This is an optimization exercise on Yosys and OpenROAD, whose aim is small area and a short achievable clock period, not a production implementation.
Function was checked by simulation only, so behaviour that the tests miss may differ from the original.
The series may have gaps, and a smaller design here may also do less where the tests do not look.
With no activity given, the tool overestimates toggling in this design, so its power and IR-drop figures are unreliable.

==> design/flow/design.v <==
`timescale 1ns / 1ps
module alu (input [7:0] b, a,
            input [3:0] opcode,
            output reg [7:0] y);
reg [7:0] o, an, n, x, add, sub, rsn;
always @* 
begin
    o   = a | b;
    an  = a & b;
    n   = ~a;
    x   = a ^ b;
    add = a + b;
    sub = a - b;
    rsn = a >> b;
    case (opcode)
        4'h0  :   y    = o;
        4'h1  :   y   = an;
        4'h2  :   y   = n;
        4'h3  :   y   = x;
        4'h4  :   y   = add;
        4'h5  :   y   = sub;
        4'h6  : y      = b;
        4'h7  : y = rsn;
        default: y            = 8'b0;
    endcase
end
endmodule 
`timescale 1ns / 1ps
module pc(input clk, reset, jump, freeze,
          input [7:0] jmpaddr,
          output reg [7:0] data);
always @(posedge clk)
begin
    if (reset == 1)
    begin
        data <= 8'b0;
    end
    else if (reset == 0)
    begin
        if (jump == 1)
            data <= jmpaddr;
        else
            data <= freeze? data : data + 1;
    end
end
endmodule
`timescale 1ns / 1ps
module regfile (input [1:0] readreg1, readreg2, writereg,
                input [7:0] data,
                input clk, reset, regwrite,
                output [7:0] read1, read2, v1, v2);
reg [7:0] registerfile [3:0];  
always @(negedge clk)
begin
    if (reset == 1)
    begin
        registerfile[2'd0] <= 8'b0;
        registerfile[2'd1] <= 8'b0;
        registerfile[2'd2] <= 8'b0;
        registerfile[2'd3] <= 8'b0;
    end
    else if (regwrite == 1)
        registerfile[writereg] <= data;
end
assign read1 = (regwrite && readreg1 == writereg)? data: registerfile[readreg1];
assign read2 = (regwrite && readreg2 == writereg)? data: registerfile[readreg2];
assign v1    = registerfile[0];
assign v2    = registerfile[1];
endmodule
`timescale 1ns / 1ps
module control (input clk, reset, interrupt,
                input [7:0] datamem_data, datamem_address, regfile_out1,
                input [7:0] regfile_out2, alu_out, usermem_data_in,
                output reg [3:0] alu_opcode,
                output reg [7:0] regfile_data, usermem_data_out,
                output reg [1:0] regfile_read1, regfile_read2, regfile_writereg,
                output reg [7:0] usermem_address, pc_jmpaddr,
                output reg rw, regfile_regwrite, pc_jump, pc_freeze);
    parameter state0 = 3'h0;
    parameter state1 = 3'h1;
    parameter state2 = 3'h2;
    parameter state3 = 3'h3;
    parameter state4 = 3'h4;
    parameter state5 = 3'h5;
    parameter state6 = 3'h6;
    reg [2:0] stage;
    reg [7:0] instruction_c;
    reg [7:0] instruction;
    reg [7:0] sp;
    reg is_onecyc, is_alu;
    reg eq;
    always @(*) 
    begin
        instruction_c = datamem_data;
        is_alu        = (instruction_c[7:4] <=  4'h7);
        is_onecyc     = (instruction_c[7:4] <=  4'hd);
        alu_opcode    = instruction_c[7:4];
        regfile_read1 = (stage == state0) ? instruction_c[3:2] : instruction[3:2];
        regfile_read2 = (stage == state0) ? instruction_c[1:0] : instruction[1:0];
        regfile_writereg = instruction[1:0];
        eq  = (regfile_out1 == regfile_out2);
        pc_freeze = (stage >= state4) ? 1 : 0;
    end
    always @(posedge clk) 
    begin
        regfile_regwrite <= 0;
        if (interrupt == 1)
        begin
            pc_jump    <= 1;
            pc_jmpaddr <= 8'hfd;
            stage      <= state2;
        end
        else if (reset == 1)
        begin
            sp                                                             <= 0;
            {instruction, regfile_data, usermem_data_out, usermem_address} <= 8'b0;
            {rw, regfile_regwrite}                                         <= 1'b0;
            pc_jump                                                        <= 1;
            pc_jmpaddr                                                     <= 8'b0;
            stage                                                          <= state2;
        end
        else if (stage == state0)
        begin
            rw          <= 0;
            instruction <= datamem_data;
            if (is_alu)
            begin
                rw               <= 0;
                regfile_regwrite <= 1;
                regfile_data     <= alu_out;
                stage            <= state0;
            end
            else if (is_alu == 0) 
            begin
                case (instruction_c[7:4])
                    4'h9  :
                    begin
                        pc_jmpaddr       <= regfile_out2;
                        regfile_regwrite <= 0;
                        pc_jump          <= 1;
                        stage            <= state2;
                    end
                    4'ha  :
                    begin
                        rw               <= 1;
                        sp               <= sp + 1;
                        usermem_address  <= sp;
                        usermem_data_out <= datamem_address;
                        pc_jmpaddr       <= regfile_out2;
                        regfile_regwrite <= 0;
                        pc_jump          <= 1;
                        stage            <= state2;
                    end
                    4'hb  :
                    begin
                        if (instruction_c[3:0] == 4'h0) 
                        begin
                            pc_jump          <= 1;
                            sp               <= sp - 1;
                            usermem_address  <= sp;
                            regfile_regwrite <= 0;
                            stage            <= state4;
                        end
                        else if (instruction_c[3:0] == 4'h1) 
                        begin
                            regfile_regwrite <= 1;
                            regfile_data     <= sp;
                            stage            <= state0;
                        end
                        else if (instruction_c[3:0] == 4'h2) 
                        begin
                            sp               <= sp - 1;
                            usermem_address  <= sp;
                            regfile_regwrite <= 1;
                            regfile_regwrite <= 0;
                            stage            <= state6;
                        end
                        else if (instruction_c[3:0] == 4'h4) 
                        begin
                            regfile_regwrite <= 0;
                            sp               <= regfile_out1;
                            stage            <= state0;
                        end
                        else if (instruction_c[3:0] == 4'h8) 
                        begin
                            rw               <= 1;
                            sp               <= sp + 1;
                            usermem_address  <= sp + 1;
                            usermem_data_out <= regfile_out1;
                            stage            <= state0;
                        end
                    end
                    4'hc  :
                    begin
                        regfile_regwrite <= 0;
                        if (eq)
                        begin
                            stage <= state3;
                        end
                        else
                            stage <= state0;
                    end
                    4'hd  :
                    begin
                        regfile_regwrite <= 0;
                        if (eq == 0)
                        begin
                            stage <= state3;
                        end
                        else
                            stage <= state0;
                    end
                    default:  stage <= state1;
                endcase
            end
        end
        else if (stage == state1)
        begin
            case (instruction[7:4])
                4'h8  :
                begin
                    rw               <= 0;
                    regfile_regwrite <= 1;
                    regfile_data     <= datamem_data;
                    stage            <= state0;
                end
                4'he  :
                begin
                    rw               <= 1;
                    regfile_regwrite <= 0;
                    usermem_address  <= datamem_data;
                    usermem_data_out <= regfile_out1;
                    stage            <= state0;
                end
                4'hf  :
                begin
                    rw               <= 0;
                    usermem_address  <= datamem_data;
                    regfile_regwrite <= 1;
                    stage            <= state5;
                end
            endcase
        end
        else if (stage == state2)
        begin
            rw          <= 0;
            instruction <= datamem_data;
            pc_jump     <= 0;
            stage       <= state0;
        end
        else if (stage == state3)
        begin
            if (is_onecyc)
                stage <= state0;
            else
                stage <= state2;
        end
        else if (stage == state4)
        begin
            rw         <= 0;
            pc_jmpaddr <= usermem_data_in;
            stage      <= state2;
        end
        else if (stage == state5)
        begin
            instruction  <= datamem_data;
            regfile_data <= usermem_data_in;
            stage        <= state0;
        end
        else if (stage == state6)
        begin
            instruction  <= datamem_data;
            regfile_data <= usermem_data_in;
            stage        <= state0;
        end
    end
endmodule 
`timescale 1ns / 1ps
module cpu(input clk, reset, interrupt,
           input [7:0] datamem_data, usermem_data_in,
           output [7:0] datamem_address, usermem_address, usermem_data_out,
           output rw,
           output [7:0] v1, v2);
    wire [1:0] regfile_read1, regfile_read2, regfile_writereg;
    wire [7:0] pc_jumpaddr, regfile_data, regfile_out1, regfile_out2;
    wire [7:0] alu_out;
    wire [3:0] alu_opcode;
    pc pc0(clk, reset, pc_jump, pc_freeze, pc_jumpaddr, datamem_address);
    regfile reg0(regfile_read1, regfile_read2, regfile_writereg,
                regfile_data, clk, reset, regfile_regwrite,regfile_out1, 
                regfile_out2,v1,v2);
    alu alu0(regfile_out1, regfile_out2, alu_opcode, alu_out);
    control cntrl0(clk, reset, interrupt, datamem_data, datamem_address, regfile_out1, regfile_out2,
                   alu_out, usermem_data_in, alu_opcode, regfile_data, usermem_data_out, 
                   regfile_read1, regfile_read2, regfile_writereg, usermem_address,
                   pc_jumpaddr, rw, regfile_regwrite, pc_jump, pc_freeze);
endmodule
==> design/flow/run.sh <==
#!/bin/bash
# synth_recipe.tcl (not shown) runs the flow's synth.tcl, then flattens the netlist and writes it again
# the make line also repeats each setting of config.mk as NAME=value (left out here)
make -C /OpenROAD-flow-scripts/flow DESIGN_CONFIG=/design/flow/config.mk WORK_HOME=/design/flow/orfs CLKGATE_MAP_FILE= SYNTH_SCRIPT=/design/flow/synth_recipe.tcl finish
==> design/flow/config.mk <==
export PLATFORM = sky130hd
export DESIGN_NAME = cpu
export DESIGN_NICKNAME = cpu
export VERILOG_FILES = /design/flow/design.v
export SDC_FILE = /design/flow/constraint.sdc
export NUM_CORES = 4
export LEC_CHECK = 0
export CAP_MARGIN = 20
export CORE_MARGIN = 2
export CORE_UTILIZATION = 40
export SLEW_MARGIN = 20
==> design/flow/constraint.sdc <==
create_clock -name core_clock -period 8.5 [get_ports {clk}]
set_input_delay 1.7000 -clock core_clock [delete_from_list [all_inputs] [get_ports {clk}]]
set_output_delay 1.7000 -clock core_clock [all_outputs]
set_load 0.01 [all_outputs]
### Cell density map, run 1

Scale: 3 px per micron. 14 x 14 tiles, from black (low) to pale yellow (high), 0 to 100% covered.
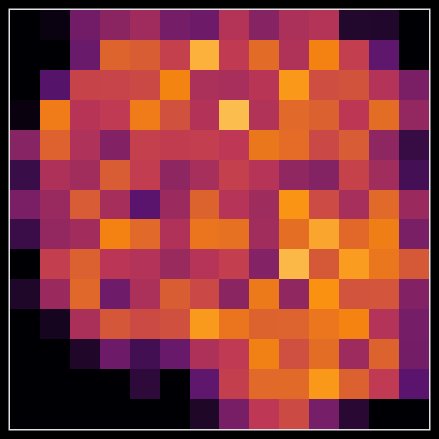
emptiest ninth of the die = lower left
fullest tile = 86%
tiles over 75% full = 5.1%
mean over tiles = 43%
core area: 0.0180 sq mm
fin util: 48.0%
Starting Density: 40.8%

### Sequential cells grouped by signal name, run 1

Scale: 3 px per micron. Other sequential cells in the stronger grey, the rest of the logic in the fainter grey.
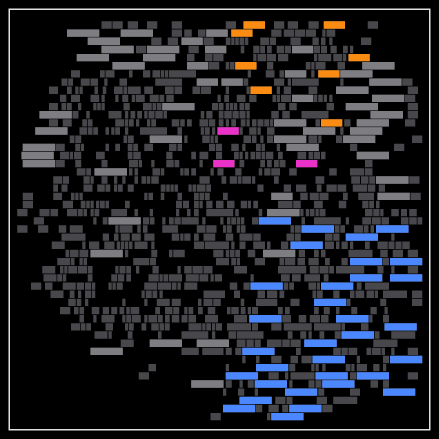
pc0.data -> orange  # flops 8
cntrl0.stage -> magenta  # flops 3
reg0.registerfile -> blue  # flops 32
not coloured = 51
FF+latch area: 0.00261 sq mm
fraction of area in registers: 30.2%

==> results.txt, run 1 <==
CP cell instances: and3_1 -> a211oi_1 -> a311oi_1 -> a21oi_1 -> ha_1 -> inv_1 -> fa_1 -> a21o_1 -> a21oi_1 -> nor2b_1 -> o21a_1 -> o21ai_0 -> o31ai_1 -> xnor2_1 -> a221oi_1 -> a311oi_1
CTS tree: built
Max Root-Sink Buffers: 2
Iteration-0 DRC Markers: 747
status: timing/DRC/antenna clean
drt pass-1 iters: 5
Worst Skew: 0.0591 ns
Routed WL: 24.5 mm
WS Path Type: register to register
Max stage delay on crit path: 0.47 ns
synthesized area: 0.00736 sq mm
initial antenna violation count: 0
cell chosen for the clock root: clkbuf_16
Synth Instances: 837
Setup Slack @ Placement: 0.772 ns
IO Pins: 60
Hold-fix buffers, CTS: 0
post-synthesis sequential area ratio: 35.5%
Total Nets Final: 959
first-pass GRT wire length: 37.6 mm
post-route ant nets: 0
area leader, netlist: edfxtp_1
routed via count: 6,917
Clock Latency Late Sink: 0.42 ns
layout overhead on the synthesized area: 17.6%
antenna cells: 0
most frequent cells in the layout: nor2_1, edfxtp_1, nand2_1
Fin. Hold Viols: 0
htree depth: 3
endpoints failing setup: 0
fillcell total: 1,760
number of gates resized after cts: 0
Primary FF master, synth: edfxtp_1
Detail Placement HPWL: 17.8 mm
Worst Path Arrival: 7.98 ns
commonest non-fill, non-tap cell in the layout: nor2_1
EDFF count, synth: 73
CP Capture Type: register
clock sink total: 94
number of CTS-inserted buffers: 9
row cnt: 49
fraction of registers with async set/reset: 0%
Setup Buffers After CTS: 0
synthesized area per cell: 8.79 sq um
share of layout cells above drive strength 1: 9.72%
via/cell ratio: 6.04
largest net degree at the start of global routing: 48
GRT Overall Usage: 25.0%
Congestion Overflow GR: 0
die area: 0.0195 sq mm
Clk pin slew, worst setup/hold paths: 0.08 ns
### Pin map, run 1

Scale: 3 px per micron. Pins as bars across the die edge, other pins in grey.
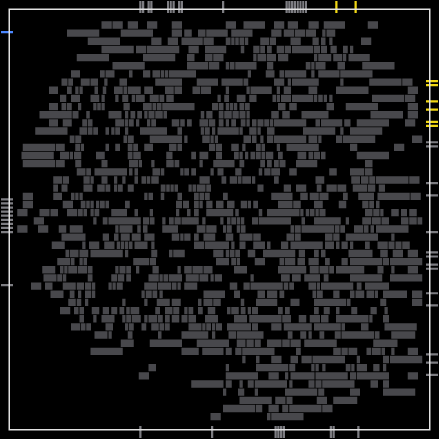
clk -> blue  # pins 1, direction input, edge left
usermem_data_out -> yellow  # pins 8, direction output, edge 6 right, 2 top
Die H: 140 microns
IO Port Bufs: 59
Die W: 140 microns

==> run 1: critical path: cells and delay by family (launching register included) <==
family,cells,cell delay [ns]
AO/OA/AOI/OAI,10,1.81
adder cells (fa/ha/maj),2,0.68
flip-flops,1,0.36
AND/OR/NAND/NOR,2,0.23
XOR/XNOR,1,0.15
buffers and inverters,1,0.07
==> run 1: final timing paths <==
kind	from	endpoint	slack, ns	depth (start not counted)
setup reg to reg	reg0.registerfile[2][0]$_SDFFCE_NN0P_	cntrl0.regfile_data[6]$_SDFFCE_PP0P_	0.63	16
hold / removal	cntrl0.pc_jmpaddr[5]$_SDFFE_PP1P_	pc0.data[5]$_SDFFE_PP0P_	0.50	2
setup / recovery	reg0.registerfile[2][0]$_SDFFCE_NN0P_	cntrl0.regfile_data[6]$_SDFFCE_PP0P_	0.63	16
hold reg to reg	cntrl0.pc_jmpaddr[5]$_SDFFE_PP1P_	pc0.data[5]$_SDFFE_PP0P_	0.50	2
==> run 1: layer usage <==
metal  part of all wire (%)  wire [microns]  global-route usage (%)  up-vias
met4                    3.3             810                    9.84        0
met3                    8.0            1950                    4.96       50
met1                     44           10900                    35.0     3278
met5                      0               0                       0        -
li1                       -               -                       -     3223
met2                     44           10800                    38.3      366
==> run 1: cells in the mapped netlist, types with 4 or more instances <==
library cell and number:
a32oi_1 9, or2_2 6, o221ai_1 4, a211oi_1 20, nand2_1 69, nand4_1 5
a22oi_1 4, xor2_1 14, a21oi_1 55, ha_1 27, a221oi_1 10, nor2b_1 18
nor2_1 88, dfxtp_1 21, xnor2_1 15, nor3_1 19, o31ai_1 5, edfxtp_1 73
o211ai_1 8, mux4_2 7, and3_1 17, buf_2 6, a21o_1 7, or3_1 5
clkbuf_1 48, mux2i_1 25, inv_1 33, a311oi_1 9, nand3_1 26, a31oi_1 7
nand2b_1 5, o22ai_1 8, and2_1 37, o21ai_0 56, o21bai_1 8
==> run 1: sequential cells by signal, indices dropped and copies added, names as in the netlist <==
register / count
cntrl0.instruction: 8
cntrl0.pc_jmpaddr: 8
cntrl0.pc_jump: 1
cntrl0.regfile_data: 8
cntrl0.regfile_regwrite: 1
cntrl0.rw: 1
cntrl0.sp: 8
cntrl0.stage: 3
cntrl0.usermem_address: 8
cntrl0.usermem_data_out: 8
pc0.data: 8
reg0.registerfile: 32
==> run 1: logic make-up (layout without fill, tap and decap cells) <==
logic type	count (synthesis)	count (layout)	synth area share, %
simple gates	316	316	21.6
compound gates	228	228	20.5
buf+inv	99	178	5.63
flops	94	94	35.5
mux	42	42	8.23
fa+ha+maj	29	29	5.14
xor+xnor	29	29	3.45
==> run 1: metrics by stage <==
stage	instances	area [sq um]	hold WS (ns)
floorplan	837	7360	0.454
global placement	1098	8230	0.473
detailed placement	1098	8230	0.483
CTS	1145	8650	0.497
global route	1145	8650	0.520
finish	1145	8650	0.497
==> run 1: area by class of cell <==
type	instances	area, sq um	area share (%)
clock buffer	10	250	2.89
inverter	36	140	1.62
sequential	94	2610	30.2
tap	229	287	3.31
multi-input combinational	644	4340	50.2
clock inverter	38	173	2.00
timing repair buffer	94	848	9.80
## Run 2: files that changed since run 1, shown whole
==> design/flow/design.v <==
module alu (input [7:0] b, a,
            input [2:0] op,
            output reg [7:0] y);
wire [7:0] rsn = (|b[7:3]) ? 8'b0 : (a >> b[2:0]);
always @*
begin
    case (op)
        3'd0: y = a | b;
        3'd1: y = a & b;
        3'd2: y = ~a;
        3'd3: y = a ^ b;
        3'd4: y = a + b;
        3'd5: y = a - b;
        3'd6: y = b;
        default: y = rsn;
    endcase
end
endmodule
module pc (input clk, reset, jump, freeze,
           input [7:0] jmpaddr,
           output reg [7:0] data);
always @(posedge clk)
begin
    if (reset)
        data <= 8'b0;
    else if (jump)
        data <= jmpaddr;
    else if (!freeze)
        data <= data + 8'd1;
end
endmodule
module regfile (input clk, reset, we,
                input [1:0] wsel, rsel1, rsel2,
                input [7:0] wdata,
                output [7:0] read1, read2, v1, v2);
reg [7:0] r0, r1, r2, r3;
always @(posedge clk)
begin
    if (reset)
    begin
        r0 <= 8'b0;
        r1 <= 8'b0;
        r2 <= 8'b0;
        r3 <= 8'b0;
    end
    else if (we)
    begin
        case (wsel)
            2'd0: r0 <= wdata;
            2'd1: r1 <= wdata;
            2'd2: r2 <= wdata;
            default: r3 <= wdata;
        endcase
    end
end
function [7:0] sel4(input [1:0] s, input [7:0] x0, x1, x2, x3);
    case (s)
        2'd0: sel4 = x0;
        2'd1: sel4 = x1;
        2'd2: sel4 = x2;
        default: sel4 = x3;
    endcase
endfunction
assign read1 = sel4(rsel1, r0, r1, r2, r3);
assign read2 = sel4(rsel2, r0, r1, r2, r3);
assign v1    = reset ? 8'b0 : r0;
assign v2    = reset ? 8'b0 : r1;
endmodule
module control (input clk, reset, interrupt,
                input [7:0] datamem_data, datamem_address, usermem_data_in,
                input [7:0] read1, read2, alu_out,
                output [1:0] rsel1, rsel2, wsel,
                output reg we,
                output reg [7:0] wdata,
                output reg [7:0] usermem_address, usermem_data_out, pc_jmpaddr,
                output reg rw,
                output pc_jump, pc_freeze);
localparam S0   = 3'd0;   
localparam S1   = 3'd1;   
localparam S2J  = 3'd2;   
localparam S2S  = 3'd3;   
localparam S3   = 3'd4;   
localparam S4   = 3'd5;   
localparam S56  = 3'd6;   
reg [2:0] stage;
reg [7:0] sp;
reg [7:0] regdata;           
reg [3:0] ins;               
wire [7:0] dd = datamem_data;
wire s0  = (stage == S0);
wire s1  = (stage == S1);
wire [3:0] hi = dd[7:4];
wire eq = (read1 == read2);
wire ins_ld     = (ins[3:2] == 2'b00);
wire ins_st     = (ins[3:2] == 2'b10);
assign rsel1 = dd[3:2];
assign rsel2 = dd[1:0];
assign wsel  = s0 ? dd[1:0] : ins[1:0];
assign pc_jump   = (stage == S2J) || (stage == S4);
assign pc_freeze = (stage == S56);
always @*
begin
    we    = 1'b0;
    wdata = alu_out;
    if (!interrupt && !reset)
    begin
        if (s0)
        begin
            if (!dd[7])
                we = 1'b1;
            else if (dd == 8'hb1)
            begin
                we    = 1'b1;
                wdata = sp;
            end
        end
        else if (s1)
        begin
            we    = ins_ld || (ins[3:2] == 2'b11);
            wdata = ins_ld ? dd : regdata;
        end
    end
end
always @(posedge clk)
begin
    ins <= {dd[5:4], dd[1:0]};
    if (interrupt)
    begin
        pc_jmpaddr <= 8'hfd;
        stage      <= S2J;
    end
    else if (reset)
    begin
        sp               <= 8'b0;
        regdata          <= 8'b0;
        usermem_data_out <= 8'b0;
        usermem_address  <= 8'b0;
        rw               <= 1'b0;
        pc_jmpaddr       <= 8'b0;
        stage            <= S2J;
    end
    else
    begin
        case (stage)
        S0:
        begin
            rw <= 1'b0;
            usermem_data_out <= (!dd[6] && !dd[4]) ? datamem_address : read1;
            if (!dd[7])
            begin
                regdata <= alu_out;
                stage   <= S0;
            end
            else
            case (hi)
            4'h9:
            begin
                pc_jmpaddr <= read2;
                stage      <= S2J;
            end
            4'ha:
            begin
                rw              <= 1'b1;
                sp              <= sp + 8'd1;
                usermem_address <= sp;
                pc_jmpaddr      <= read2;
                stage           <= S2J;
            end
            4'hb:
            begin
                case (dd[3:0])
                4'h0:
                begin
                    sp              <= sp - 8'd1;
                    usermem_address <= sp;
                    stage           <= S4;
                end
                4'h1:
                begin
                    regdata <= sp;
                    stage   <= S0;
                end
                4'h2:
                begin
                    sp              <= sp - 8'd1;
                    usermem_address <= sp;
                    stage           <= S56;
                end
                4'h4:
                begin
                    sp    <= read1;
                    stage <= S0;
                end
                4'h8:
                begin
                    rw              <= 1'b1;
                    sp              <= sp + 8'd1;
                    usermem_address <= sp + 8'd1;
                    stage           <= S0;
                end
                default: stage <= S0;
                endcase
            end
            4'hc: stage <= eq ? S3 : S0;
            4'hd: stage <= eq ? S0 : S3;
            default: stage <= S1;
            endcase
        end
        S1:
        begin
            rw    <= ins_st;
            stage <= (ins[3:2] == 2'b11) ? S56 : S0;
            if (ins_ld)
                regdata <= dd;
            else
                usermem_address <= dd;
        end
        S3:
            stage <= (hi <= 4'hd) ? S0 : S2S;
        S4:
        begin
            rw         <= 1'b0;
            pc_jmpaddr <= usermem_data_in;
            stage      <= S2J;
        end
        S56:
        begin
            regdata <= usermem_data_in;
            stage   <= S0;
        end
        default:     
        begin
            rw    <= 1'b0;
            stage <= S0;
        end
        endcase
    end
end
endmodule
module cpu(input clk, reset, interrupt,
           input [7:0] datamem_data, usermem_data_in,
           output [7:0] datamem_address, usermem_address, usermem_data_out,
           output rw,
           output [7:0] v1, v2);
    wire [1:0] rsel1, rsel2, wsel;
    wire [7:0] pc_jumpaddr, wdata, read1, read2, alu_out;
    wire we, pc_jump, pc_freeze;
    pc pc0(clk, reset, pc_jump, pc_freeze, pc_jumpaddr, datamem_address);
    regfile reg0(clk, reset, we, wsel, rsel1, rsel2, wdata, read1, read2, v1, v2);
    alu alu0(read1, read2, datamem_data[6:4], alu_out);
    control cntrl0(clk, reset, interrupt, datamem_data, datamem_address, usermem_data_in,
                   read1, read2, alu_out, rsel1, rsel2, wsel, we, wdata,
                   usermem_address, usermem_data_out, pc_jumpaddr, rw, pc_jump, pc_freeze);
endmodule
==> design/flow/config.mk <==
export PLATFORM = sky130hd
export DESIGN_NAME = cpu
export DESIGN_NICKNAME = cpu
export VERILOG_FILES = /design/flow/design.v
export SDC_FILE = /design/flow/constraint.sdc
export NUM_CORES = 4
export LEC_CHECK = 0
export CAP_MARGIN = 20
export CORE_MARGIN = 2
export CORE_UTILIZATION = 40
export SETUP_SLACK_MARGIN = 4.0
export SLEW_MARGIN = 20
### IR drop map, run 2

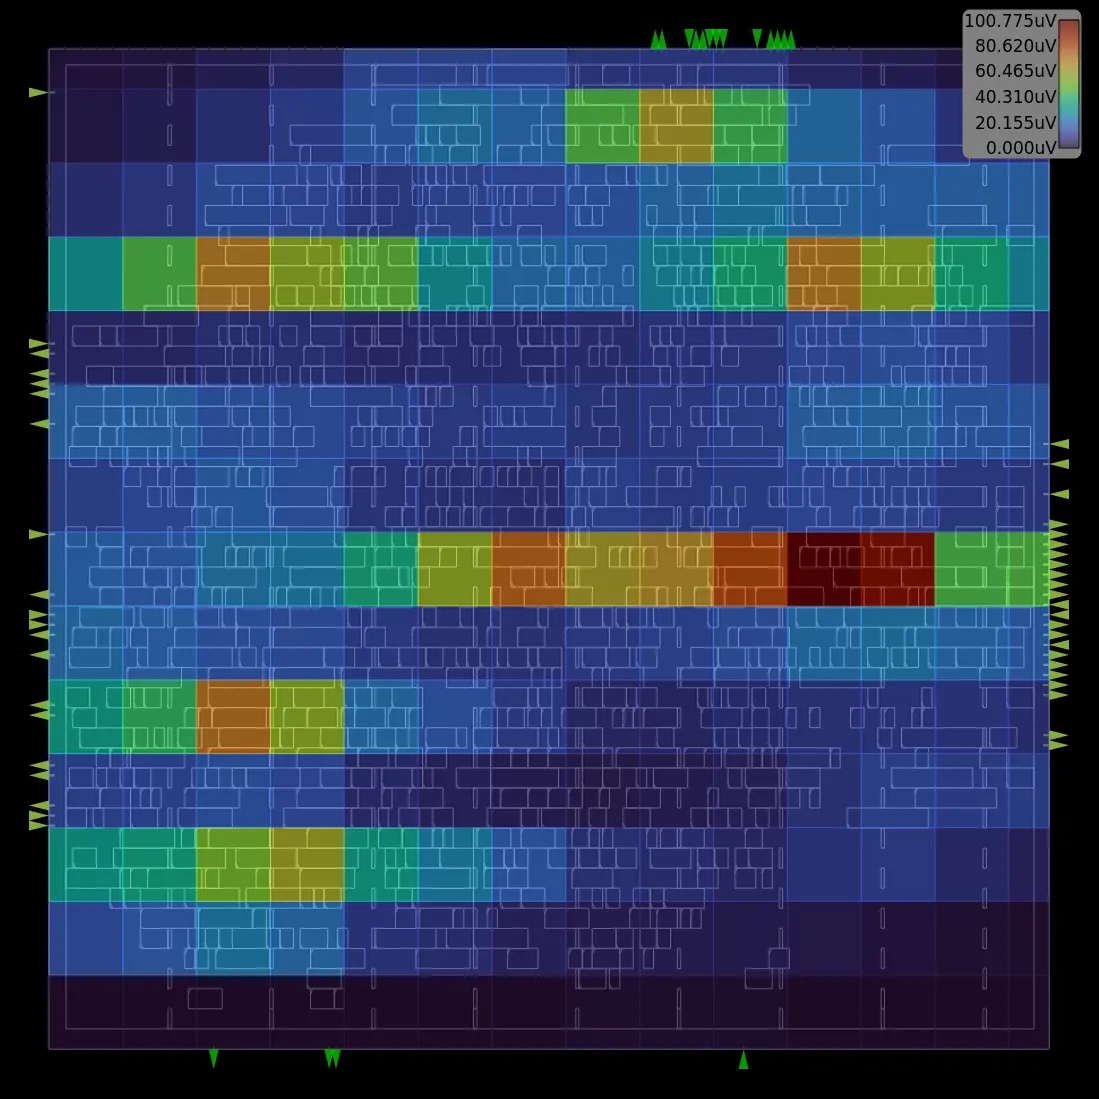

### Routing congestion map, run 2

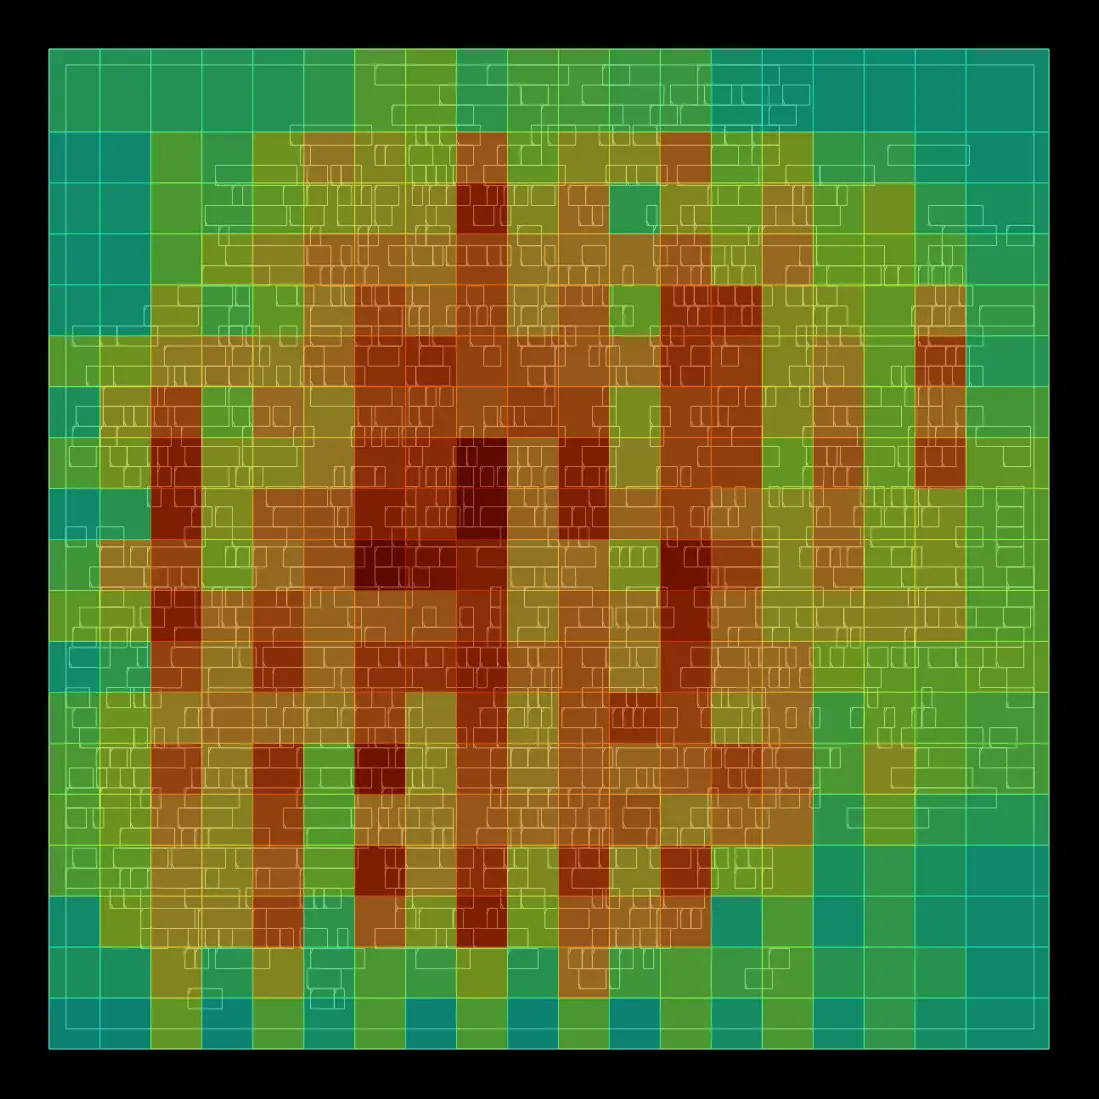
GR peak layer: met2
M1 GR Usage: 37.0%
GRT Overall Usage: 27.2%
met2 Track Usage GR: 40.9%
met3 Track Usage GR: 5.99%

==> run 2 against run 1 <==
Against the previous run:
- non-clock buffer count fell by 8
- via count fell by 1.4%
- final cell count fell by 3.4%
- synthesized area fell by 6.1%
- design area fell by 5.4%
- core utilization fell by 0.18 points
- hold slack got worse by 0.011 ns
- worst setup slack improved by 3.5 ns
- critical path type is now input pin to register
- critical endpoint is now cntrl0.regdata[1]$_SDFFCE_PP0P_
- largest cell class unchanged
- highest routed layer unchanged
==> results.txt, run 2 <==
Tcrit/Tclk final: 51.8%
routed via count: 6,821
final cell count without fillers: 1,106
Die H: 135 microns
Post-DP Area: 0.00762 sq mm
core area: 0.0171 sq mm
IO Pins: 60
Total Nets Final: 927
synthesized area per cell: 8.19 sq um
Clk pin slew, worst setup/hold paths: 0.08 ns
synth unique cells: 69
post-synthesis sequential area ratio: 30.3%
post-route cell area: 0.00819 sq mm
placed cell count: 1,075
Routed WL: 24.5 mm
Congestion Overflow GR: 0
Hold Path Stages: 2
Iteration-0 DRC Markers: 755
Worst Path Arrival: 4.63 ns
IO Port Bufs: 59
most frequent cells in the layout: nor2_1, nand2_1, a21oi_1
largest net degree at the start of global routing: 49
Worst Skew: 0.00991 ns
drt pass-1 iters: 5
htree depth: 3
WHS Endpoint: reg0.r2[2]$_SDFFE_PP0P_
Max Root-Sink Buffers: 2
fraction of registers with async set/reset: 0%
Detail Placement HPWL: 17.4 mm
CTS tree: built
share of layout cells above drive strength 1: 14.0%
area leader, netlist: dfxtp_1
die area: 0.0183 sq mm
Synth Instances: 844
fillcell total: 1,708
Reg2Reg Launch Point: reg0.r0[4]$_SDFFE_PP0P_
r2r endpoint: reg0.r3[5]$_SDFFE_PP0P_
most common cell in the netlist: nor2_1
endpoints failing setup: 0
synthesized area: 0.00691 sq mm
post-route ant nets: 0
via/cell ratio: 6.17
first-pass GRT wire length: 37.4 mm
number of CTS-inserted buffers: 9
initial antenna violation count: 0
Primary FF master, synth: dfxtp_1
WS Path Type: input pin to register
Die W: 135 microns
antenna cells: 0
commonest non-fill, non-tap cell in the layout: nor2_1
status: timing/DRC/antenna clean
R2R depth: 9
layout overhead on the synthesized area: 18.5%
EDFF count, synth: 33
cell chosen for the clock root: clkbuf_16
top post-synthesis cells by count: nor2_1, nand2_1, a21oi_1
Least-Margin Pin Slew: 1.11 ns
clock sink total: 88
Fin. Hold Viols: 0
setup slack, reg-to-reg: 5.35 ns
Clock Latency Late Sink: 0.37 ns
CP Capture Type: register
Starting Density: 40.4%
row cnt: 48
-- run 2: changes by cell type in the layout (fill, tap and decap cells not counted), sizes merged, moves of 10 or more --
cell,before,now
dfxtp,21,55
mux4,10,20
edfxtp,73,33
xor2,14,3
and2,38,2
inv,68,50
clkdlybuf4s50,58,42
nand2,69,82
a21oi,55,65
-- run 2: cell type report --
| class | count | area, sq um | area share (%) |
|---|---|---|---|
| Multi-Input combinational cell | 646 | 4510 | 55.1 |
| Sequential cell | 88 | 2090 | 25.6 |
| Timing Repair Buffer | 86 | 842 | 10.3 |
| Tap cell | 225 | 282 | 3.44 |
| Clock buffer | 9 | 225 | 2.75 |
| Inverter | 45 | 171 | 2.09 |
| Clock inverter | 7 | 61.3 | 0.749 |
-- run 2: layer usage --
layer  GRT usage (%)  share of wire, %  routed length [microns]  up-vias
met5               0                 0                        0        -
met4            13.4               4.8                     1180        0
met3            5.99               8.5                     2090       78
met2            40.9                44                    10700      333
li1                -                 -                        -     3144
met1            37.0                43                    10500     3266
-- run 2: timing repair --
action | in CTS | in global routing
resized for setup | 49 | 24
buffers inserted | 10 | 4
hold buffers | 0 | 0
gates cloned | 1 | 0
pin swaps | 1 | 6
setup endpoints to repair | 81 | 57
-- run 2: cells by family (layout without fill, tap and decap cells) --
| kind of cell | count (synthesis) | in the layout | synth area share, % |
|---|---|---|---|
| and+or+nand+nor | 305 | 305 | 21.3 |
| AOI/OAI and AO/OA | 238 | 238 | 22.3 |
| buffers and inverters | 110 | 147 | 6.26 |
| DFF | 88 | 88 | 30.3 |
| muxes | 52 | 52 | 11.4 |
| adders and majority gates | 32 | 32 | 6.01 |
| xor gates and xnor gates | 19 | 19 | 2.41 |
-- run 2: stage by stage --
stage | hold slack, ns | utilization, % | setup WS, ns
after floorplan | 0.446 | - | 4.00
after global routing | 0.526 | 47.8 | 3.96
after global placement | 0.457 | 44.5 | 2.63
after detailed placement | 0.476 | 44.5 | 2.55
after CTS | 0.486 | 47.1 | 4.01
final | 0.485 | 47.8 | 4.10
-- run 2: how the worst max path moves through the flow --
stage / startpoint / to / cells after the start
4_1_cts: datamem_data[0] / reg0.r3[6]$_SDFFE_PP0P_ / 13
5_1_grt: datamem_data[2] / reg0.r3[3]$_SDFFE_PP0P_ / 11
6_report: datamem_data[6] / cntrl0.regdata[1]$_SDFFCE_PP0P_ / 9
3_3_place_gp: datamem_data[0] / reg0.r2[3]$_SDFFE_PP0P_ / 10
2_1_floorplan: datamem_data[2] / reg0.r1[3]$_SDFFE_PP0P_ / 14
3_5_place_dp: datamem_data[0] / reg0.r2[3]$_SDFFE_PP0P_ / 10
-- run 2: worst max-delay path: stages --
cell             delay (ns)
clkdlybuf4s50_1        0.45
buf_4                  0.33
inv_1                  0.39
nor3_1                 0.35
nand2_1                0.15
nor4_1                 0.72
nor3_1                 0.13
a211o_1                0.26
a21oi_1                0.13
==> run 2 -> run 3 <==
--- a/design/flow/config.mk
+++ b/design/flow/config.mk
@@ -9,4 +9,3 @@
 export CORE_MARGIN = 2
 export CORE_UTILIZATION = 40
-export SETUP_SLACK_MARGIN = 4.0
 export SLEW_MARGIN = 20
### Cell classes on the final placement, run 3

Scale: 3 px per micron. Fill, decap, tap and diode cells in grey.
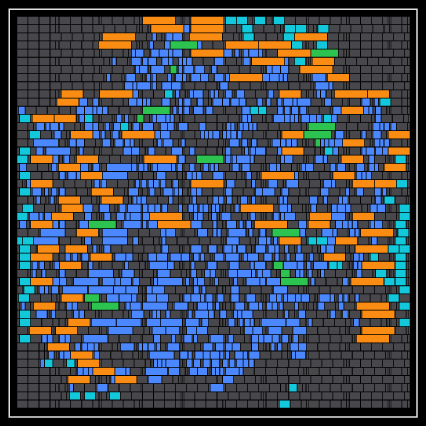
registers -> orange  # cells 88, share of their area 27%
remaining buffers and delay cells -> cyan  # cells 72, share of their area 8.9%
remaining logic cells -> blue  # cells 691, share of their area 60%
clock drivers and dummy loads -> green  # cells 16, share of their area 3.9%
fraction of area in registers: 26.5%
row cnt: 48

### Pin map, run 3

Scale: 3 px per micron. Pins as bars across the die edge, other pins in grey.
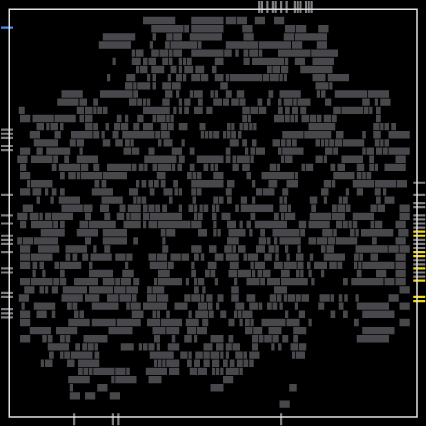
Die W: 135 microns
Die H: 135 microns

==> run 3 against run 2 <==
Against the previous run:
- worst setup slack worse by 1.3 ns
- maximum frequency is 23% lower
- wire length is 2.3% lower
- critical path type unchanged
- flip-flop and latch count stayed put
- final cell count is 1.3% lower
- hold slack worse by 0.0033 ns
- design area is 3.4% lower
- register-to-register slack worse by 0.40 ns
==> results.txt, run 3 <==
IO Port Bufs: 59
R2R depth: 10
setup TNS: 0 ns
Max stage delay on crit path: 1.13 ns
clock sink total: 88
Primary FF master, synth: dfxtp_1
Worst slew margin: 33.1%
vias in the first global route: 6,190
Fin. Hold Viols: 0
synthesized area per cell: 8.19 sq um
RSZ-0062 raised after global routing: false
CP startpoint kind: input pin
top post-synthesis cells by count: nor2_1, nand2_1, a21oi_1
MaxCap Viol Count: 0
IO Pins: 60
top cell type's share of synthesized area: 15.9%
drt pass-1 iters: 5
Reg2Reg Launch Point: reg0.r3[1]$_SDFFE_PP0P_
Max FO, Critical Path: 18
endpoints failing setup: 0
CP Capture Type: register
crit path buf inv count: 3
fin util: 46.2%
number of gates resized after cts: 0
fmax: 0.174 GHz
post-DR wirelength/cell: 21.9 microns
most frequent cells in the layout: nor2_1, nand2_1, a21oi_1
Setup Slack @ Placement: 2.36 ns
CP cell instances: clkdlybuf4s50_1 -> mux4_2 -> inv_1 -> ha_1 -> inv_1 -> fa_1 -> mux2_2 -> mux4_2 -> o311ai_1 -> o21ai_0
area leader, netlist: dfxtp_1
fraction of registers with async set/reset: 0%
fin. max-slew vios: 0
Synth Instances: 844
Iteration-0 DRC Markers: 777
initial antenna violation count: 0
Required @ worst endpoint: 8.71 ns
GRT Overall Usage: 26.5%
core area: 0.0171 sq mm
Synth Register Bits: 88
Clock Latency Late Sink: 0.36 ns
htree depth: 3
Detail Placement HPWL: 17.3 mm
most common cell in the netlist: nor2_1
worst hold start: reg0.r2[2]$_SDFFE_PP0P_
CTS tree: built
cell chosen for the clock root: clkbuf_16
synthesized area: 0.00691 sq mm
layout overhead on the synthesized area: 14.4%
post-route ant nets: 0
setup slack after layout: 2.76 ns
placed cell count: 1,076
Hold Path Class: register to register
Starting Density: 40.4%
synth unique cells: 69
gpl congestion: 0.997
crit path time final: 5.74 ns
Setup Buffers After CTS: 0
Clk pin slew, worst setup/hold paths: 0.07 ns
Slowest cell on crit path: clkdlybuf4s50_1
top post-synthesis cells by area: dfxtp_1, edfxtp_1, mux4_2
setup slack, reg-to-reg: 4.95 ns
Worst Path Arrival: 5.95 ns
Hold-fix buffers, CTS: 0
Max Root-Sink Buffers: 2
final cell count without fillers: 1,092
DRC Markers: 0
EDFF count, synth: 33
first-pass GRT wire length: 36.9 mm
Total Nets Final: 913
commonest non-fill, non-tap cell in the layout: nor2_1
die area: 0.0183 sq mm
r2r endpoint: reg0.r1[3]$_SDFFE_PP0P_
Least-Margin Pin Slew: 1.00 ns
launch point of the worst path: datamem_data[0]
status: timing/DRC/antenna clean
largest net degree at the start of global routing: 49
via/cell ratio: 6.14
antenna cells: 0
Tcrit/Tclk final: 67.5%
Worst Skew: 0.0104 ns
share of layout cells above drive strength 1: 9.46%
Hold Path Stages: 2
Congestion Overflow GR: 0
WHS Endpoint: reg0.r2[2]$_SDFFE_PP0P_
YS warnings: 4
post-synthesis sequential area ratio: 30.3%
syn_nets: 895
critical path's top delay family: multiplexers
WS Path Type: input pin to register
number of CTS-inserted buffers: 9
Routed WL: 24.0 mm
routed via count: 6,706
[run 3: cell counts after synthesis]
Identical to the previous run, type by type.
[run 3: cell families (layout without fill, tap and decap cells)]
group                      Yosys count  count (layout)  share of synthesized area (%)
and+or+nand+nor                    305             305                           21.3
AOI/OAI and AO/OA                  238             238                           22.3
buffers and inverters              110             133                           6.26
DFF                                 88              88                           30.3
muxes                               52              52                           11.4
adders and majority gates           32              32                           6.01
xor gates and xnor gates            19              19                           2.41
[run 3: how the worst max path moves through the flow]
stage               slack (ns)                 endpoint  depth (start not counted)
global route              2.51  reg0.r0[7]$_SDFFE_PP0P_                         11
global placement          2.48  reg0.r1[1]$_SDFFE_PP0P_                         10
finish                    2.76  reg0.r1[1]$_SDFFE_PP0P_                         10
detailed placement        2.36  reg0.r1[1]$_SDFFE_PP0P_                         10
CTS                       2.73  reg0.r1[1]$_SDFFE_PP0P_                         10
floorplan                 3.71  reg0.r3[5]$_SDFFE_PP0P_                         12
[run 3: layout make-up]
class | count | area [sq um]
clock buffers | 11 | 264
fillers | 1724 | 9210
inverters | 45 | 169
flip-flops and latches | 88 | 2090
well taps | 225 | 282
clock inverters | 5 | 35.0
repair buffers | 72 | 678
multi-input cells | 646 | 4390
[run 3: metrics by stage]
step	hold WS, ns	area (sq um)
after floorplan	0.446	6910
after global placement	0.459	7610
after detailed placement	0.474	7610
after CTS	0.483	7910
after global routing	0.509	7910
final	0.482	7910
[run 3: routing by layer]
metal | part of all wire (%) | GRT usage, % | vias to the layer above
met3 | 8.3 | 5.27 | 57
li1 | - | - | 3114
met5 | 0 | 0 | -
met2 | 44 | 40.6 | 328
met4 | 3.8 | 10.0 | 0
met1 | 44 | 36.9 | 3207
[run 3: tightest hold or removal path, stage by stage, from the launching register on]
cell and delay (ns):
dfxtp_1 0.32, nand3_1 0.06, o21ai_1 0.05
==> run 4: a larger rewrite; changed files in full <==
==> design/flow/design.v <==
module alu (input [7:0] b, a,
            input [2:0] op,
            output reg [7:0] y);
wire       sub = op[0];
wire [7:0] bx  = b ^ {8{sub}};
wire [7:0] sum = a + bx + {7'b0, sub};
wire [7:0] rsn = (|b[7:3]) ? 8'b0 : (a >> b[2:0]);
always @*
begin
    case (op)
        3'd0: y = a | b;
        3'd1: y = a & b;
        3'd2: y = ~a;
        3'd3: y = a ^ b;
        3'd4, 3'd5: y = sum;
        3'd6: y = b;
        default: y = rsn;
    endcase
end
endmodule
module pc (input clk, reset, jump, freeze,
           input [7:0] jmpaddr,
           output reg [7:0] data);
always @(posedge clk)
begin
    if (reset)
        data <= 8'b0;
    else if (jump)
        data <= jmpaddr;
    else if (!freeze)
        data <= data + 8'd1;
end
endmodule
module regfile (input clk, reset, we,
                input [1:0] wsel, rsel1, rsel2,
                input [7:0] wdata,
                output [7:0] read1, read2, v1, v2);
reg [7:0] r0, r1, r2, r3;
wire [7:0] d = reset ? 8'b0 : wdata;
always @(posedge clk)
begin
    if (reset || (we && wsel == 2'd0)) r0 <= d;
    if (reset || (we && wsel == 2'd1)) r1 <= d;
    if (reset || (we && wsel == 2'd2)) r2 <= d;
    if (reset || (we && wsel == 2'd3)) r3 <= d;
end
function [7:0] sel4(input [1:0] s, input [7:0] x0, x1, x2, x3);
    case (s)
        2'd0: sel4 = x0;
        2'd1: sel4 = x1;
        2'd2: sel4 = x2;
        default: sel4 = x3;
    endcase
endfunction
assign read1 = sel4(rsel1, r0, r1, r2, r3);
assign read2 = sel4(rsel2, r0, r1, r2, r3);
assign v1    = reset ? 8'b0 : r0;
assign v2    = reset ? 8'b0 : r1;
endmodule
module control (input clk, reset, interrupt,
                input [7:0] datamem_data, datamem_address, usermem_data_in,
                input [7:0] read1, read2, alu_out,
                output [1:0] rsel1, rsel2, wsel,
                output we,
                output [7:0] wdata,
                output reg [7:0] usermem_address, usermem_data_out, pc_jmpaddr,
                output reg rw,
                output pc_jump, pc_freeze);
localparam S0   = 3'd0;   
localparam S1   = 3'd1;   
localparam S2J  = 3'd2;   
localparam S2S  = 3'd3;   
localparam S3   = 3'd4;   
localparam S4   = 3'd5;   
localparam S56  = 3'd6;   
reg [2:0] stage;
reg [7:0] sp;
reg [7:0] regdata;           
reg [3:0] ins;               
wire [7:0] dd = datamem_data;
wire [3:0] hi = dd[7:4];
wire s0  = (stage == S0);
wire s1  = (stage == S1);
wire s4  = (stage == S4);
wire s56 = (stage == S56);
wire run = !interrupt && !reset;
wire rst = !interrupt && reset;   
wire eq  = (read1 == read2);
wire op_alu  = !dd[7];
wire op_jmp  = (hi == 4'h9);
wire op_call = (hi == 4'ha);
wire op_b    = (hi == 4'hb);
wire op_rts  = op_b && dd[3:0] == 4'h0;
wire op_stsp = op_b && dd[3:0] == 4'h1;
wire op_pop  = op_b && dd[3:0] == 4'h2;
wire op_ldsp = op_b && dd[3:0] == 4'h4;
wire op_push = op_b && dd[3:0] == 4'h8;
wire op_ieq  = (hi == 4'hc);
wire op_ine  = (hi == 4'hd);
wire op_two  = dd[7] && !dd[4] && !dd[5] && !dd[6] || (hi == 4'he) || (hi == 4'hf);
wire ins_ld  = (ins[3:2] == 2'b00);
wire ins_st  = (ins[3:2] == 2'b10);
wire ins_lum = (ins[3:2] == 2'b11);
assign rsel1 = dd[3:2];
assign rsel2 = dd[1:0];
assign wsel  = s1 ? ins[1:0] : dd[1:0];
assign pc_jump   = (stage == S2J) || s4;
assign pc_freeze = s56;
assign we    = !interrupt && ((s0 && (op_alu || op_stsp)) || (s1 && !ins_st));
assign wdata = s1 ? (ins_ld ? dd : regdata) : (dd[7] ? sp : alu_out);
wire       sp_dec = dd[4] && !dd[3];         
wire [7:0] sp_pm  = sp + {{7{sp_dec}}, 1'b1};
always @(posedge clk)
begin
    ins <= {dd[5:4], dd[1:0]};
    if (!interrupt && s0)
        usermem_data_out <= (!dd[6] && !dd[4]) ? datamem_address : read1;
    if (interrupt || reset || (s0 && (op_jmp || op_call)) || s4)
        pc_jmpaddr <= interrupt ? 8'hfd : reset ? 8'h00 : s4 ? usermem_data_in : read2;
    if (rst || (run && ((s0 && (op_alu || op_stsp)) || (s1 && ins_ld) || s56)))
        regdata <= reset ? 8'h00 : s56 ? usermem_data_in : wdata;
    if (rst || (run && s0 && (op_call || op_rts || op_pop || op_push || op_ldsp)))
        sp <= reset ? 8'h00 : op_ldsp ? read1 : sp_pm;
    if (rst || (run && ((s0 && (op_call || op_rts || op_pop || op_push)) || (s1 && !ins_ld))))
        usermem_address <= reset ? 8'h00 : s1 ? dd : op_push ? sp_pm : sp;
    if (!interrupt)
        rw <= !reset && ((s0 && (op_call || op_push)) || (s1 && ins_st));
    if (interrupt || reset)
        stage <= S2J;
    else
        case (stage)
        S0:
            if (op_jmp || op_call)                stage <= S2J;
            else if (op_rts)                      stage <= S4;
            else if (op_pop)                      stage <= S56;
            else if ((op_ieq && eq) || (op_ine && !eq)) stage <= S3;
            else if (op_two)                      stage <= S1;
            else                                  stage <= S0;
        S1:  stage <= ins_lum ? S56 : S0;
        S3:  stage <= (hi <= 4'hd) ? S0 : S2S;
        S4:  stage <= S2J;
        default: stage <= S0;     
        endcase
end
endmodule
module cpu(input clk, reset, interrupt,
           input [7:0] datamem_data, usermem_data_in,
           output [7:0] datamem_address, usermem_address, usermem_data_out,
           output rw,
           output [7:0] v1, v2);
    wire [1:0] rsel1, rsel2, wsel;
    wire [7:0] pc_jumpaddr, wdata, read1, read2, alu_out;
    wire we, pc_jump, pc_freeze;
    pc pc0(clk, reset, pc_jump, pc_freeze, pc_jumpaddr, datamem_address);
    regfile reg0(clk, reset, we, wsel, rsel1, rsel2, wdata, read1, read2, v1, v2);
    alu alu0(read1, read2, datamem_data[6:4], alu_out);
    control cntrl0(clk, reset, interrupt, datamem_data, datamem_address, usermem_data_in,
                   read1, read2, alu_out, rsel1, rsel2, wsel, we, wdata,
                   usermem_address, usermem_data_out, pc_jumpaddr, rw, pc_jump, pc_freeze);
endmodule
==> design/flow/config.mk <==
export PLATFORM = sky130hd
export DESIGN_NAME = cpu
export DESIGN_NICKNAME = cpu
export VERILOG_FILES = /design/flow/design.v
export SDC_FILE = /design/flow/constraint.sdc
export NUM_CORES = 4
export LEC_CHECK = 0
export CAP_MARGIN = 20
export CORE_MARGIN = 2
export CORE_UTILIZATION = 40
export SETUP_SLACK_MARGIN = 5.0
export SLEW_MARGIN = 20
### Cell classes on the final placement, run 4

Scale: 4 px per micron. Fill, decap, tap and diode cells in grey.
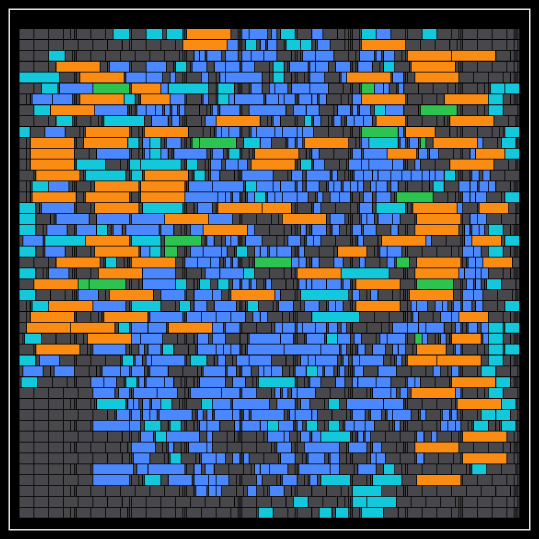
registers -> orange  # cells 88, share of their area 29%
clock drivers and dummy loads -> green  # cells 16, share of their area 3.2%
remaining buffers and delay cells -> cyan  # cells 133, share of their area 18%
remaining logic cells -> blue  # cells 518, share of their area 50%
core area: 0.0153 sq mm
fraction of area in registers: 28.1%
fin util: 57.9%
post-route cell area: 0.00887 sq mm

### Cell density map, run 4

Scale: 3 px per micron. 13 x 13 tiles, from black (low) to pale yellow (high), 0 to 100% covered.
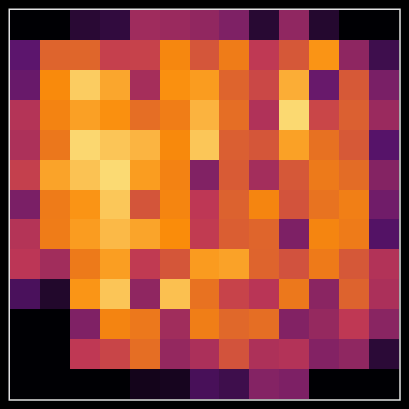
tiles over 75% full = 18%
densest ninth of the die = middle left
nearly empty tiles = 8.9%
fullest tile = 92%
mean over tiles = 51%
Starting Density: 41.3%

==> run 4 against run 3 <==
Against the previous run:
- hold slack better by 0.068 ns
- global-route usage rose by 1.3 points
- clock skew down 0.0045 ns
- register-to-register slack gained 0.58 ns
- still clean
- largest cell class unchanged
- sequential share of layout area is 1.6 points higher
- via count down 13%
- critical path depth is the same
- worst setup slack gained 1.7 ns
==> results.txt, run 4 <==
DRC Markers: 0
synth unique cells: 66
Synth Register Bits: 88
crit path buf inv count: 2
vias in the first global route: 5,672
Max stage delay on crit path: 0.56 ns
worst hold start: pc0.data[7]$_SDFFE_PP0P_
drt pass-1 iters: 5
cell chosen for the clock root: clkbuf_16
post-route ant nets: 0
antenna cells: 0
Worst Skew: 0.00595 ns
CP Capture Type: register
htree depth: 3
Routed WL: 22.7 mm
RSZ-0062 raised after global routing: true
gpl congestion: 0.937
FF+latch area: 0.00249 sq mm
Hold Path Stages: 2
IO Port Bufs: 59
row cnt: 45
setup slack after layout: 4.48 ns
top cell type's share of synthesized area: 34.6%
top post-synthesis cells by area: edfxtp_1, ha_1, mux2i_1
cell repeated most along the worst path: o311a_1
fraction of registers with async set/reset: 0%
Clk pin slew, worst setup/hold paths: 0.06 ns
Reg2Reg Launch Point: reg0.r0[1]$_DFFE_PP_
Die H: 130 microns
CTS tree: built
met3 Track Usage GR: 4.63%
GR peak layer: met2
Worst slew margin: 31.4%
Slowest cell on crit path: mux4_2
synthesized area per cell: 9.69 sq um
placed cell count: 884
layout overhead on the synthesized area: 40.3%
WHS Endpoint: pc0.data[7]$_SDFFE_PP0P_
hold_ws: 0.550 ns
MaxCap Viol Count: 0
setup slack, reg-to-reg: 5.53 ns
post-DR wirelength/cell: 23.5 microns
Primary FF master, synth: edfxtp_1
Required @ worst endpoint: 8.58 ns
Total Nets Final: 800
first-pass GRT wire length: 34.5 mm
CP startpoint kind: input pin
Max Root-Sink Buffers: 2
Die W: 130 microns
mux cell area share after synthesis: 11.9%
GRT Overall Usage: 27.8%
status: timing/DRC/antenna clean
Congestion Overflow GR: 0
combinational family with the most area after synthesis: simple AND/OR/NAND/NOR gates
synthesized area: 0.00633 sq mm
Tcrit/Tclk final: 47.3%
endpoints failing setup: 0
Max FO, Critical Path: 5
via/cell ratio: 6.04
[run 4: changes by cell type after synthesis, moves of 7 or more]
cell      change
nand2b_1      +7
a21oi_1      -22
dfxtp_1      -40
mux4_2        -7
o21bai_1      -9
edfxtp_1     +40
mux2_2       -10
clkbuf_1     -17
inv_1        -19
nand2_1      -29
nor3_1        -8
mux2i_1      +11
nor2_1       -40
a22oi_1      -10
[run 4: what timing repair did]
item                                    CTS  global route
hold buffers                              0             0
hold endpoints to repair                  0             0
endpoints found under the setup margin  156           116
resized for setup                       196            36
pin swaps                                37            31
cloned                                    7             2
setup buffers                            41            16
[run 4: how the worst max path moves through the flow]
stage | from | endpoint | slack [ns] | depth (start not counted)
after floorplan | datamem_data[2] | reg0.r0[1]$_DFFE_PP_ | 4.08 | 12
after global placement | datamem_data[2] | reg0.r0[6]$_DFFE_PP_ | 2.87 | 11
after detailed placement | datamem_data[2] | reg0.r2[6]$_DFFE_PP_ | 2.80 | 11
after CTS | datamem_data[2] | cntrl0.regdata[7]$_SDFFCE_PP0P_ | 4.51 | 12
after global routing | datamem_data[2] | reg0.r0[6]$_DFFE_PP_ | 4.40 | 12
final | datamem_data[2] | reg0.r0[1]$_DFFE_PP_ | 4.48 | 10
[run 4: worst reg2reg max path, cell delays in order, from the launching register on]
cell	delay, ns
edfxtp_1	0.43
mux4_2	0.55
xnor2_2	0.20
inv_1	0.08
fa_2	0.54
o22ai_2	0.08
a21oi_2	0.13
o311a_1	0.23
o31ai_2	0.09
o311a_1	0.39
[run 4: final cells by class]
| class | count | area share [%] |
|---|---|---|
| Clock inverter | 7 | 0.536 |
| Tap cell | 211 | 2.97 |
| Clock buffer | 9 | 2.54 |
| Inverter | 28 | 1.30 |
| Sequential cell | 88 | 28.1 |
| Multi-Input combinational cell | 490 | 47.1 |
| Timing Repair Buffer | 133 | 17.5 |
[run 4: per-layer routing]
| metal | up-vias | part of all wire [%] |
|---|---|---|
| met2 | 309 | 47 |
| met3 | 68 | 8.0 |
| met4 | 0 | 4.6 |
| met5 | - | 0 |
| li1 | 2636 | - |
| met1 | 2825 | 40 |
[run 4: cell families after synthesis]
logic type	Yosys count
flip-flops	88
AO/OA/AOI/OAI	172
AND/OR/NAND/NOR	217
adder cells (fa/ha/maj)	31
multiplexers	51
buffers and inverters	75
XOR/XNOR	19
==> run 4 -> run 5 <==
--- a/design/flow/config.mk
+++ b/design/flow/config.mk
@@ -9,4 +9,4 @@
 export CORE_MARGIN = 2
 export CORE_UTILIZATION = 40
-export SETUP_SLACK_MARGIN = 5.0
+export SETUP_SLACK_MARGIN = 4.0
 export SLEW_MARGIN = 20
### IR drop map, run 5

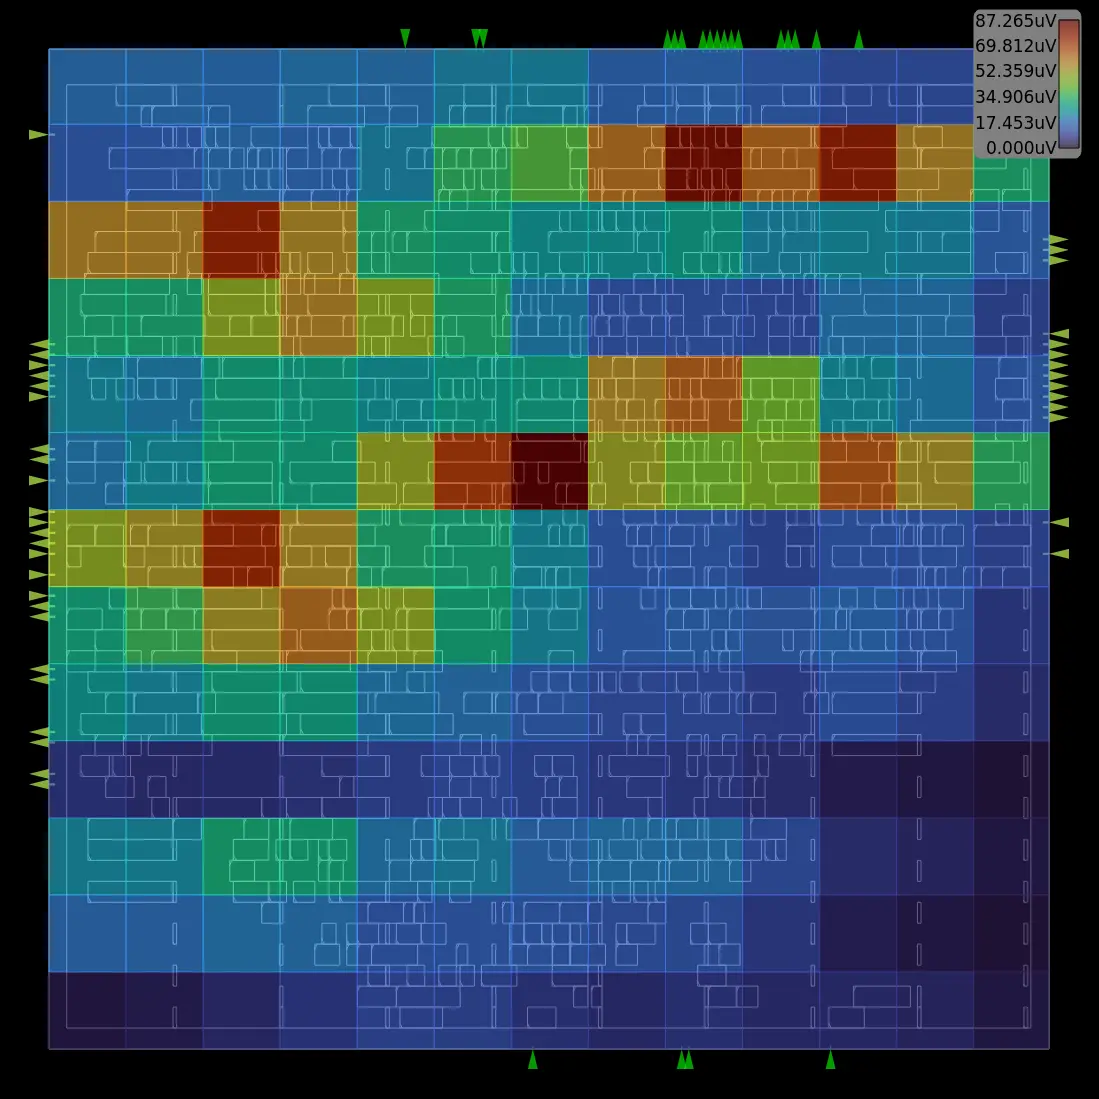

### Cell density map, run 5

Scale: 3 px per micron. 13 x 13 tiles, from black (low) to pale yellow (high), 0 to 100% covered.
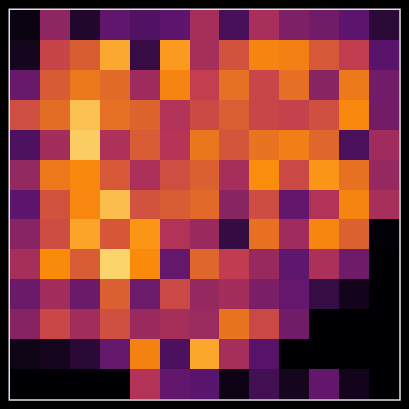
tiles over 75% full = 6.5%
mean over tiles = 43%
emptiest ninth of the die = lower right
fullest tile = 91%
densest ninth of the die = middle left
fin util: 49.2%

==> run 5 against run 4 <==
Against the previous run:
- still clean on timing, DRC and antenna
- die area stayed put
- highest routed layer unchanged
- wire length shrank 7.2%
==> results.txt, run 5 <==
CP cell instances: buf_2 -> buf_12 -> nor2b_1 -> clkdlybuf4s50_1
post-DR wirelength/cell: 23.0 microns
IO Port Bufs: 59
most frequent cells in the layout: edfxtp_1, nand2_1, o21ai_0
post-synthesis sequential area ratio: 39.4%
most common cell in the netlist: edfxtp_1
top post-synthesis cells by area: edfxtp_1, ha_1, mux2i_1
Clock Latency Late Sink: 0.36 ns
Detail Placement HPWL: 14.8 mm
Iteration-0 DRC Markers: 614
row cnt: 45
endpoints failing setup: 0
htree depth: 3
MaxCap Viol Count: 0
Congestion Overflow GR: 0
antenna cells: 0
GRT Overall Usage: 25.5%
area leader, netlist: edfxtp_1
Max Root-Sink Buffers: 2
Slowest cell on crit path: clkdlybuf4s50_1
via/cell ratio: 6.08
cell chosen for the clock root: clkbuf_16
CTS tree: built
Die H: 130 microns
number of CTS-inserted buffers: 9
Worst Skew: 0.00783 ns
Hold-fix buffers, CTS: 0
syn_nets: 703
crit path time final: 4.48 ns
Setup Slack @ Placement: 2.71 ns
clock sink total: 88
CP startpoint kind: input pin
CP Capture Type: output port
Synth Instances: 653
status: timing/DRC/antenna clean
largest net degree at the start of global routing: 64
commonest non-fill, non-tap cell in the layout: edfxtp_1
Max stage delay on crit path: 0.56 ns
Routed WL: 21.0 mm
Total Nets Final: 749
share of layout cells above drive strength 1: 12.4%
YS warnings: 4
routed via count: 5,561
IO Pins: 60
Synth Register Bits: 88
layout overhead on the synthesized area: 19.1%
Worst Path Arrival: 2.78 ns
run 5: cell counts after synthesis:
Identical to the previous run, type by type.
run 5: layout make-up:
| type | count | area [sq um] |
|---|---|---|
| Clock inverter | 7 | 63.8 |
| Timing Repair Buffer | 82 | 815 |
| Inverter | 28 | 108 |
| Fill cell | 1441 | 7780 |
| Clock buffer | 9 | 225 |
| Multi-Input combinational cell | 490 | 3570 |
| Tap cell | 211 | 264 |
| Sequential cell | 88 | 2490 |
run 5: through the flow:
stage,instances,hold WS [ns],area (sq um)
floorplan,653,0.523,6360
global placement,884,0.508,7050
detailed placement,884,0.547,7050
CTS,905,0.558,7400
global route,915,0.584,7530
finish,915,0.562,7530
run 5: layer usage:
layer / GRT usage, % / share of wire (%) / vias up
met1: 36.3 / 43 / 2703
met4: 8.86 / 3.0 / 0
met2: 38.7 / 45 / 295
met3: 5.33 / 8.5 / 36
met5: 0 / 0 / -
li1: - / - / 2527
run 5: repair_timing:
action                                 4_1_cts  5_1_grt
gates cloned                                 0        1
buffers inserted                             5        8
pin swaps                                    1        3
setup endpoints to repair                   78       43
gates resized for setup                     25       16
endpoints found under the hold margin        0        0
run 5: worst register-to-register path: stages (launching register included):
cell and delay, ns:
edfxtp_1 0.44, mux4_2 0.53, xnor2_1 0.19, ha_2 0.35
a21oi_4 0.21, a21o_1 0.16, a21oi_2 0.05, a311oi_2 0.37
xnor2_1 0.15, a211oi_2 0.30, nor2_1 0.12
run 5: cells by family (layout without fill, tap and decap cells):
group | count (synthesis) | in the layout | synth area share, %
AO/OA/AOI/OAI | 172 | 172 | 17.2
XOR/XNOR | 19 | 19 | 2.63
adder cells (fa/ha/maj) | 31 | 31 | 6.37
buffers and inverters | 75 | 126 | 4.98
flip-flops | 88 | 88 | 39.4
multiplexers | 51 | 51 | 11.9
AND/OR/NAND/NOR | 217 | 217 | 17.5
run 5: path summary, 6_finish.rpt:
| check | start | end | slack, ns | cells after the start |
|---|---|---|---|---|
| worst min register to register | pc0.data[7]$_SDFFE_PP0P_ | pc0.data[7]$_SDFFE_PP0P_ | 0.56 | 2 |
| worst max register to register | reg0.r0[2]$_DFFE_PP_ | reg0.r3[7]$_DFFE_PP_ | 5.35 | 10 |
| worst max-delay path | reset | v1[2] | 4.02 | 4 |
| worst min-delay path | pc0.data[7]$_SDFFE_PP0P_ | pc0.data[7]$_SDFFE_PP0P_ | 0.56 | 2 |
==> run 5 -> run 6 <==
--- a/design/flow/config.mk
+++ b/design/flow/config.mk
@@ -9,4 +9,4 @@
 export CORE_MARGIN = 2
 export CORE_UTILIZATION = 40
-export SETUP_SLACK_MARGIN = 4.0
+export SETUP_SLACK_MARGIN = 4.4
 export SLEW_MARGIN = 20
### Pin map, run 6

Scale: 3 px per micron. Pins as bars across the die edge, other pins in grey.
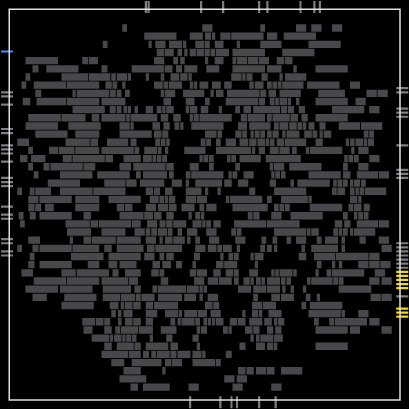
usermem_data_out -> yellow  # pins 8, direction output, edge right
clk -> blue  # pins 1, direction input, edge left
all pins by edge = 25 right, 20 left, 9 top, 6 bottom
Die H: 130 microns
Die W: 130 microns

### Cell density map, run 6

Scale: 3 px per micron. 13 x 13 tiles, from black (low) to pale yellow (high), 0 to 100% covered.
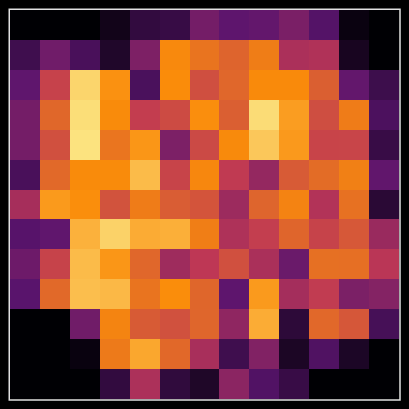
nearly empty tiles = 9.5%
tiles over 75% full = 15%
fullest tile = 94%
fin util: 52.4%

==> run 6 against run 5 <==
Against the previous run:
- die area did not move
- hold slack worse by 0.013 ns
- synthesized area stayed put
- sequential share of layout area shrank 2.0 points
- flip-flop and latch count unchanged
- global-route usage increased by 0.28 points
- maximum frequency up 7.3%
- core utilization rose by 3.2 points
- critical path depth increased by 9
==> results.txt, run 6 <==
Slowest cell on crit path: mux4_2
first-pass GRT wire length: 32.4 mm
met3 WL: 1.76 mm
Max stage delay on crit path: 0.57 ns
number of CTS-inserted buffers: 9
die area: 0.0168 sq mm
status: timing/DRC/antenna clean
commonest non-fill, non-tap cell in the layout: edfxtp_1
DRC Markers: 0
CTS tree: built
routed via count: 5,708
fin. max-slew vios: 0
MaxCap Viol Count: 0
cell repeated most along the worst path: nand3_1
Detail Placement HPWL: 14.3 mm
post-route ant nets: 0
layout overhead on the synthesized area: 26.9%
Reg2Reg Launch Point: reg0.r1[1]$_DFFE_PP_
share of layout cells above drive strength 1: 22.7%
synthesized area: 0.00633 sq mm
clock sink total: 88
Worst Path Arrival: 4.26 ns
initial antenna violation count: 0
fillcell total: 1,387
hold_ws: 0.549 ns
setup slack, reg-to-reg: 5.45 ns
top post-synthesis cells by area: edfxtp_1, ha_1, mux2i_1
post-synthesis sequential area ratio: 39.4%
gpl congestion: 0.949
synthesized area per cell: 9.69 sq um
Primary FF master, synth: edfxtp_1
Hold Path Class: register to register
Starting Density: 41.3%
setup TNS: 0 ns
crit path time final: 4.17 ns
Least-Margin Pin Slew: 0.967 ns
endpoints failing setup: 0
WS Path Type: input pin to register
Hold-fix buffers, CTS: 0
met2 wire len: 9.97 mm
top post-synthesis cells by count: edfxtp_1, nand2_1, o21ai_0
CP cell instances: buf_16 -> buf_8 -> buf_6 -> mux4_2 -> buf_4 -> ha_1 -> nand2b_1 -> a32oi_1 -> o211ai_1 -> a211oi_1 -> nand3_1 -> nand3_1 -> a21oi_1
fraction of registers with async set/reset: 0%
GRT Overall Usage: 25.7%
DR top layer: met4
IO Pins: 60
RSZ-0062 raised after global routing: true
synth unique cells: 66
Clk pin slew, worst setup/hold paths: 0.06 ns
post-DR wirelength/cell: 22.7 microns
antenna cells: 0
Max Root-Sink Buffers: 2
crit path buf inv count: 4
Synth Register Bits: 88
Iteration-0 DRC Markers: 598
fmax: 0.240 GHz
largest net degree at the start of global routing: 34
Worst slew margin: 35.3%
critical path's top delay family: compound AO/OA/AOI/OAI gates
run 6: cell counts after synthesis:
No cell type changed its count.
run 6: final timing paths:
kind                                          end  cells after the start
hold reg to reg          pc0.data[7]$_SDFFE_PP0P_                      2
setup reg to reg             reg0.r1[1]$_DFFE_PP_                      9
setup / recovery  cntrl0.regdata[5]$_SDFFCE_PP0P_                     13
hold / removal           pc0.data[7]$_SDFFE_PP0P_                      2
run 6: metrics by stage:
step                utilization [%]  cells  instance area (sq um)  worst slack (ns)
floorplan                         -    653                   6460              4.08
global placement               46.6    884                   7130              2.91
detailed placement             46.6    884                   7130              2.86
CTS                            50.2    914                   7680              4.39
global route                   52.4    937                   8030              4.30
finish                         52.4    937                   8030              4.33
run 6: kinds of logic after synthesis:
kind of cell | share of synthesized area (%)
DFF | 39.4
xor gates and xnor gates | 2.63
and+or+nand+nor | 17.5
muxes | 11.9
buffers and inverters | 4.98
adders and majority gates | 6.37
AOI/OAI and AO/OA | 17.2
run 6: what timing repair did:
action | 4_1_cts | 5_1_grt
cloned | 3 | 0
resized for setup | 92 | 59
endpoints found under the setup margin | 123 | 97
buffers inserted | 12 | 23
pin swaps | 4 | 22
run 6: metal layers:
metal,vias to the layer above,track usage [%]
met5,-,0
met4,0,10.6
met3,61,5.54
met2,293,41.4
met1,2779,33.9
li1,2575,-
run 6: worst min-delay path, cell delays in order (launching register included):
cell	delay [ns]
dfxtp_1	0.35
o21ai_0	0.09
a21oi_1	0.06
run 6: area by class of cell:
class	instances	area, sq um	area share (%)
clock inverter	1	7.51	0.0935
sequential	88	2490	31.0
inverter	28	108	1.34
timing repair buffer	105	1040	12.9
tap	211	264	3.29
multi-input combinational	490	3860	48.1
clock buffer	14	254	3.16
==> run 6 -> run 7 <==
--- a/design/flow/config.mk
+++ b/design/flow/config.mk
@@ -9,4 +9,3 @@
 export CORE_MARGIN = 2
 export CORE_UTILIZATION = 40
-export SETUP_SLACK_MARGIN = 4.4
 export SLEW_MARGIN = 20
### Routing congestion map, run 7

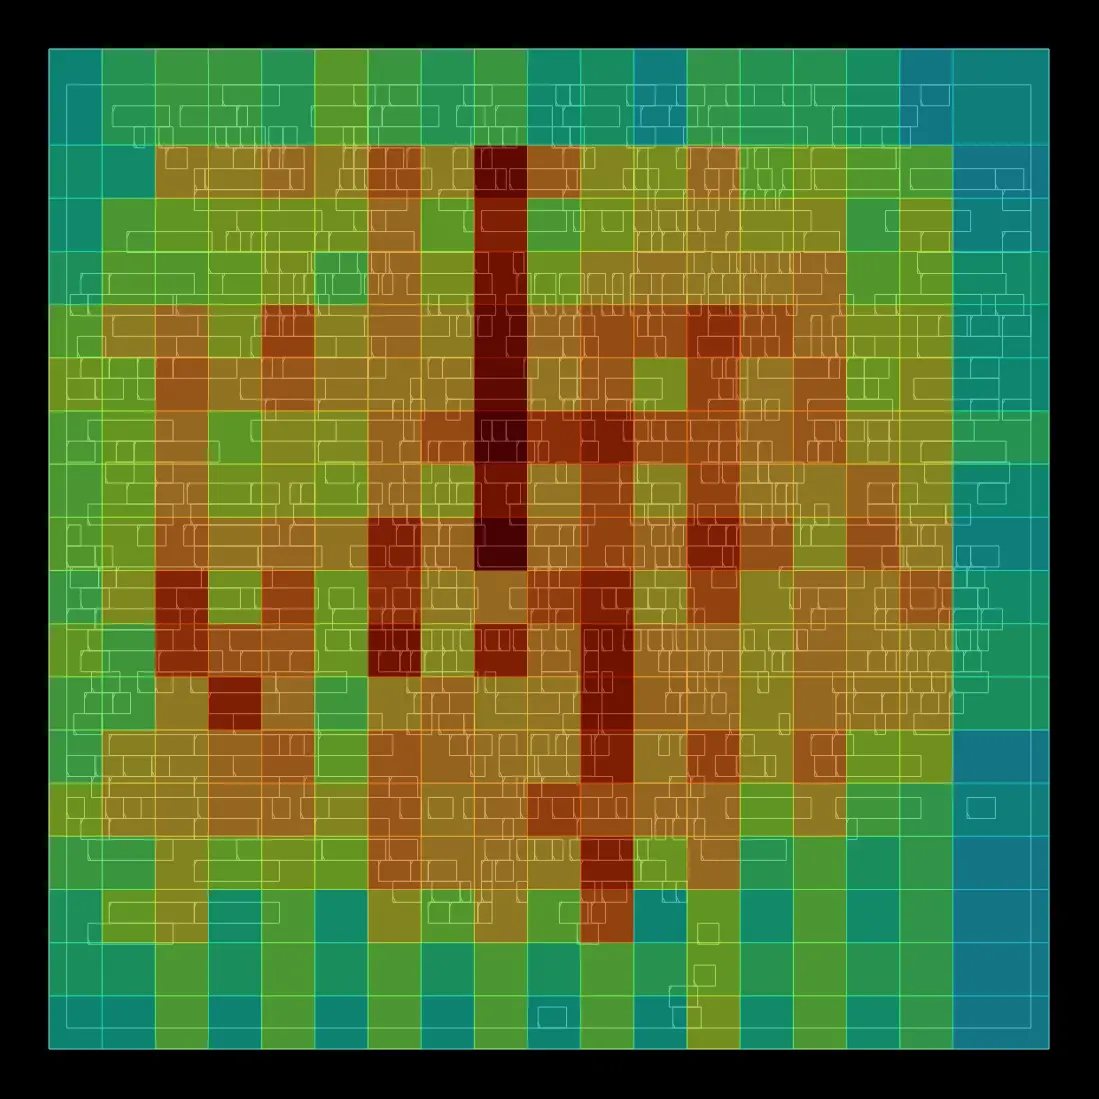
post-DR wirelength/cell: 22.7 microns
M1 GR Usage: 36.4%

### Cell classes on the final placement, run 7

Scale: 4 px per micron. Fill, decap, tap and diode cells in grey.
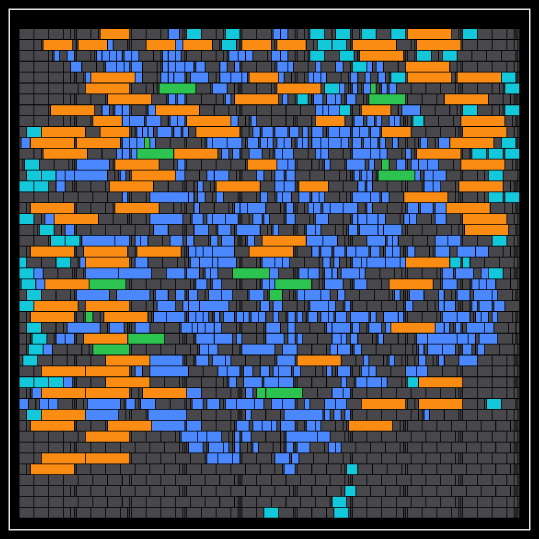
registers -> orange  # cells 88, share of their area 35%
clock drivers and dummy loads -> green  # cells 16, share of their area 4.0%
remaining buffers and delay cells -> cyan  # cells 66, share of their area 9.0%
remaining logic cells -> blue  # cells 518, share of their area 52%
fraction of area in registers: 34.1%
post-route cell area: 0.00731 sq mm
fin util: 47.7%
row cnt: 45

==> run 7 against run 6 <==
Against the previous run:
- still clean
- critical path depth decreased by 1
- sequential share of layout area rose by 3.1 points
- first-iteration DRC count rose by 1.8%
- non-clock buffer count decreased by 39
- synthesized area stayed put
- design area fell by 9.0%
- hold slack worse by 0.011 ns
- via count down 4.9%
==> results.txt, run 7 <==
status: timing/DRC/antenna clean
setup slack, reg-to-reg: 4.86 ns
Worst slew margin: 22.5%
via/cell ratio: 6.04
GRT Overall Usage: 24.9%
Clock Latency Late Sink: 0.35 ns
endpoints failing setup: 0
placed cell count: 883
fmax: 0.176 GHz
syn_nets: 703
Fin. Hold Viols: 0
Routed WL: 20.4 mm
crit path buf inv count: 2
commonest non-fill, non-tap cell in the layout: edfxtp_1
CP Capture Type: register
cell chosen for the clock root: clkbuf_16
fraction of registers with async set/reset: 0%
post-synthesis sequential area ratio: 39.4%
number of CTS-inserted buffers: 9
Total Nets Final: 733
first-pass GRT wire length: 31.2 mm
Setup Buffers After CTS: 0
crit path to: reg0.r1[6]$_DFFE_PP_
CP startpoint kind: input pin
core area: 0.0153 sq mm
most common cell in the netlist: edfxtp_1
Critical Path Stages: 12
synthesized area: 0.00633 sq mm
die area: 0.0168 sq mm
Hold Path Class: register to register
hold_ws: 0.537 ns
fin. max-slew vios: 0
vias in the first global route: 5,213
Required @ worst endpoint: 8.55 ns
htree depth: 3
Die H: 130 microns
RSZ-0062 raised after global routing: false
top post-synthesis cells by area: edfxtp_1, ha_1, mux2i_1
EDFF count, synth: 73
DRC Markers: 0
Reg2Reg Launch Point: reg0.r1[1]$_DFFE_PP_
Tcrit/Tclk final: 66.8%
Max FO, Critical Path: 14
Starting Density: 41.3%
Detail Placement HPWL: 14.4 mm
largest net degree at the start of global routing: 64
Congestion Overflow GR: 0
Hold-fix buffers, CTS: 0
R2R depth: 11
layout overhead on the synthesized area: 15.5%
fillcell total: 1,445
synth unique cells: 66
area leader, netlist: edfxtp_1
Die W: 130 microns
gpl congestion: 0.930
share of layout cells above drive strength 1: 7.99%
Max stage delay on crit path: 0.99 ns
r2r endpoint: reg0.r1[6]$_DFFE_PP_
Slowest cell on crit path: clkdlybuf4s50_1
drt pass-1 iters: 7
routed via count: 5,427
critical path's top delay family: buffers and inverters
most frequent cells in the layout: edfxtp_1, clkdlybuf4s50_1, nand2_1
synthesized area per cell: 9.69 sq um
WS Path Type: input pin to register
setup TNS: 0 ns
final cell count without fillers: 899
Synth Instances: 653
clock sink total: 88
Primary FF master, synth: edfxtp_1
YS warnings: 4
top cell type's share of synthesized area: 34.6%
run 7: cell types whose count changed in the layout (fill, tap and decap cells not counted), moves of 6 or more:
cell / delta
a21oi_1: +7
nor2b_1: +8
clkbuf_2: -6
ha_1: +6
buf_4: -28
buf_2: -6
clkdlybuf4s50_1: +20
run 7: area by class of cell:
cell class                      count  area (sq um)  area share [%]
Timing Repair Buffer               66           633            8.67
Inverter                           28           105            1.44
Clock buffer                       12           258            3.53
Clock inverter                      4          25.0           0.343
Sequential cell                    88          2490            34.1
Multi-Input combinational cell    490          3530            48.3
Tap cell                          211           264            3.61
run 7: worst min-delay path, stage by stage, from the launching register on:
cell and delay (ns):
dfxtp_1 0.34, o21ai_0 0.09, a21oi_1 0.06
run 7: metal layers:
metal | global-route usage, % | up-vias | share of wire (%)
met1 | 36.4 | 2641 | 45
met4 | 6.64 | 0 | 1.7
met3 | 4.67 | 23 | 7.8
met2 | 38.3 | 268 | 45
met5 | 0 | - | 0
li1 | - | 2495 | -
run 7: kinds of logic after synthesis:
kind of cell,count (synthesis),share of synthesized area (%)
muxes,51,11.9
AOI/OAI and AO/OA,172,17.2
xor gates and xnor gates,19,2.63
DFF,88,39.4
and+or+nand+nor,217,17.5
adders and majority gates,31,6.37
buffers and inverters,75,4.98
run 7: stage by stage:
step / setup slack [ns] / instance area [sq um]
final: 2.82 / 7310
after global routing: 2.54 / 7310
after CTS: 2.87 / 7310
after detailed placement: 2.51 / 7020
after global placement: 2.61 / 7020
after floorplan: 3.72 / 6330
run 7: worst min-delay path by stage:
stage	to	depth (start not counted)	slack [ns]	startpoint
after floorplan	pc0.data[7]$_SDFFE_PP0P_	2	0.52	pc0.data[7]$_SDFFE_PP0P_
after global placement	pc0.data[7]$_SDFFE_PP0P_	2	0.51	pc0.data[7]$_SDFFE_PP0P_
after detailed placement	pc0.data[7]$_SDFFE_PP0P_	2	0.53	pc0.data[7]$_SDFFE_PP0P_
after CTS	pc0.data[7]$_SDFFE_PP0P_	2	0.54	pc0.data[7]$_SDFFE_PP0P_
after global routing	pc0.data[7]$_SDFFE_PP0P_	2	0.59	pc0.data[7]$_SDFFE_PP0P_
final	pc0.data[7]$_SDFFE_PP0P_	2	0.54	pc0.data[7]$_SDFFE_PP0P_
==> run 7 -> run 8 <==
--- a/design/flow/config.mk
+++ b/design/flow/config.mk
@@ -8,4 +8,5 @@
 export CAP_MARGIN = 20
 export CORE_MARGIN = 2
-export CORE_UTILIZATION = 40
+export CORE_UTILIZATION = 65
+export SETUP_SLACK_MARGIN = 4.0
 export SLEW_MARGIN = 20
### Pin map, run 8

Scale: 4 px per micron. Pins as bars across the die edge, other pins in grey.
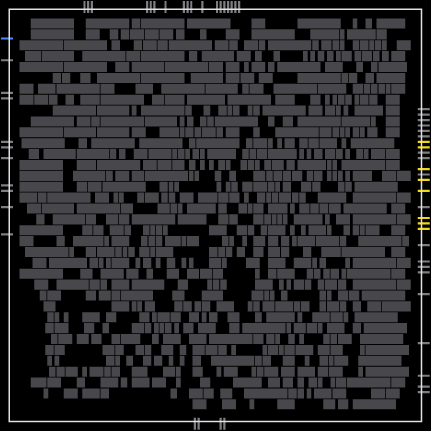
clk -> blue  # pins 1, direction input, edge left
usermem_data_out -> yellow  # pins 8, direction output, edge right
Die H: 103 microns
Die W: 103 microns

### IR drop map, run 8

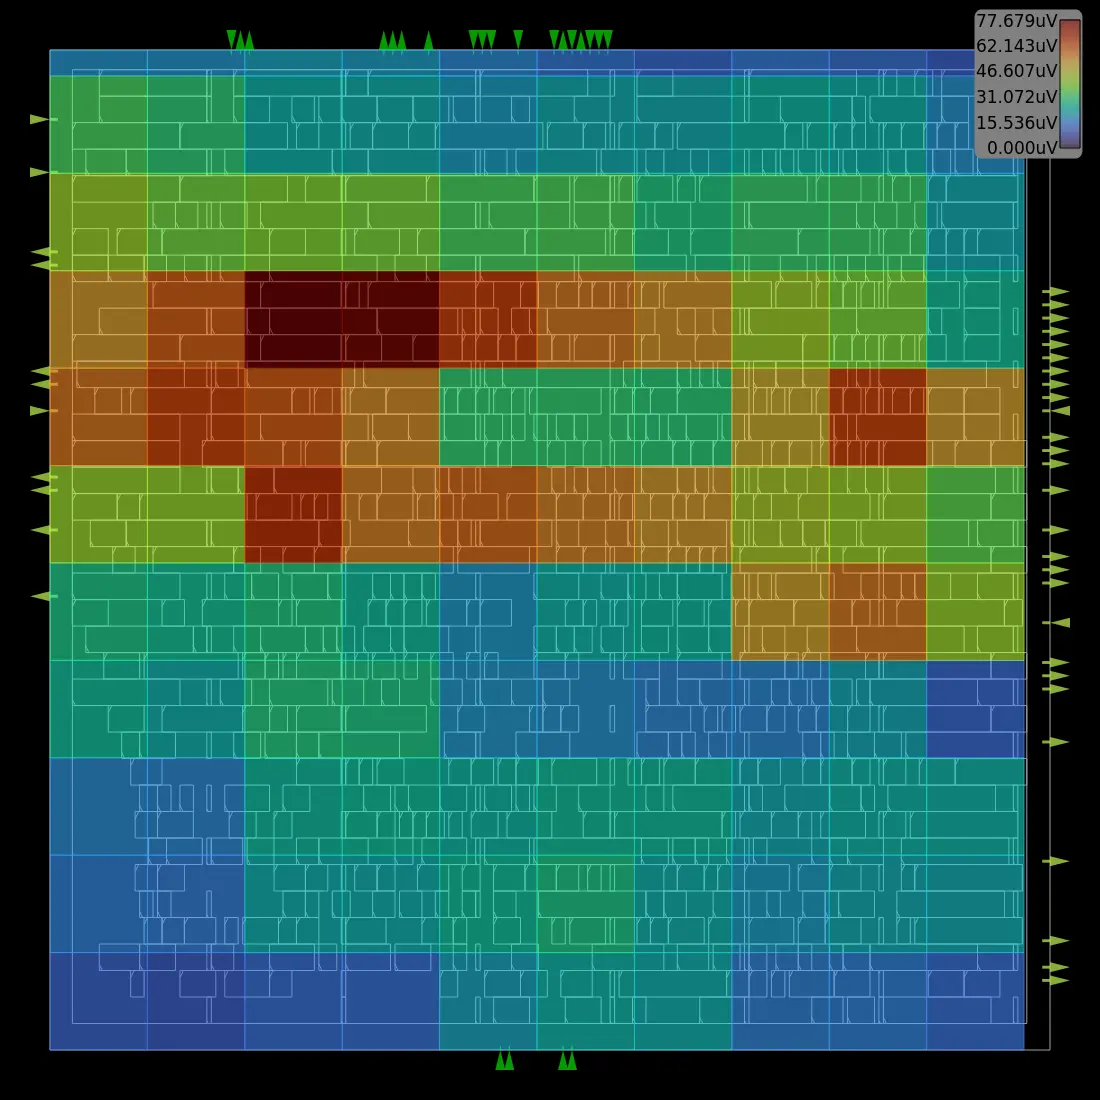

==> run 8 against run 7 <==
Against the previous run:
- die area is 37% lower
- design area is 1.3% lower
- non-clock buffer count rose by 4
- first-iteration DRC count up 22%
- count of clock-buffer cells in the layout decreased by 2
- register-to-register slack gained 0.53 ns
- core utilization grew 27 points
- critical path type is now input pin to output port
==> results.txt, run 8 <==
top post-synthesis cells by count: edfxtp_1, nand2_1, o21ai_0
Synth Register Bits: 88
top cell type's share of synthesized area: 34.6%
Max FO, Critical Path: 63
Reg2Reg Launch Point: reg0.r1[0]$_DFFE_PP_
YS warnings: 4
Worst Skew: 0.0154 ns
antenna cells: 0
Clock Latency Late Sink: 0.37 ns
post-synthesis sequential area ratio: 39.4%
XOR/XNOR share of the synthesized area: 2.63%
core area: 0.00959 sq mm
htree depth: 3
CP cell instances: buf_2 -> buf_12 -> nor2b_1 -> clkdlybuf4s50_1
cell chosen for the clock root: clkbuf_8
combinational family with the most area after synthesis: simple AND/OR/NAND/NOR gates
fraction of registers with async set/reset: 0%
mux cell area share after synthesis: 11.9%
launch point of the worst path: reset
CP Capture Type: output port
initial antenna violation count: 0
MaxCap Viol Count: 0
Fin. Hold Viols: 0
Clk pin slew, worst setup/hold paths: 0.09 ns
row cnt: 36
Hold-fix buffers, CTS: 0
Post-DP Area: 0.00694 sq mm
Starting Density: 65.9%
Slowest cell on crit path: clkdlybuf4s50_1
Post-Synth Simple-Gate Area: 17.5%
fin util: 75.2%
GRT Overall Usage: 36.6%
area leader, netlist: edfxtp_1
commonest non-fill, non-tap cell in the layout: edfxtp_1
synthesized area per cell: 9.69 sq um
CTS tree: built
top post-synthesis cells by area: edfxtp_1, ha_1, mux2i_1
IO Pins: 60
IO Port Bufs: 59
Detail Placement HPWL: 13.6 mm
Hold Path Class: register to register
gpl congestion: 1.04
Routed WL: 19.0 mm
drt pass-1 iters: 5
vias in the first global route: 5,202
synth unique cells: 66
crit path time final: 4.48 ns
die area: 0.0105 sq mm
Congestion Overflow GR: 0
post-route cell area: 0.00721 sq mm
via/cell ratio: 6.89
Setup Slack @ Placement: 2.85 ns
Tcrit/Tclk final: 52.7%
post-route ant nets: 0
Synth Area in Adders: 6.37%
number of CTS-inserted buffers: 9
DRC Markers: 0
clock sink total: 88
setup slack after layout: 4.02 ns
setup TNS: 0 ns
placed cell count: 804
most common cell in the netlist: edfxtp_1
Worst slew margin: 32.7%
most frequent cells in the layout: edfxtp_1, nand2_1, o21ai_0
synthesized area: 0.00633 sq mm
Synth Instances: 653
status: timing/DRC/antenna clean
Least-Margin Pin Slew: 1.01 ns
post-DR wirelength/cell: 23.0 microns
Max stage delay on crit path: 0.57 ns
Primary FF master, synth: edfxtp_1
final cell count without fillers: 825
first-pass GRT wire length: 28.8 mm
Max Root-Sink Buffers: 2
RSZ-0062 raised after global routing: true
layout overhead on the synthesized area: 14.0%
fin. max-slew vios: 0
WS Path Type: input pin to output port
Total Nets Final: 737
Worst Path Arrival: 2.78 ns
setup slack, reg-to-reg: 5.39 ns
Compound-Gate Fraction of Synth Area: 17.2%
routed via count: 5,686
fmax: 0.223 GHz
Required @ worst endpoint: 6.80 ns
share of layout cells above drive strength 1: 10.4%
fillcell total: 699
endpoints failing setup: 0
CP startpoint kind: input pin
[run 8: cell count changes in the layout (fill, tap and decap cells not counted), sizes merged]
cell / change
buf: +3
clkbuf: +1
clkinvlp: +2
clkdlybuf4s50: -7
clkdlybuf4s15: +1
bufinv: +1
dlygate4sd2: +1
clkinv: -1
dlymetal6s2s: +3
[run 8: cell type report]
class                      count  area [sq um]  share of cell area [%]
multi-input combinational    490          3570                    49.4
sequential                    88          2490                    34.5
timing repair buffer          70           691                    9.57
tap                          133           166                    2.31
clock buffer                  10           128                    1.77
inverter                      28           105                    1.46
clock inverter                 6          66.3                   0.919
[run 8: cell families (layout without fill, tap and decap cells)]
kind of cell | count (synthesis) | in the layout
and+or+nand+nor | 217 | 217
AOI/OAI and AO/OA | 172 | 172
DFF | 88 | 88
buffers and inverters | 75 | 114
muxes | 51 | 51
adders and majority gates | 31 | 31
xor gates and xnor gates | 19 | 19
[run 8: worst max-delay path, delay by kind of cell]
kind,cells,cell delay [ns]
simple gates,1,0.16
buf+inv,3,0.88
[run 8: worst paths after layout]
path         cells past startpoint                         endpoint
max reg2reg                      9  cntrl0.regdata[1]$_SDFFCE_PP0P_
min reg2reg                      2         pc0.data[7]$_SDFFE_PP0P_
min                              2         pc0.data[7]$_SDFFE_PP0P_
max                              4                            v2[5]
[run 8: layer usage]
layer	global-route usage, %	up-vias	wire (microns)
met3	7.12	58	2120
met2	58.6	431	8960
met1	49.1	2704	7130
li1	-	2493	-
met4	15.1	0	740
met5	0	-	0
[run 8: repair_timing]
action                                 4_1_cts  5_1_grt
buffers inserted                             4        1
endpoints found under the hold margin        0        0
setup endpoints to repair                   73       61
pin swaps                                    0        0
gates resized for setup                     20       12
==> run 8 -> run 9 <==
--- a/design/flow/config.mk
+++ b/design/flow/config.mk
@@ -6,4 +6,5 @@
 export NUM_CORES = 4
 export LEC_CHECK = 0
+export ABC_AREA = 1
 export CAP_MARGIN = 20
 export CORE_MARGIN = 2
### Cell density map, run 9

Scale: 4 px per micron. 10 x 10 tiles, from black (low) to pale yellow (high), 0 to 100% covered.
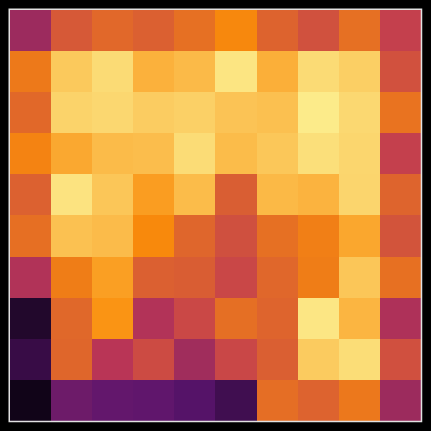
tiles over 75% full = 41%
emptiest ninth of the die = lower left
mean over tiles = 69%
fin util: 77.0%
core area: 0.00959 sq mm
Starting Density: 66.0%

### IR drop map, run 9

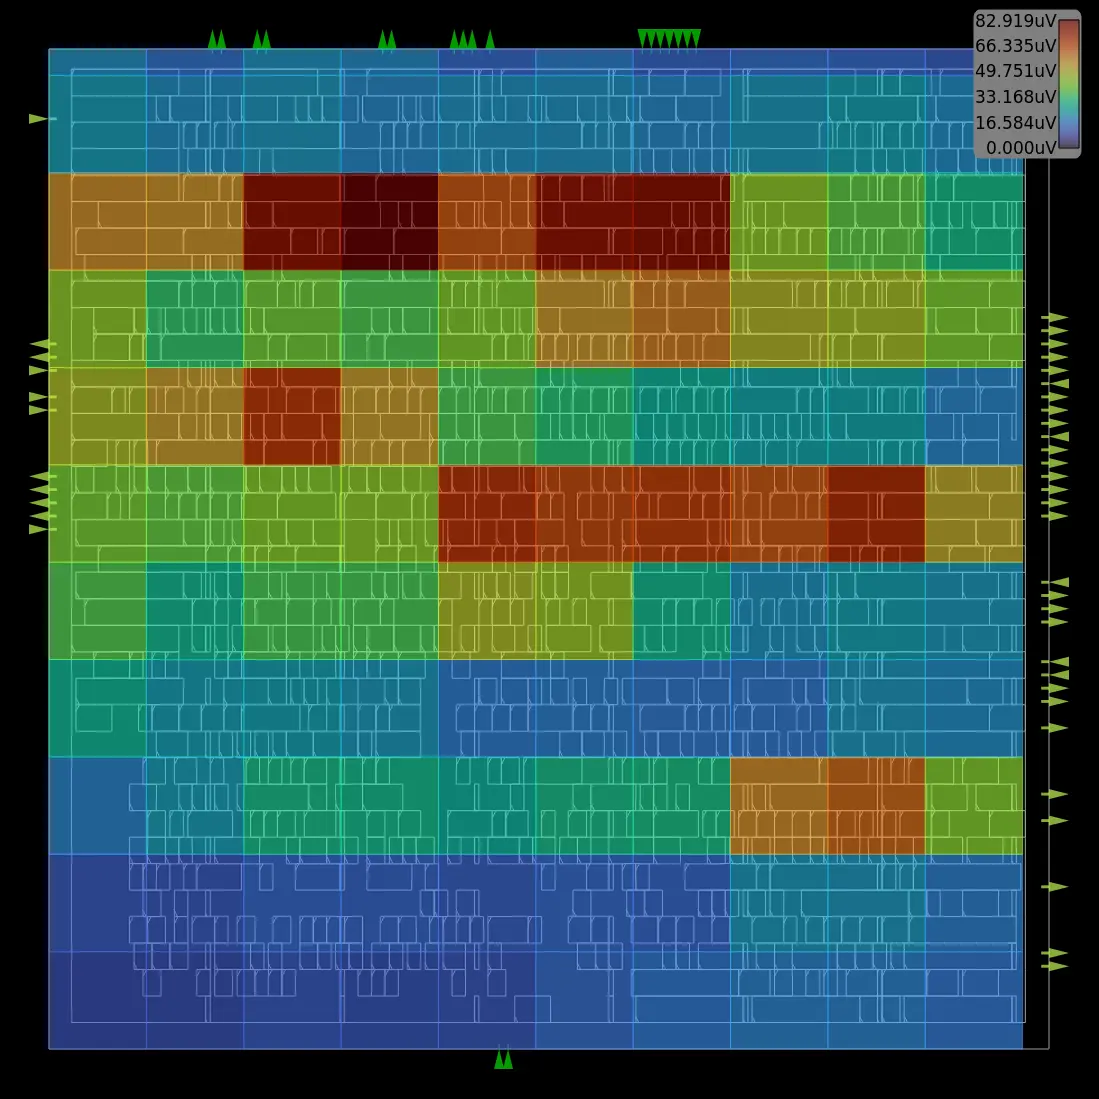

==> run 9 against run 8 <==
Against the previous run:
- via count up 16%
- critical path type is now input pin to register
- first-iteration DRC count up 4.4%
- synthesized cell count up 28%
- core utilization up 1.8 points
==> results.txt, run 9 <==
antenna cells: 0
area leader, netlist: edfxtp_1
layout overhead on the synthesized area: 16.7%
status: timing/DRC/antenna clean
setup TNS: 0 ns
top post-synthesis cells by count: nand2_1, inv_1, o21ai_0
Hold Path Stages: 2
Reg2Reg Launch Point: reg0.r2[1]$_DFFE_PP_
Synth Instances: 833
WS Path Type: input pin to register
syn_nets: 883
most frequent cells in the layout: nand2_1, inv_1, o21ai_0
post-DR wirelength/cell: 20.1 microns
row cnt: 36
MaxCap Viol Count: 0
gpl congestion: 1.06
Detail Placement HPWL: 14.9 mm
IO Pins: 60
Die H: 103 microns
WHS Endpoint: pc0.data[6]$_SDFFE_PP0P_
largest net degree at the start of global routing: 49
post-route ant nets: 0
via/cell ratio: 6.39
die area: 0.0105 sq mm
fmax: 0.226 GHz
vias in the first global route: 5,853
synth unique cells: 48
synthesized area per cell: 7.60 sq um
Worst Path Arrival: 4.60 ns
first-pass GRT wire length: 31.0 mm
initial antenna violation count: 0
worst hold start: cntrl0.pc_jmpaddr[6]$_SDFFCE_PP1P_
placed cell count: 1,000
Die W: 103 microns
Post-DP Area: 0.00695 sq mm
Congestion Overflow GR: 0
post-synthesis sequential area ratio: 39.4%
synthesized area: 0.00633 sq mm
Synth Register Bits: 88
number of CTS-inserted buffers: 9
RSZ-0062 raised after global routing: false
Total Nets Final: 947
cell chosen for the clock root: clkbuf_8
Max Root-Sink Buffers: 2
fillcell total: 680
R2R depth: 20
share of layout cells above drive strength 1: 12.3%
Worst Skew: 0.0137 ns
Fin. Hold Viols: 0
YS warnings: 4
top post-synthesis cells by area: edfxtp_1, nand2_1, o21ai_0
drt pass-1 iters: 13
fin. max-slew vios: 0
most common cell in the netlist: nand2_1
[run 9: kinds of logic after synthesis]
logic type / share of synthesized area [%]
AOI/OAI and AO/OA: 18.1
xor gates and xnor gates: 2.35
adders and majority gates: 6.36
buffers and inverters: 10.1
DFF: 39.4
and+or+nand+nor: 23.8
[run 9: worst max-delay path: stages]
cell	delay (ns)
buf_6	0.15
inv_2	0.07
nor2_4	0.19
buf_4	0.16
nand2_1	0.04
nand3_1	0.08
nand2_1	0.26
xor2_1	0.24
ha_1	0.35
nand2_1	0.16
nor2_1	0.08
nand3_1	0.09
nand2_1	0.08
a21oi_1	0.16
o21ai_0	0.16
nand3_1	0.11
nand2_1	0.15
a21oi_2	0.34
[run 9: area by class of cell]
class,instances,area [sq um],share of cell area [%]
tap,133,166,2.25
clock buffer,9,124,1.68
timing repair buffer,82,754,10.2
multi-input combinational,592,3290,44.6
inverter,124,472,6.38
sequential,88,2490,33.7
clock inverter,7,87.6,1.19
[run 9: worst max-delay path by stage]
stage | start | cells past startpoint | slack (ns) | end
after floorplan | datamem_data[2] | 22 | 4.12 | cntrl0.regdata[6]$_SDFFCE_PP0P_
after global placement | datamem_data[3] | 22 | 2.83 | cntrl0.regdata[6]$_SDFFCE_PP0P_
after detailed placement | datamem_data[2] | 20 | 2.64 | reg0.r0[6]$_DFFE_PP_
after CTS | datamem_data[2] | 21 | 4.01 | reg0.r0[6]$_DFFE_PP_
after global routing | datamem_data[2] | 23 | 3.91 | cntrl0.regdata[6]$_SDFFCE_PP0P_
final | datamem_data[2] | 18 | 4.08 | reg0.r2[5]$_DFFE_PP_
[run 9: per-stage QoR]
stage	utilization (%)	hold slack (ns)	worst slack, ns
3_3_place_gp	72.4	0.496	2.83
6_report	77.0	0.555	4.08
4_1_cts	75.5	0.542	4.01
5_1_grt	77.0	0.582	3.91
3_5_place_dp	72.4	0.525	2.64
2_1_floorplan	-	0.484	4.12
[run 9: timing repair]
item,CTS,global route
hold buffers,0,0
gates resized for setup,30,26
endpoints found under the setup margin,75,55
pin swaps,2,6
setup buffers,8,11
[run 9: layer usage]
layer	track usage [%]	share of wire, %	up-vias
li1	-	-	2919
met1	50.9	37	3044
met2	61.9	45	523
met3	8.88	11	125
met4	22.2	6.9	0
met5	0	0	-
==> run 9 -> run 10 <==
==> design/flow/flow/run.sh (new file) <==
#!/bin/bash
# The standard layout (standard.sh, unchanged synthesis), with the
# port buffers inserted as plain buf cells instead of the default delay
# buffer cell. ORFS writes each step's full log under orfs/logs; the make
# output goes to layout.log here.
set -euo pipefail
bash standard.sh "BUFFER_PORTS_ARGS=-buffer_cell sky130_fd_sc_hd__buf_2" finish > layout.log 2>&1
==> design/flow/standard.sh (new file) <==
#!/bin/bash
# synth_recipe.tcl (not shown) runs the flow's synth.tcl, then flattens the netlist and writes it again
# the make line also repeats each setting of config.mk as NAME=value (left out here)
make -C /OpenROAD-flow-scripts/flow DESIGN_CONFIG=/design/flow/config.mk WORK_HOME=/design/flow/orfs CLKGATE_MAP_FILE= SYNTH_SCRIPT=/design/flow/synth_recipe.tcl "${@:-finish}"
--- a/design/flow/config.mk
+++ b/design/flow/config.mk
@@ -6,8 +6,7 @@
 export NUM_CORES = 4
 export LEC_CHECK = 0
-export ABC_AREA = 1
 export CAP_MARGIN = 20
 export CORE_MARGIN = 2
-export CORE_UTILIZATION = 65
+export CORE_UTILIZATION = 40
 export SETUP_SLACK_MARGIN = 4.0
 export SLEW_MARGIN = 20
removed: design/flow/run.sh
### Routing congestion map, run 10

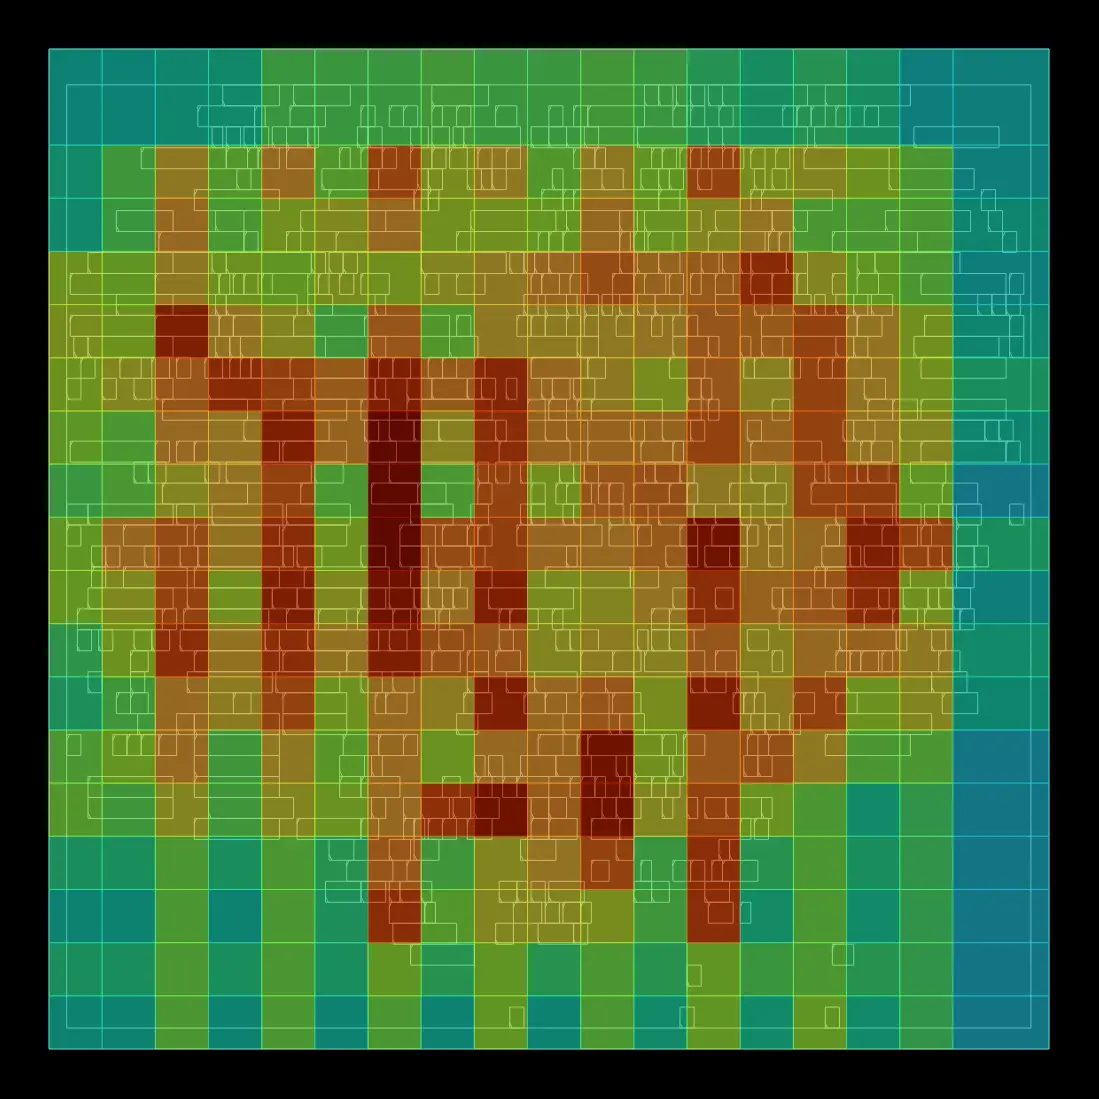
fin util: 46.2%
GRT Overall Usage: 23.9%
post-DR wirelength/cell: 22.0 microns
M1 GR Usage: 34.1%

### Sequential cells coloured by instance or generate block, run 10

Scale: 4 px per micron. Other cells in grey.
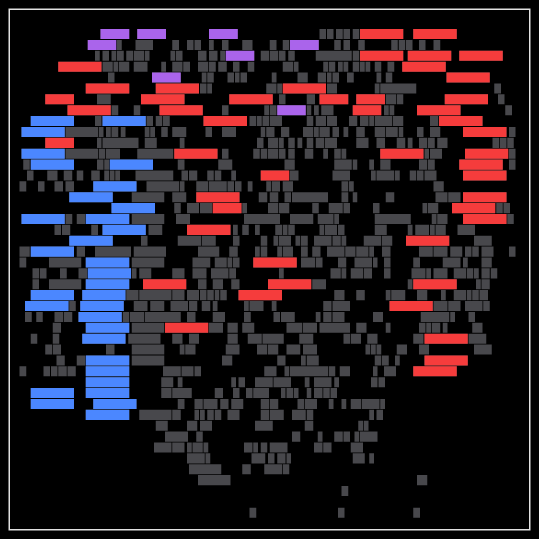
reg0 -> blue  # flops 32
pc0 -> purple  # flops 8
cntrl0 -> red  # flops 48
final cell count without fillers: 901
die area: 0.0168 sq mm

==> run 10 against run 9 <==
Against the previous run:
- core utilization decreased by 31 points
- synthesized area about the same
- count of clock-buffer cells in the layout is 1 higher
- critical endpoint is now cntrl0.sp[3]$_SDFFCE_PP0P_
- critical path type unchanged
==> results.txt, run 10 <==
Max Root-Sink Buffers: 2
share of layout cells above drive strength 1: 18.1%
synth unique cells: 66
CP startpoint kind: input pin
synthesized area: 0.00633 sq mm
Die W: 130 microns
setup TNS: 0 ns
post-route ant nets: 0
Primary FF master, synth: edfxtp_1
Routed WL: 19.8 mm
Clock Latency Late Sink: 0.35 ns
XOR/XNOR share of the synthesized area: 2.63%
area leader, netlist: edfxtp_1
Post-Synth Simple-Gate Area: 17.5%
endpoints failing setup: 0
Total Nets Final: 735
fraction of registers with async set/reset: 0%
cell chosen for the clock root: clkbuf_16
number of CTS-inserted buffers: 9
Die H: 130 microns
routed via count: 5,466
largest net degree at the start of global routing: 48
Worst slew margin: 29.1%
top cell type's share of synthesized area: 34.6%
CP Capture Type: register
row cnt: 45
post-synthesis sequential area ratio: 39.4%
YS warnings: 4
Hold Path Class: register to register
IO Pins: 60
mux cell area share after synthesis: 11.9%
vias in the first global route: 5,130
status: timing/DRC/antenna clean
Max FO, Critical Path: 29
crit path time final: 4.34 ns
top post-synthesis cells by area: edfxtp_1, ha_1, mux2i_1
core area: 0.0153 sq mm
Iteration-0 DRC Markers: 556
Detail Placement HPWL: 14.5 mm
Least-Margin Pin Slew: 1.06 ns
htree depth: 3
RSZ-0062 raised after global routing: false
IO Port Bufs: 59
top post-synthesis cells by count: edfxtp_1, nand2_1, o21ai_0
fillcell total: 1,495
Required @ worst endpoint: 8.49 ns
Clk pin slew, worst setup/hold paths: 0.07 ns
synthesized area per cell: 9.69 sq um
initial antenna violation count: 0
Worst Skew: 0.00781 ns
clock sink total: 88
combinational family with the most area after synthesis: simple AND/OR/NAND/NOR gates
## run 10: changes by cell type in the layout (fill, tap and decap cells not counted), sizes merged, moves of 14 or more
cell and delta:
nor2 -24, buf +39, mux4 +17, o21ai -43
nand2 -130, mux2i +32, a21oi -24, nand3 -48
nand2b +15, nor2b +25, clkdlybuf4s50 -53, a211oi +17
inv -90, xnor2 +14
## run 10: path summary, 6_finish.rpt
path / startpoint / to / slack, ns / cells past startpoint
max: datamem_data[4] / cntrl0.sp[3]$_SDFFCE_PP0P_ / 4.16 / 9
min: pc0.data[7]$_SDFFE_PP0P_ / pc0.data[7]$_SDFFE_PP0P_ / 0.53 / 2
max reg2reg: reg0.r0[1]$_DFFE_PP_ / cntrl0.regdata[2]$_SDFFCE_PP0P_ / 5.41 / 10
min reg2reg: pc0.data[7]$_SDFFE_PP0P_ / pc0.data[7]$_SDFFE_PP0P_ / 0.53 / 2
## run 10: cell type report
| cell class | instances | area, sq um | area share, % |
|---|---|---|---|
| Clock buffer | 10 | 229 | 3.23 |
| Sequential cell | 88 | 2490 | 35.2 |
| Timing Repair Buffer | 68 | 368 | 5.20 |
| Inverter | 28 | 105 | 1.48 |
| Multi-Input combinational cell | 490 | 3560 | 50.3 |
| Clock inverter | 6 | 58.8 | 0.831 |
| Tap cell | 211 | 264 | 3.73 |
## run 10: critical path: stages
cell and delay [ns]:
buf_2 0.08, buf_4 0.32, nand2_1 0.23, nor4_1 0.36, nand3b_1 0.51, o21ai_0 0.34
nand2b_1 0.15, a21oi_1 0.12, a21oi_2 0.49
## run 10: cell families after synthesis
family                     Yosys count
and+or+nand+nor                    217
AOI/OAI and AO/OA                  172
DFF                                 88
buffers and inverters               75
muxes                               51
adders and majority gates           31
xor gates and xnor gates            19
## run 10: routing by layer
metal | vias to the layer above | routed length (microns) | GRT usage, %
met1 | 2637 | 8620 | 34.1
met4 | 0 | 485 | 8.22
li1 | 2499 | - | -
met5 | - | 0 | 0
met2 | 300 | 8930 | 36.9
met3 | 30 | 1790 | 4.10
## run 10: stage by stage
step	hold WS (ns)	setup slack (ns)	area, sq um
6_report	0.530	4.16	7080
5_1_grt	0.594	4.00	7080
4_1_cts	0.527	4.00	7060
3_5_place_dp	0.513	3.50	6740
3_3_place_gp	0.504	3.63	6740
2_1_floorplan	0.523	4.01	6360
## run 10: timing repair
action	in CTS	in global routing
hold buffers	0	0
setup endpoints to repair	30	36
buffers inserted	3	0
resized for setup	1	6
==> run 10 -> run 11 <==
--- a/design/flow/config.mk
+++ b/design/flow/config.mk
@@ -9,4 +9,4 @@
 export CORE_MARGIN = 2
 export CORE_UTILIZATION = 40
-export SETUP_SLACK_MARGIN = 4.0
+export SETUP_SLACK_MARGIN = 4.4
 export SLEW_MARGIN = 20
### Cell classes on the final placement, run 11

Scale: 4 px per micron. Fill, decap, tap and diode cells in grey.
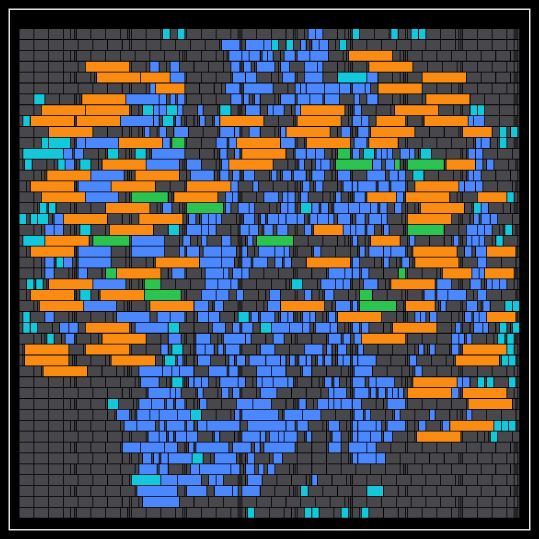
core area: 0.0153 sq mm
fraction of area in registers: 33.5%
post-route cell area: 0.00745 sq mm

### Pin map, run 11

Scale: 3 px per micron. Pins as bars across the die edge, other pins in grey.
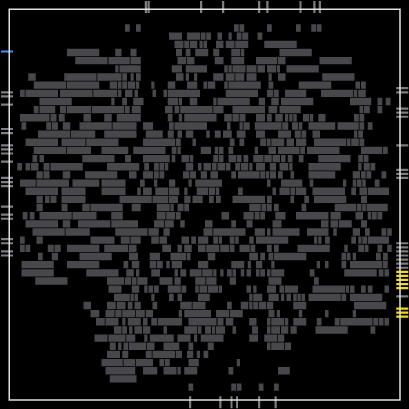
clk -> blue  # pins 1, direction input, edge left
usermem_data_out -> yellow  # pins 8, direction output, edge right
all pins by edge = 25 right, 20 left, 9 top, 6 bottom
Die H: 130 microns
Die W: 130 microns

==> run 11 against run 10 <==
Against the previous run:
- die area unchanged
- design area up 5.2%
- worst setup slack better by 0.20 ns
- synthesized cell count unchanged
- wire length up 3.9%
- critical path type unchanged
==> results.txt, run 11 <==
status: timing/DRC/antenna clean
row cnt: 45
top post-synthesis cells by area: edfxtp_1, ha_1, mux2i_1
Worst slew margin: 32.3%
Tcrit/Tclk final: 48.7%
Fin. Hold Viols: 0
most frequent cells in the layout: edfxtp_1, buf_2, nand2_1
DRC Markers: 0
synth unique cells: 66
clock sink total: 88
Worst Skew: 0.0106 ns
die area: 0.0168 sq mm
number of CTS-inserted buffers: 9
drt pass-1 iters: 5
synthesized area per cell: 9.69 sq um
CP startpoint kind: input pin
first-pass GRT wire length: 31.1 mm
area leader, netlist: edfxtp_1
GRT Overall Usage: 24.6%
Routed WL: 20.6 mm
CP Capture Type: register
setup TNS: 0 ns
post-synthesis sequential area ratio: 39.4%
WS Path Type: input pin to register
Least-Margin Pin Slew: 1.01 ns
Max stage delay on crit path: 0.58 ns
endpoints failing setup: 0
fmax: 0.242 GHz
launch point of the worst path: datamem_data[2]
commonest non-fill, non-tap cell in the layout: edfxtp_1
Clock Latency Late Sink: 0.35 ns
post-DR wirelength/cell: 22.4 microns
top cell type's share of synthesized area: 34.6%
IO Port Bufs: 59
antenna cells: 0
IO Pins: 60
CTS tree: built
cell chosen for the clock root: clkbuf_16
Detail Placement HPWL: 14.1 mm
Synth Register Bits: 88
Post-DP Area: 0.00682 sq mm
Reg2Reg Launch Point: reg0.r1[1]$_DFFE_PP_
htree depth: 3
Max FO, Critical Path: 6
Clk pin slew, worst setup/hold paths: 0.07 ns
RSZ-0062 raised after global routing: true
synthesized area: 0.00633 sq mm
crit path time final: 4.14 ns
post-route ant nets: 0
initial antenna violation count: 0
share of layout cells above drive strength 1: 24.3%
Required @ worst endpoint: 8.58 ns
syn_nets: 703
Worst Path Arrival: 4.22 ns
vias in the first global route: 5,288
Hold Path Class: register to register
YS warnings: 4
via/cell ratio: 6.12
Starting Density: 41.3%
Primary FF master, synth: edfxtp_1
EDFF count, synth: 73
Synth Instances: 653
gpl congestion: 1.00
fin util: 48.6%
worst hold start: pc0.data[1]$_SDFFE_PP0P_
top post-synthesis cells by count: edfxtp_1, nand2_1, o21ai_0
Max Root-Sink Buffers: 2
most common cell in the netlist: edfxtp_1
Congestion Overflow GR: 0
fin. max-slew vios: 0
fraction of registers with async set/reset: 0%
Total Nets Final: 754
CP cell instances: buf_16 -> mux4_2 -> xnor2_2 -> buf_4 -> ha_1 -> a21oi_4 -> a21o_1 -> a21oi_2 -> a311oi_2 -> xnor2_1 -> a211oi_2 -> a21oi_1
layout overhead on the synthesized area: 17.7%
Iteration-0 DRC Markers: 531
routed via count: 5,630
MaxCap Viol Count: 0
Slowest cell on crit path: mux4_2
largest net degree at the start of global routing: 64
[run 11: cell counts after synthesis]
No cell type changed its count.
[run 11: per-stage QoR]
step / hold slack [ns] / worst slack (ns) / cells
after detailed placement: 0.560 / 3.48 / 881
after CTS: 0.575 / 4.40 / 908
after global placement: 0.541 / 3.54 / 881
after floorplan: 0.523 / 4.08 / 653
final: 0.562 / 4.36 / 920
after global routing: 0.596 / 4.28 / 920
[run 11: what timing repair did]
item	CTS	global route
endpoints found under the setup margin	73	57
gates resized for setup	16	26
pin swaps	3	22
hold buffers	0	0
buffers inserted	11	12
[run 11: worst paths after layout]
check / to / slack [ns] / cells after the start
worst max-delay path: cntrl0.regdata[7]$_SDFFCE_PP0P_ / 4.36 / 12
worst min-delay path: pc0.data[1]$_SDFFE_PP0P_ / 0.56 / 2
worst max register to register: cntrl0.regdata[7]$_SDFFCE_PP0P_ / 5.42 / 11
worst min register to register: pc0.data[1]$_SDFFE_PP0P_ / 0.56 / 2
[run 11: cells by family after synthesis]
family	count (synthesis)	share of synthesized area [%]
mux	51	11.9
fa+ha+maj	31	6.37
xor+xnor	19	2.63
flops	88	39.4
buf+inv	75	4.98
compound gates	172	17.2
simple gates	217	17.5
[run 11: worst max-delay path: cells and delay by family]
kind | cells | cell delay, ns
adder cells (fa/ha/maj) | 1 | 0.21
multiplexers | 1 | 0.58
XOR/XNOR | 2 | 0.32
AO/OA/AOI/OAI | 6 | 1.15
buffers and inverters | 2 | 0.26
[run 11: routing by layer]
layer	vias to the layer above	GRT usage [%]	share of wire, %
met5	-	0	0
met4	0	10.2	4.1
met3	50	4.80	8.6
met2	323	39.5	46
met1	2715	32.6	41
li1	2542	-	-
[run 11: layout make-up]
class | count | area (sq um)
fill | 1457 | 7870
multi-input combinational | 490 | 3730
sequential | 88 | 2490
timing repair buffer | 87 | 579
tap | 211 | 264
clock buffer | 9 | 225
inverter | 28 | 105
clock inverter | 7 | 53.8

==> layout pictures side by side <==
Sequential cells coloured by instance or generate block.
panel A
Scale: 4 px per micron. Other cells in grey.
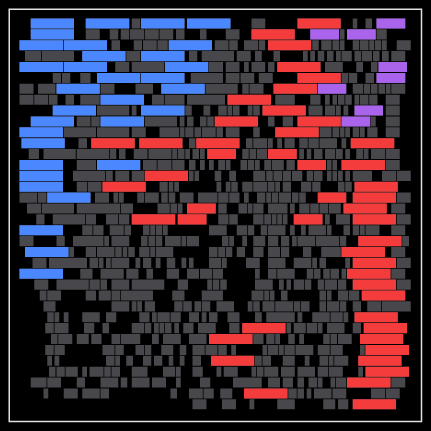
panel B
Scale: 3 px per micron. Other cells in grey.
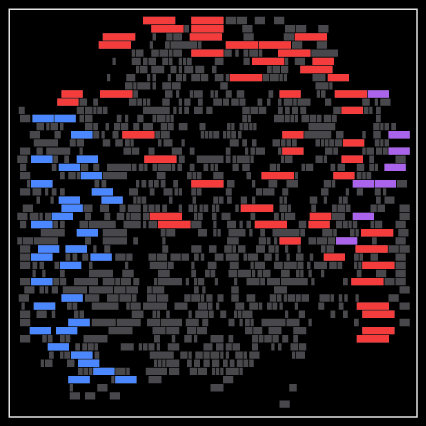
panel C
Scale: 4 px per micron. Other cells in grey.
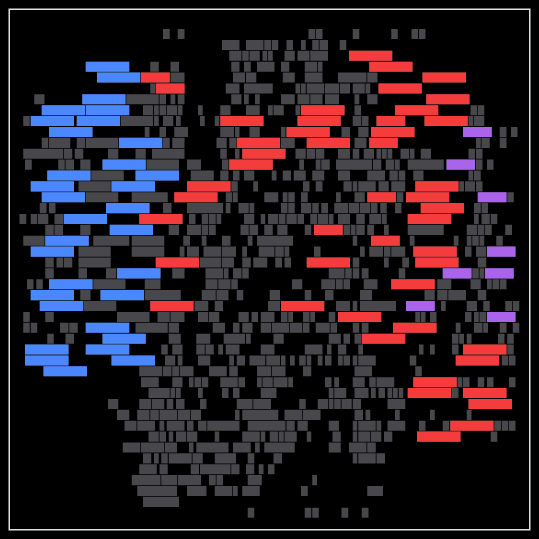
panel D
Scale: 4 px per micron. Other cells in grey.
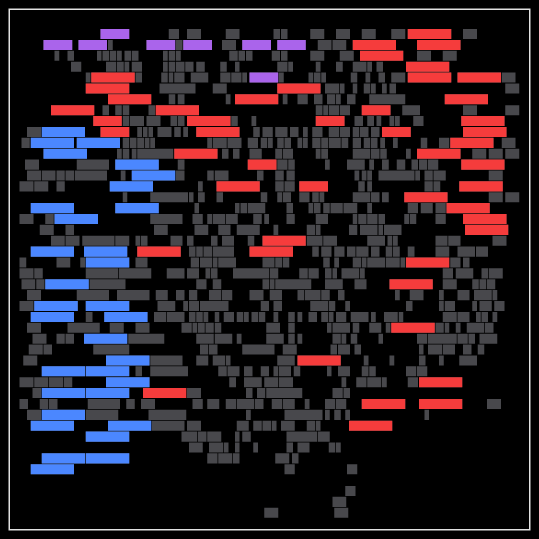
panel E
Scale: 4 px per micron. Other cells in grey.
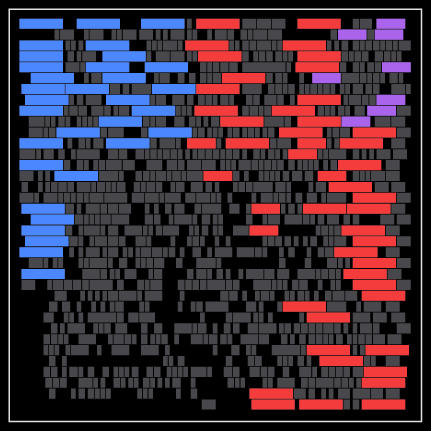
- run 8 = panel A
- run 9 = panel E
- run 3 = panel B
- run 11 = panel C
- run 7 = panel D


## Gallery

Pin map.
(a)
Scale: 3 px per micron. Pins as bars across the die edge, other pins in grey.
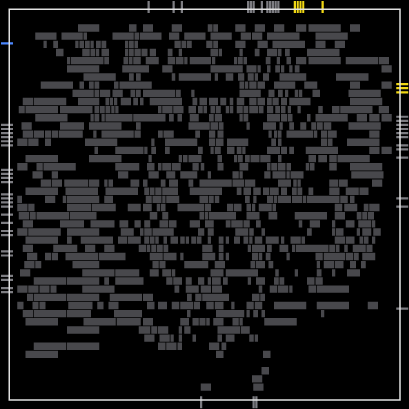
(b)
Scale: 4 px per micron. Pins as bars across the die edge, other pins in grey.
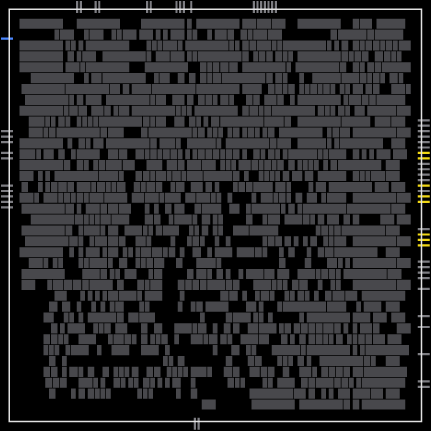
(c)
Scale: 3 px per micron. Pins as bars across the die edge, other pins in grey.
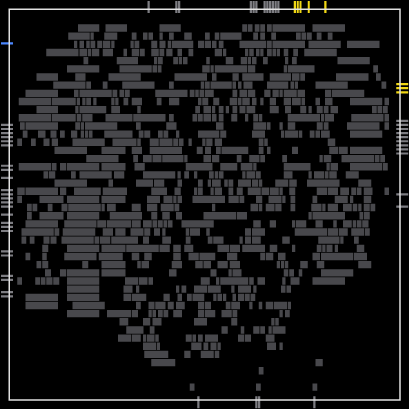
(d)
Scale: 3 px per micron. Pins as bars across the die edge, other pins in grey.
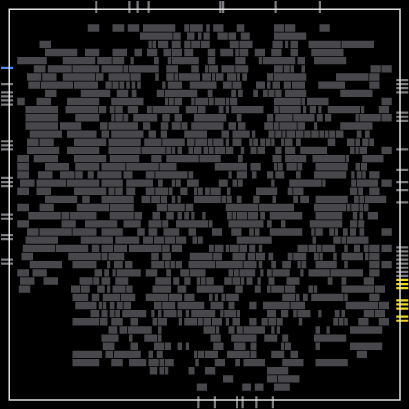
(e)
Scale: 3 px per micron. Pins as bars across the die edge, other pins in grey.
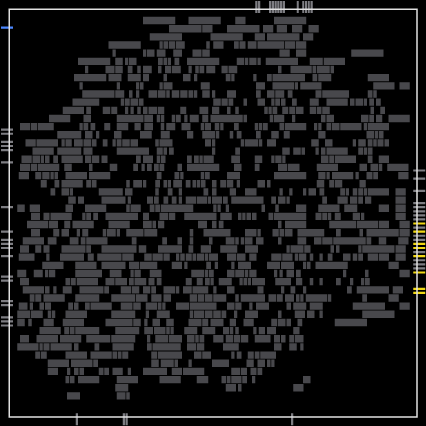
The one with the smallest die is (b).
(a) is run 7.
(d) is run 4.
(e) is run 2.
(c) is run 10.
(b) is run 9.

Key to (d):
usermem_data_out -> yellow  # pins 8, direction output, edge right
clk -> blue  # pins 1, direction input, edge left

separate check: timing with driven ports:
The flow's constraints put no driver on any port. The routed layouts listed below were extracted and timed again, unchanged, in two steps.
Step 1 assumes that a clkbuf_16 drives the clock port and a buf_2 every other input.
Step 2 adds t to the input delays and takes it off the output delays; t is the mean of the earliest and latest rising clock arrival at the registers after step 1. Input paths then give back, and output paths get back, about the clock's delay inside the block.
a / b / c = ideal ports / drivers / drivers and shift; a / b = the first two.
run | shift t [ns] | setup slack, ns | clock arrival spread, ns | worst data-port slew with drivers (ns) | cell pins on the clock port's net
run 2 | 0.407 | 4.099 / 4.110 / 3.703 | 0.010 / 0.010 | 0.05 | 1
run 3 | 0.396 | 2.763 / 2.782 / 2.387 | 0.011 / 0.011 | 0.05 | 1
run 4 | 0.389 | 4.482 / 4.342 / 3.953 | 0.006 / 0.006 | 0.26 | 1
run 5 | 0.395 | 4.025 / 4.005 / 3.798 | 0.008 / 0.008 | 0.04 | 1
run 6 | 0.387 | 4.330 / 4.277 / 3.890 | 0.012 / 0.013 | 0.09 | 1
run 7 | 0.393 | 2.820 / 2.842 / 2.450 | 0.008 / 0.009 | 0.03 | 1
run 8 | 0.396 | 4.020 / 4.001 / 3.738 | 0.015 / 0.016 | 0.05 | 1
run 9 | 0.417 | 4.079 / 4.072 / 3.655 | 0.014 / 0.014 | 0.05 | 1
run 10 | 0.387 | 4.161 / 4.181 / 3.794 | 0.008 / 0.008 | 0.04 | 1
run 11 | 0.384 | 4.364 / 4.318 / 3.934 | 0.011 / 0.011 | 0.08 | 1
After both steps every run listed still meets setup and hold. The setup slack of run 4, which loses most, moves by -0.140 ns with the drivers and by -0.529 ns with both steps.
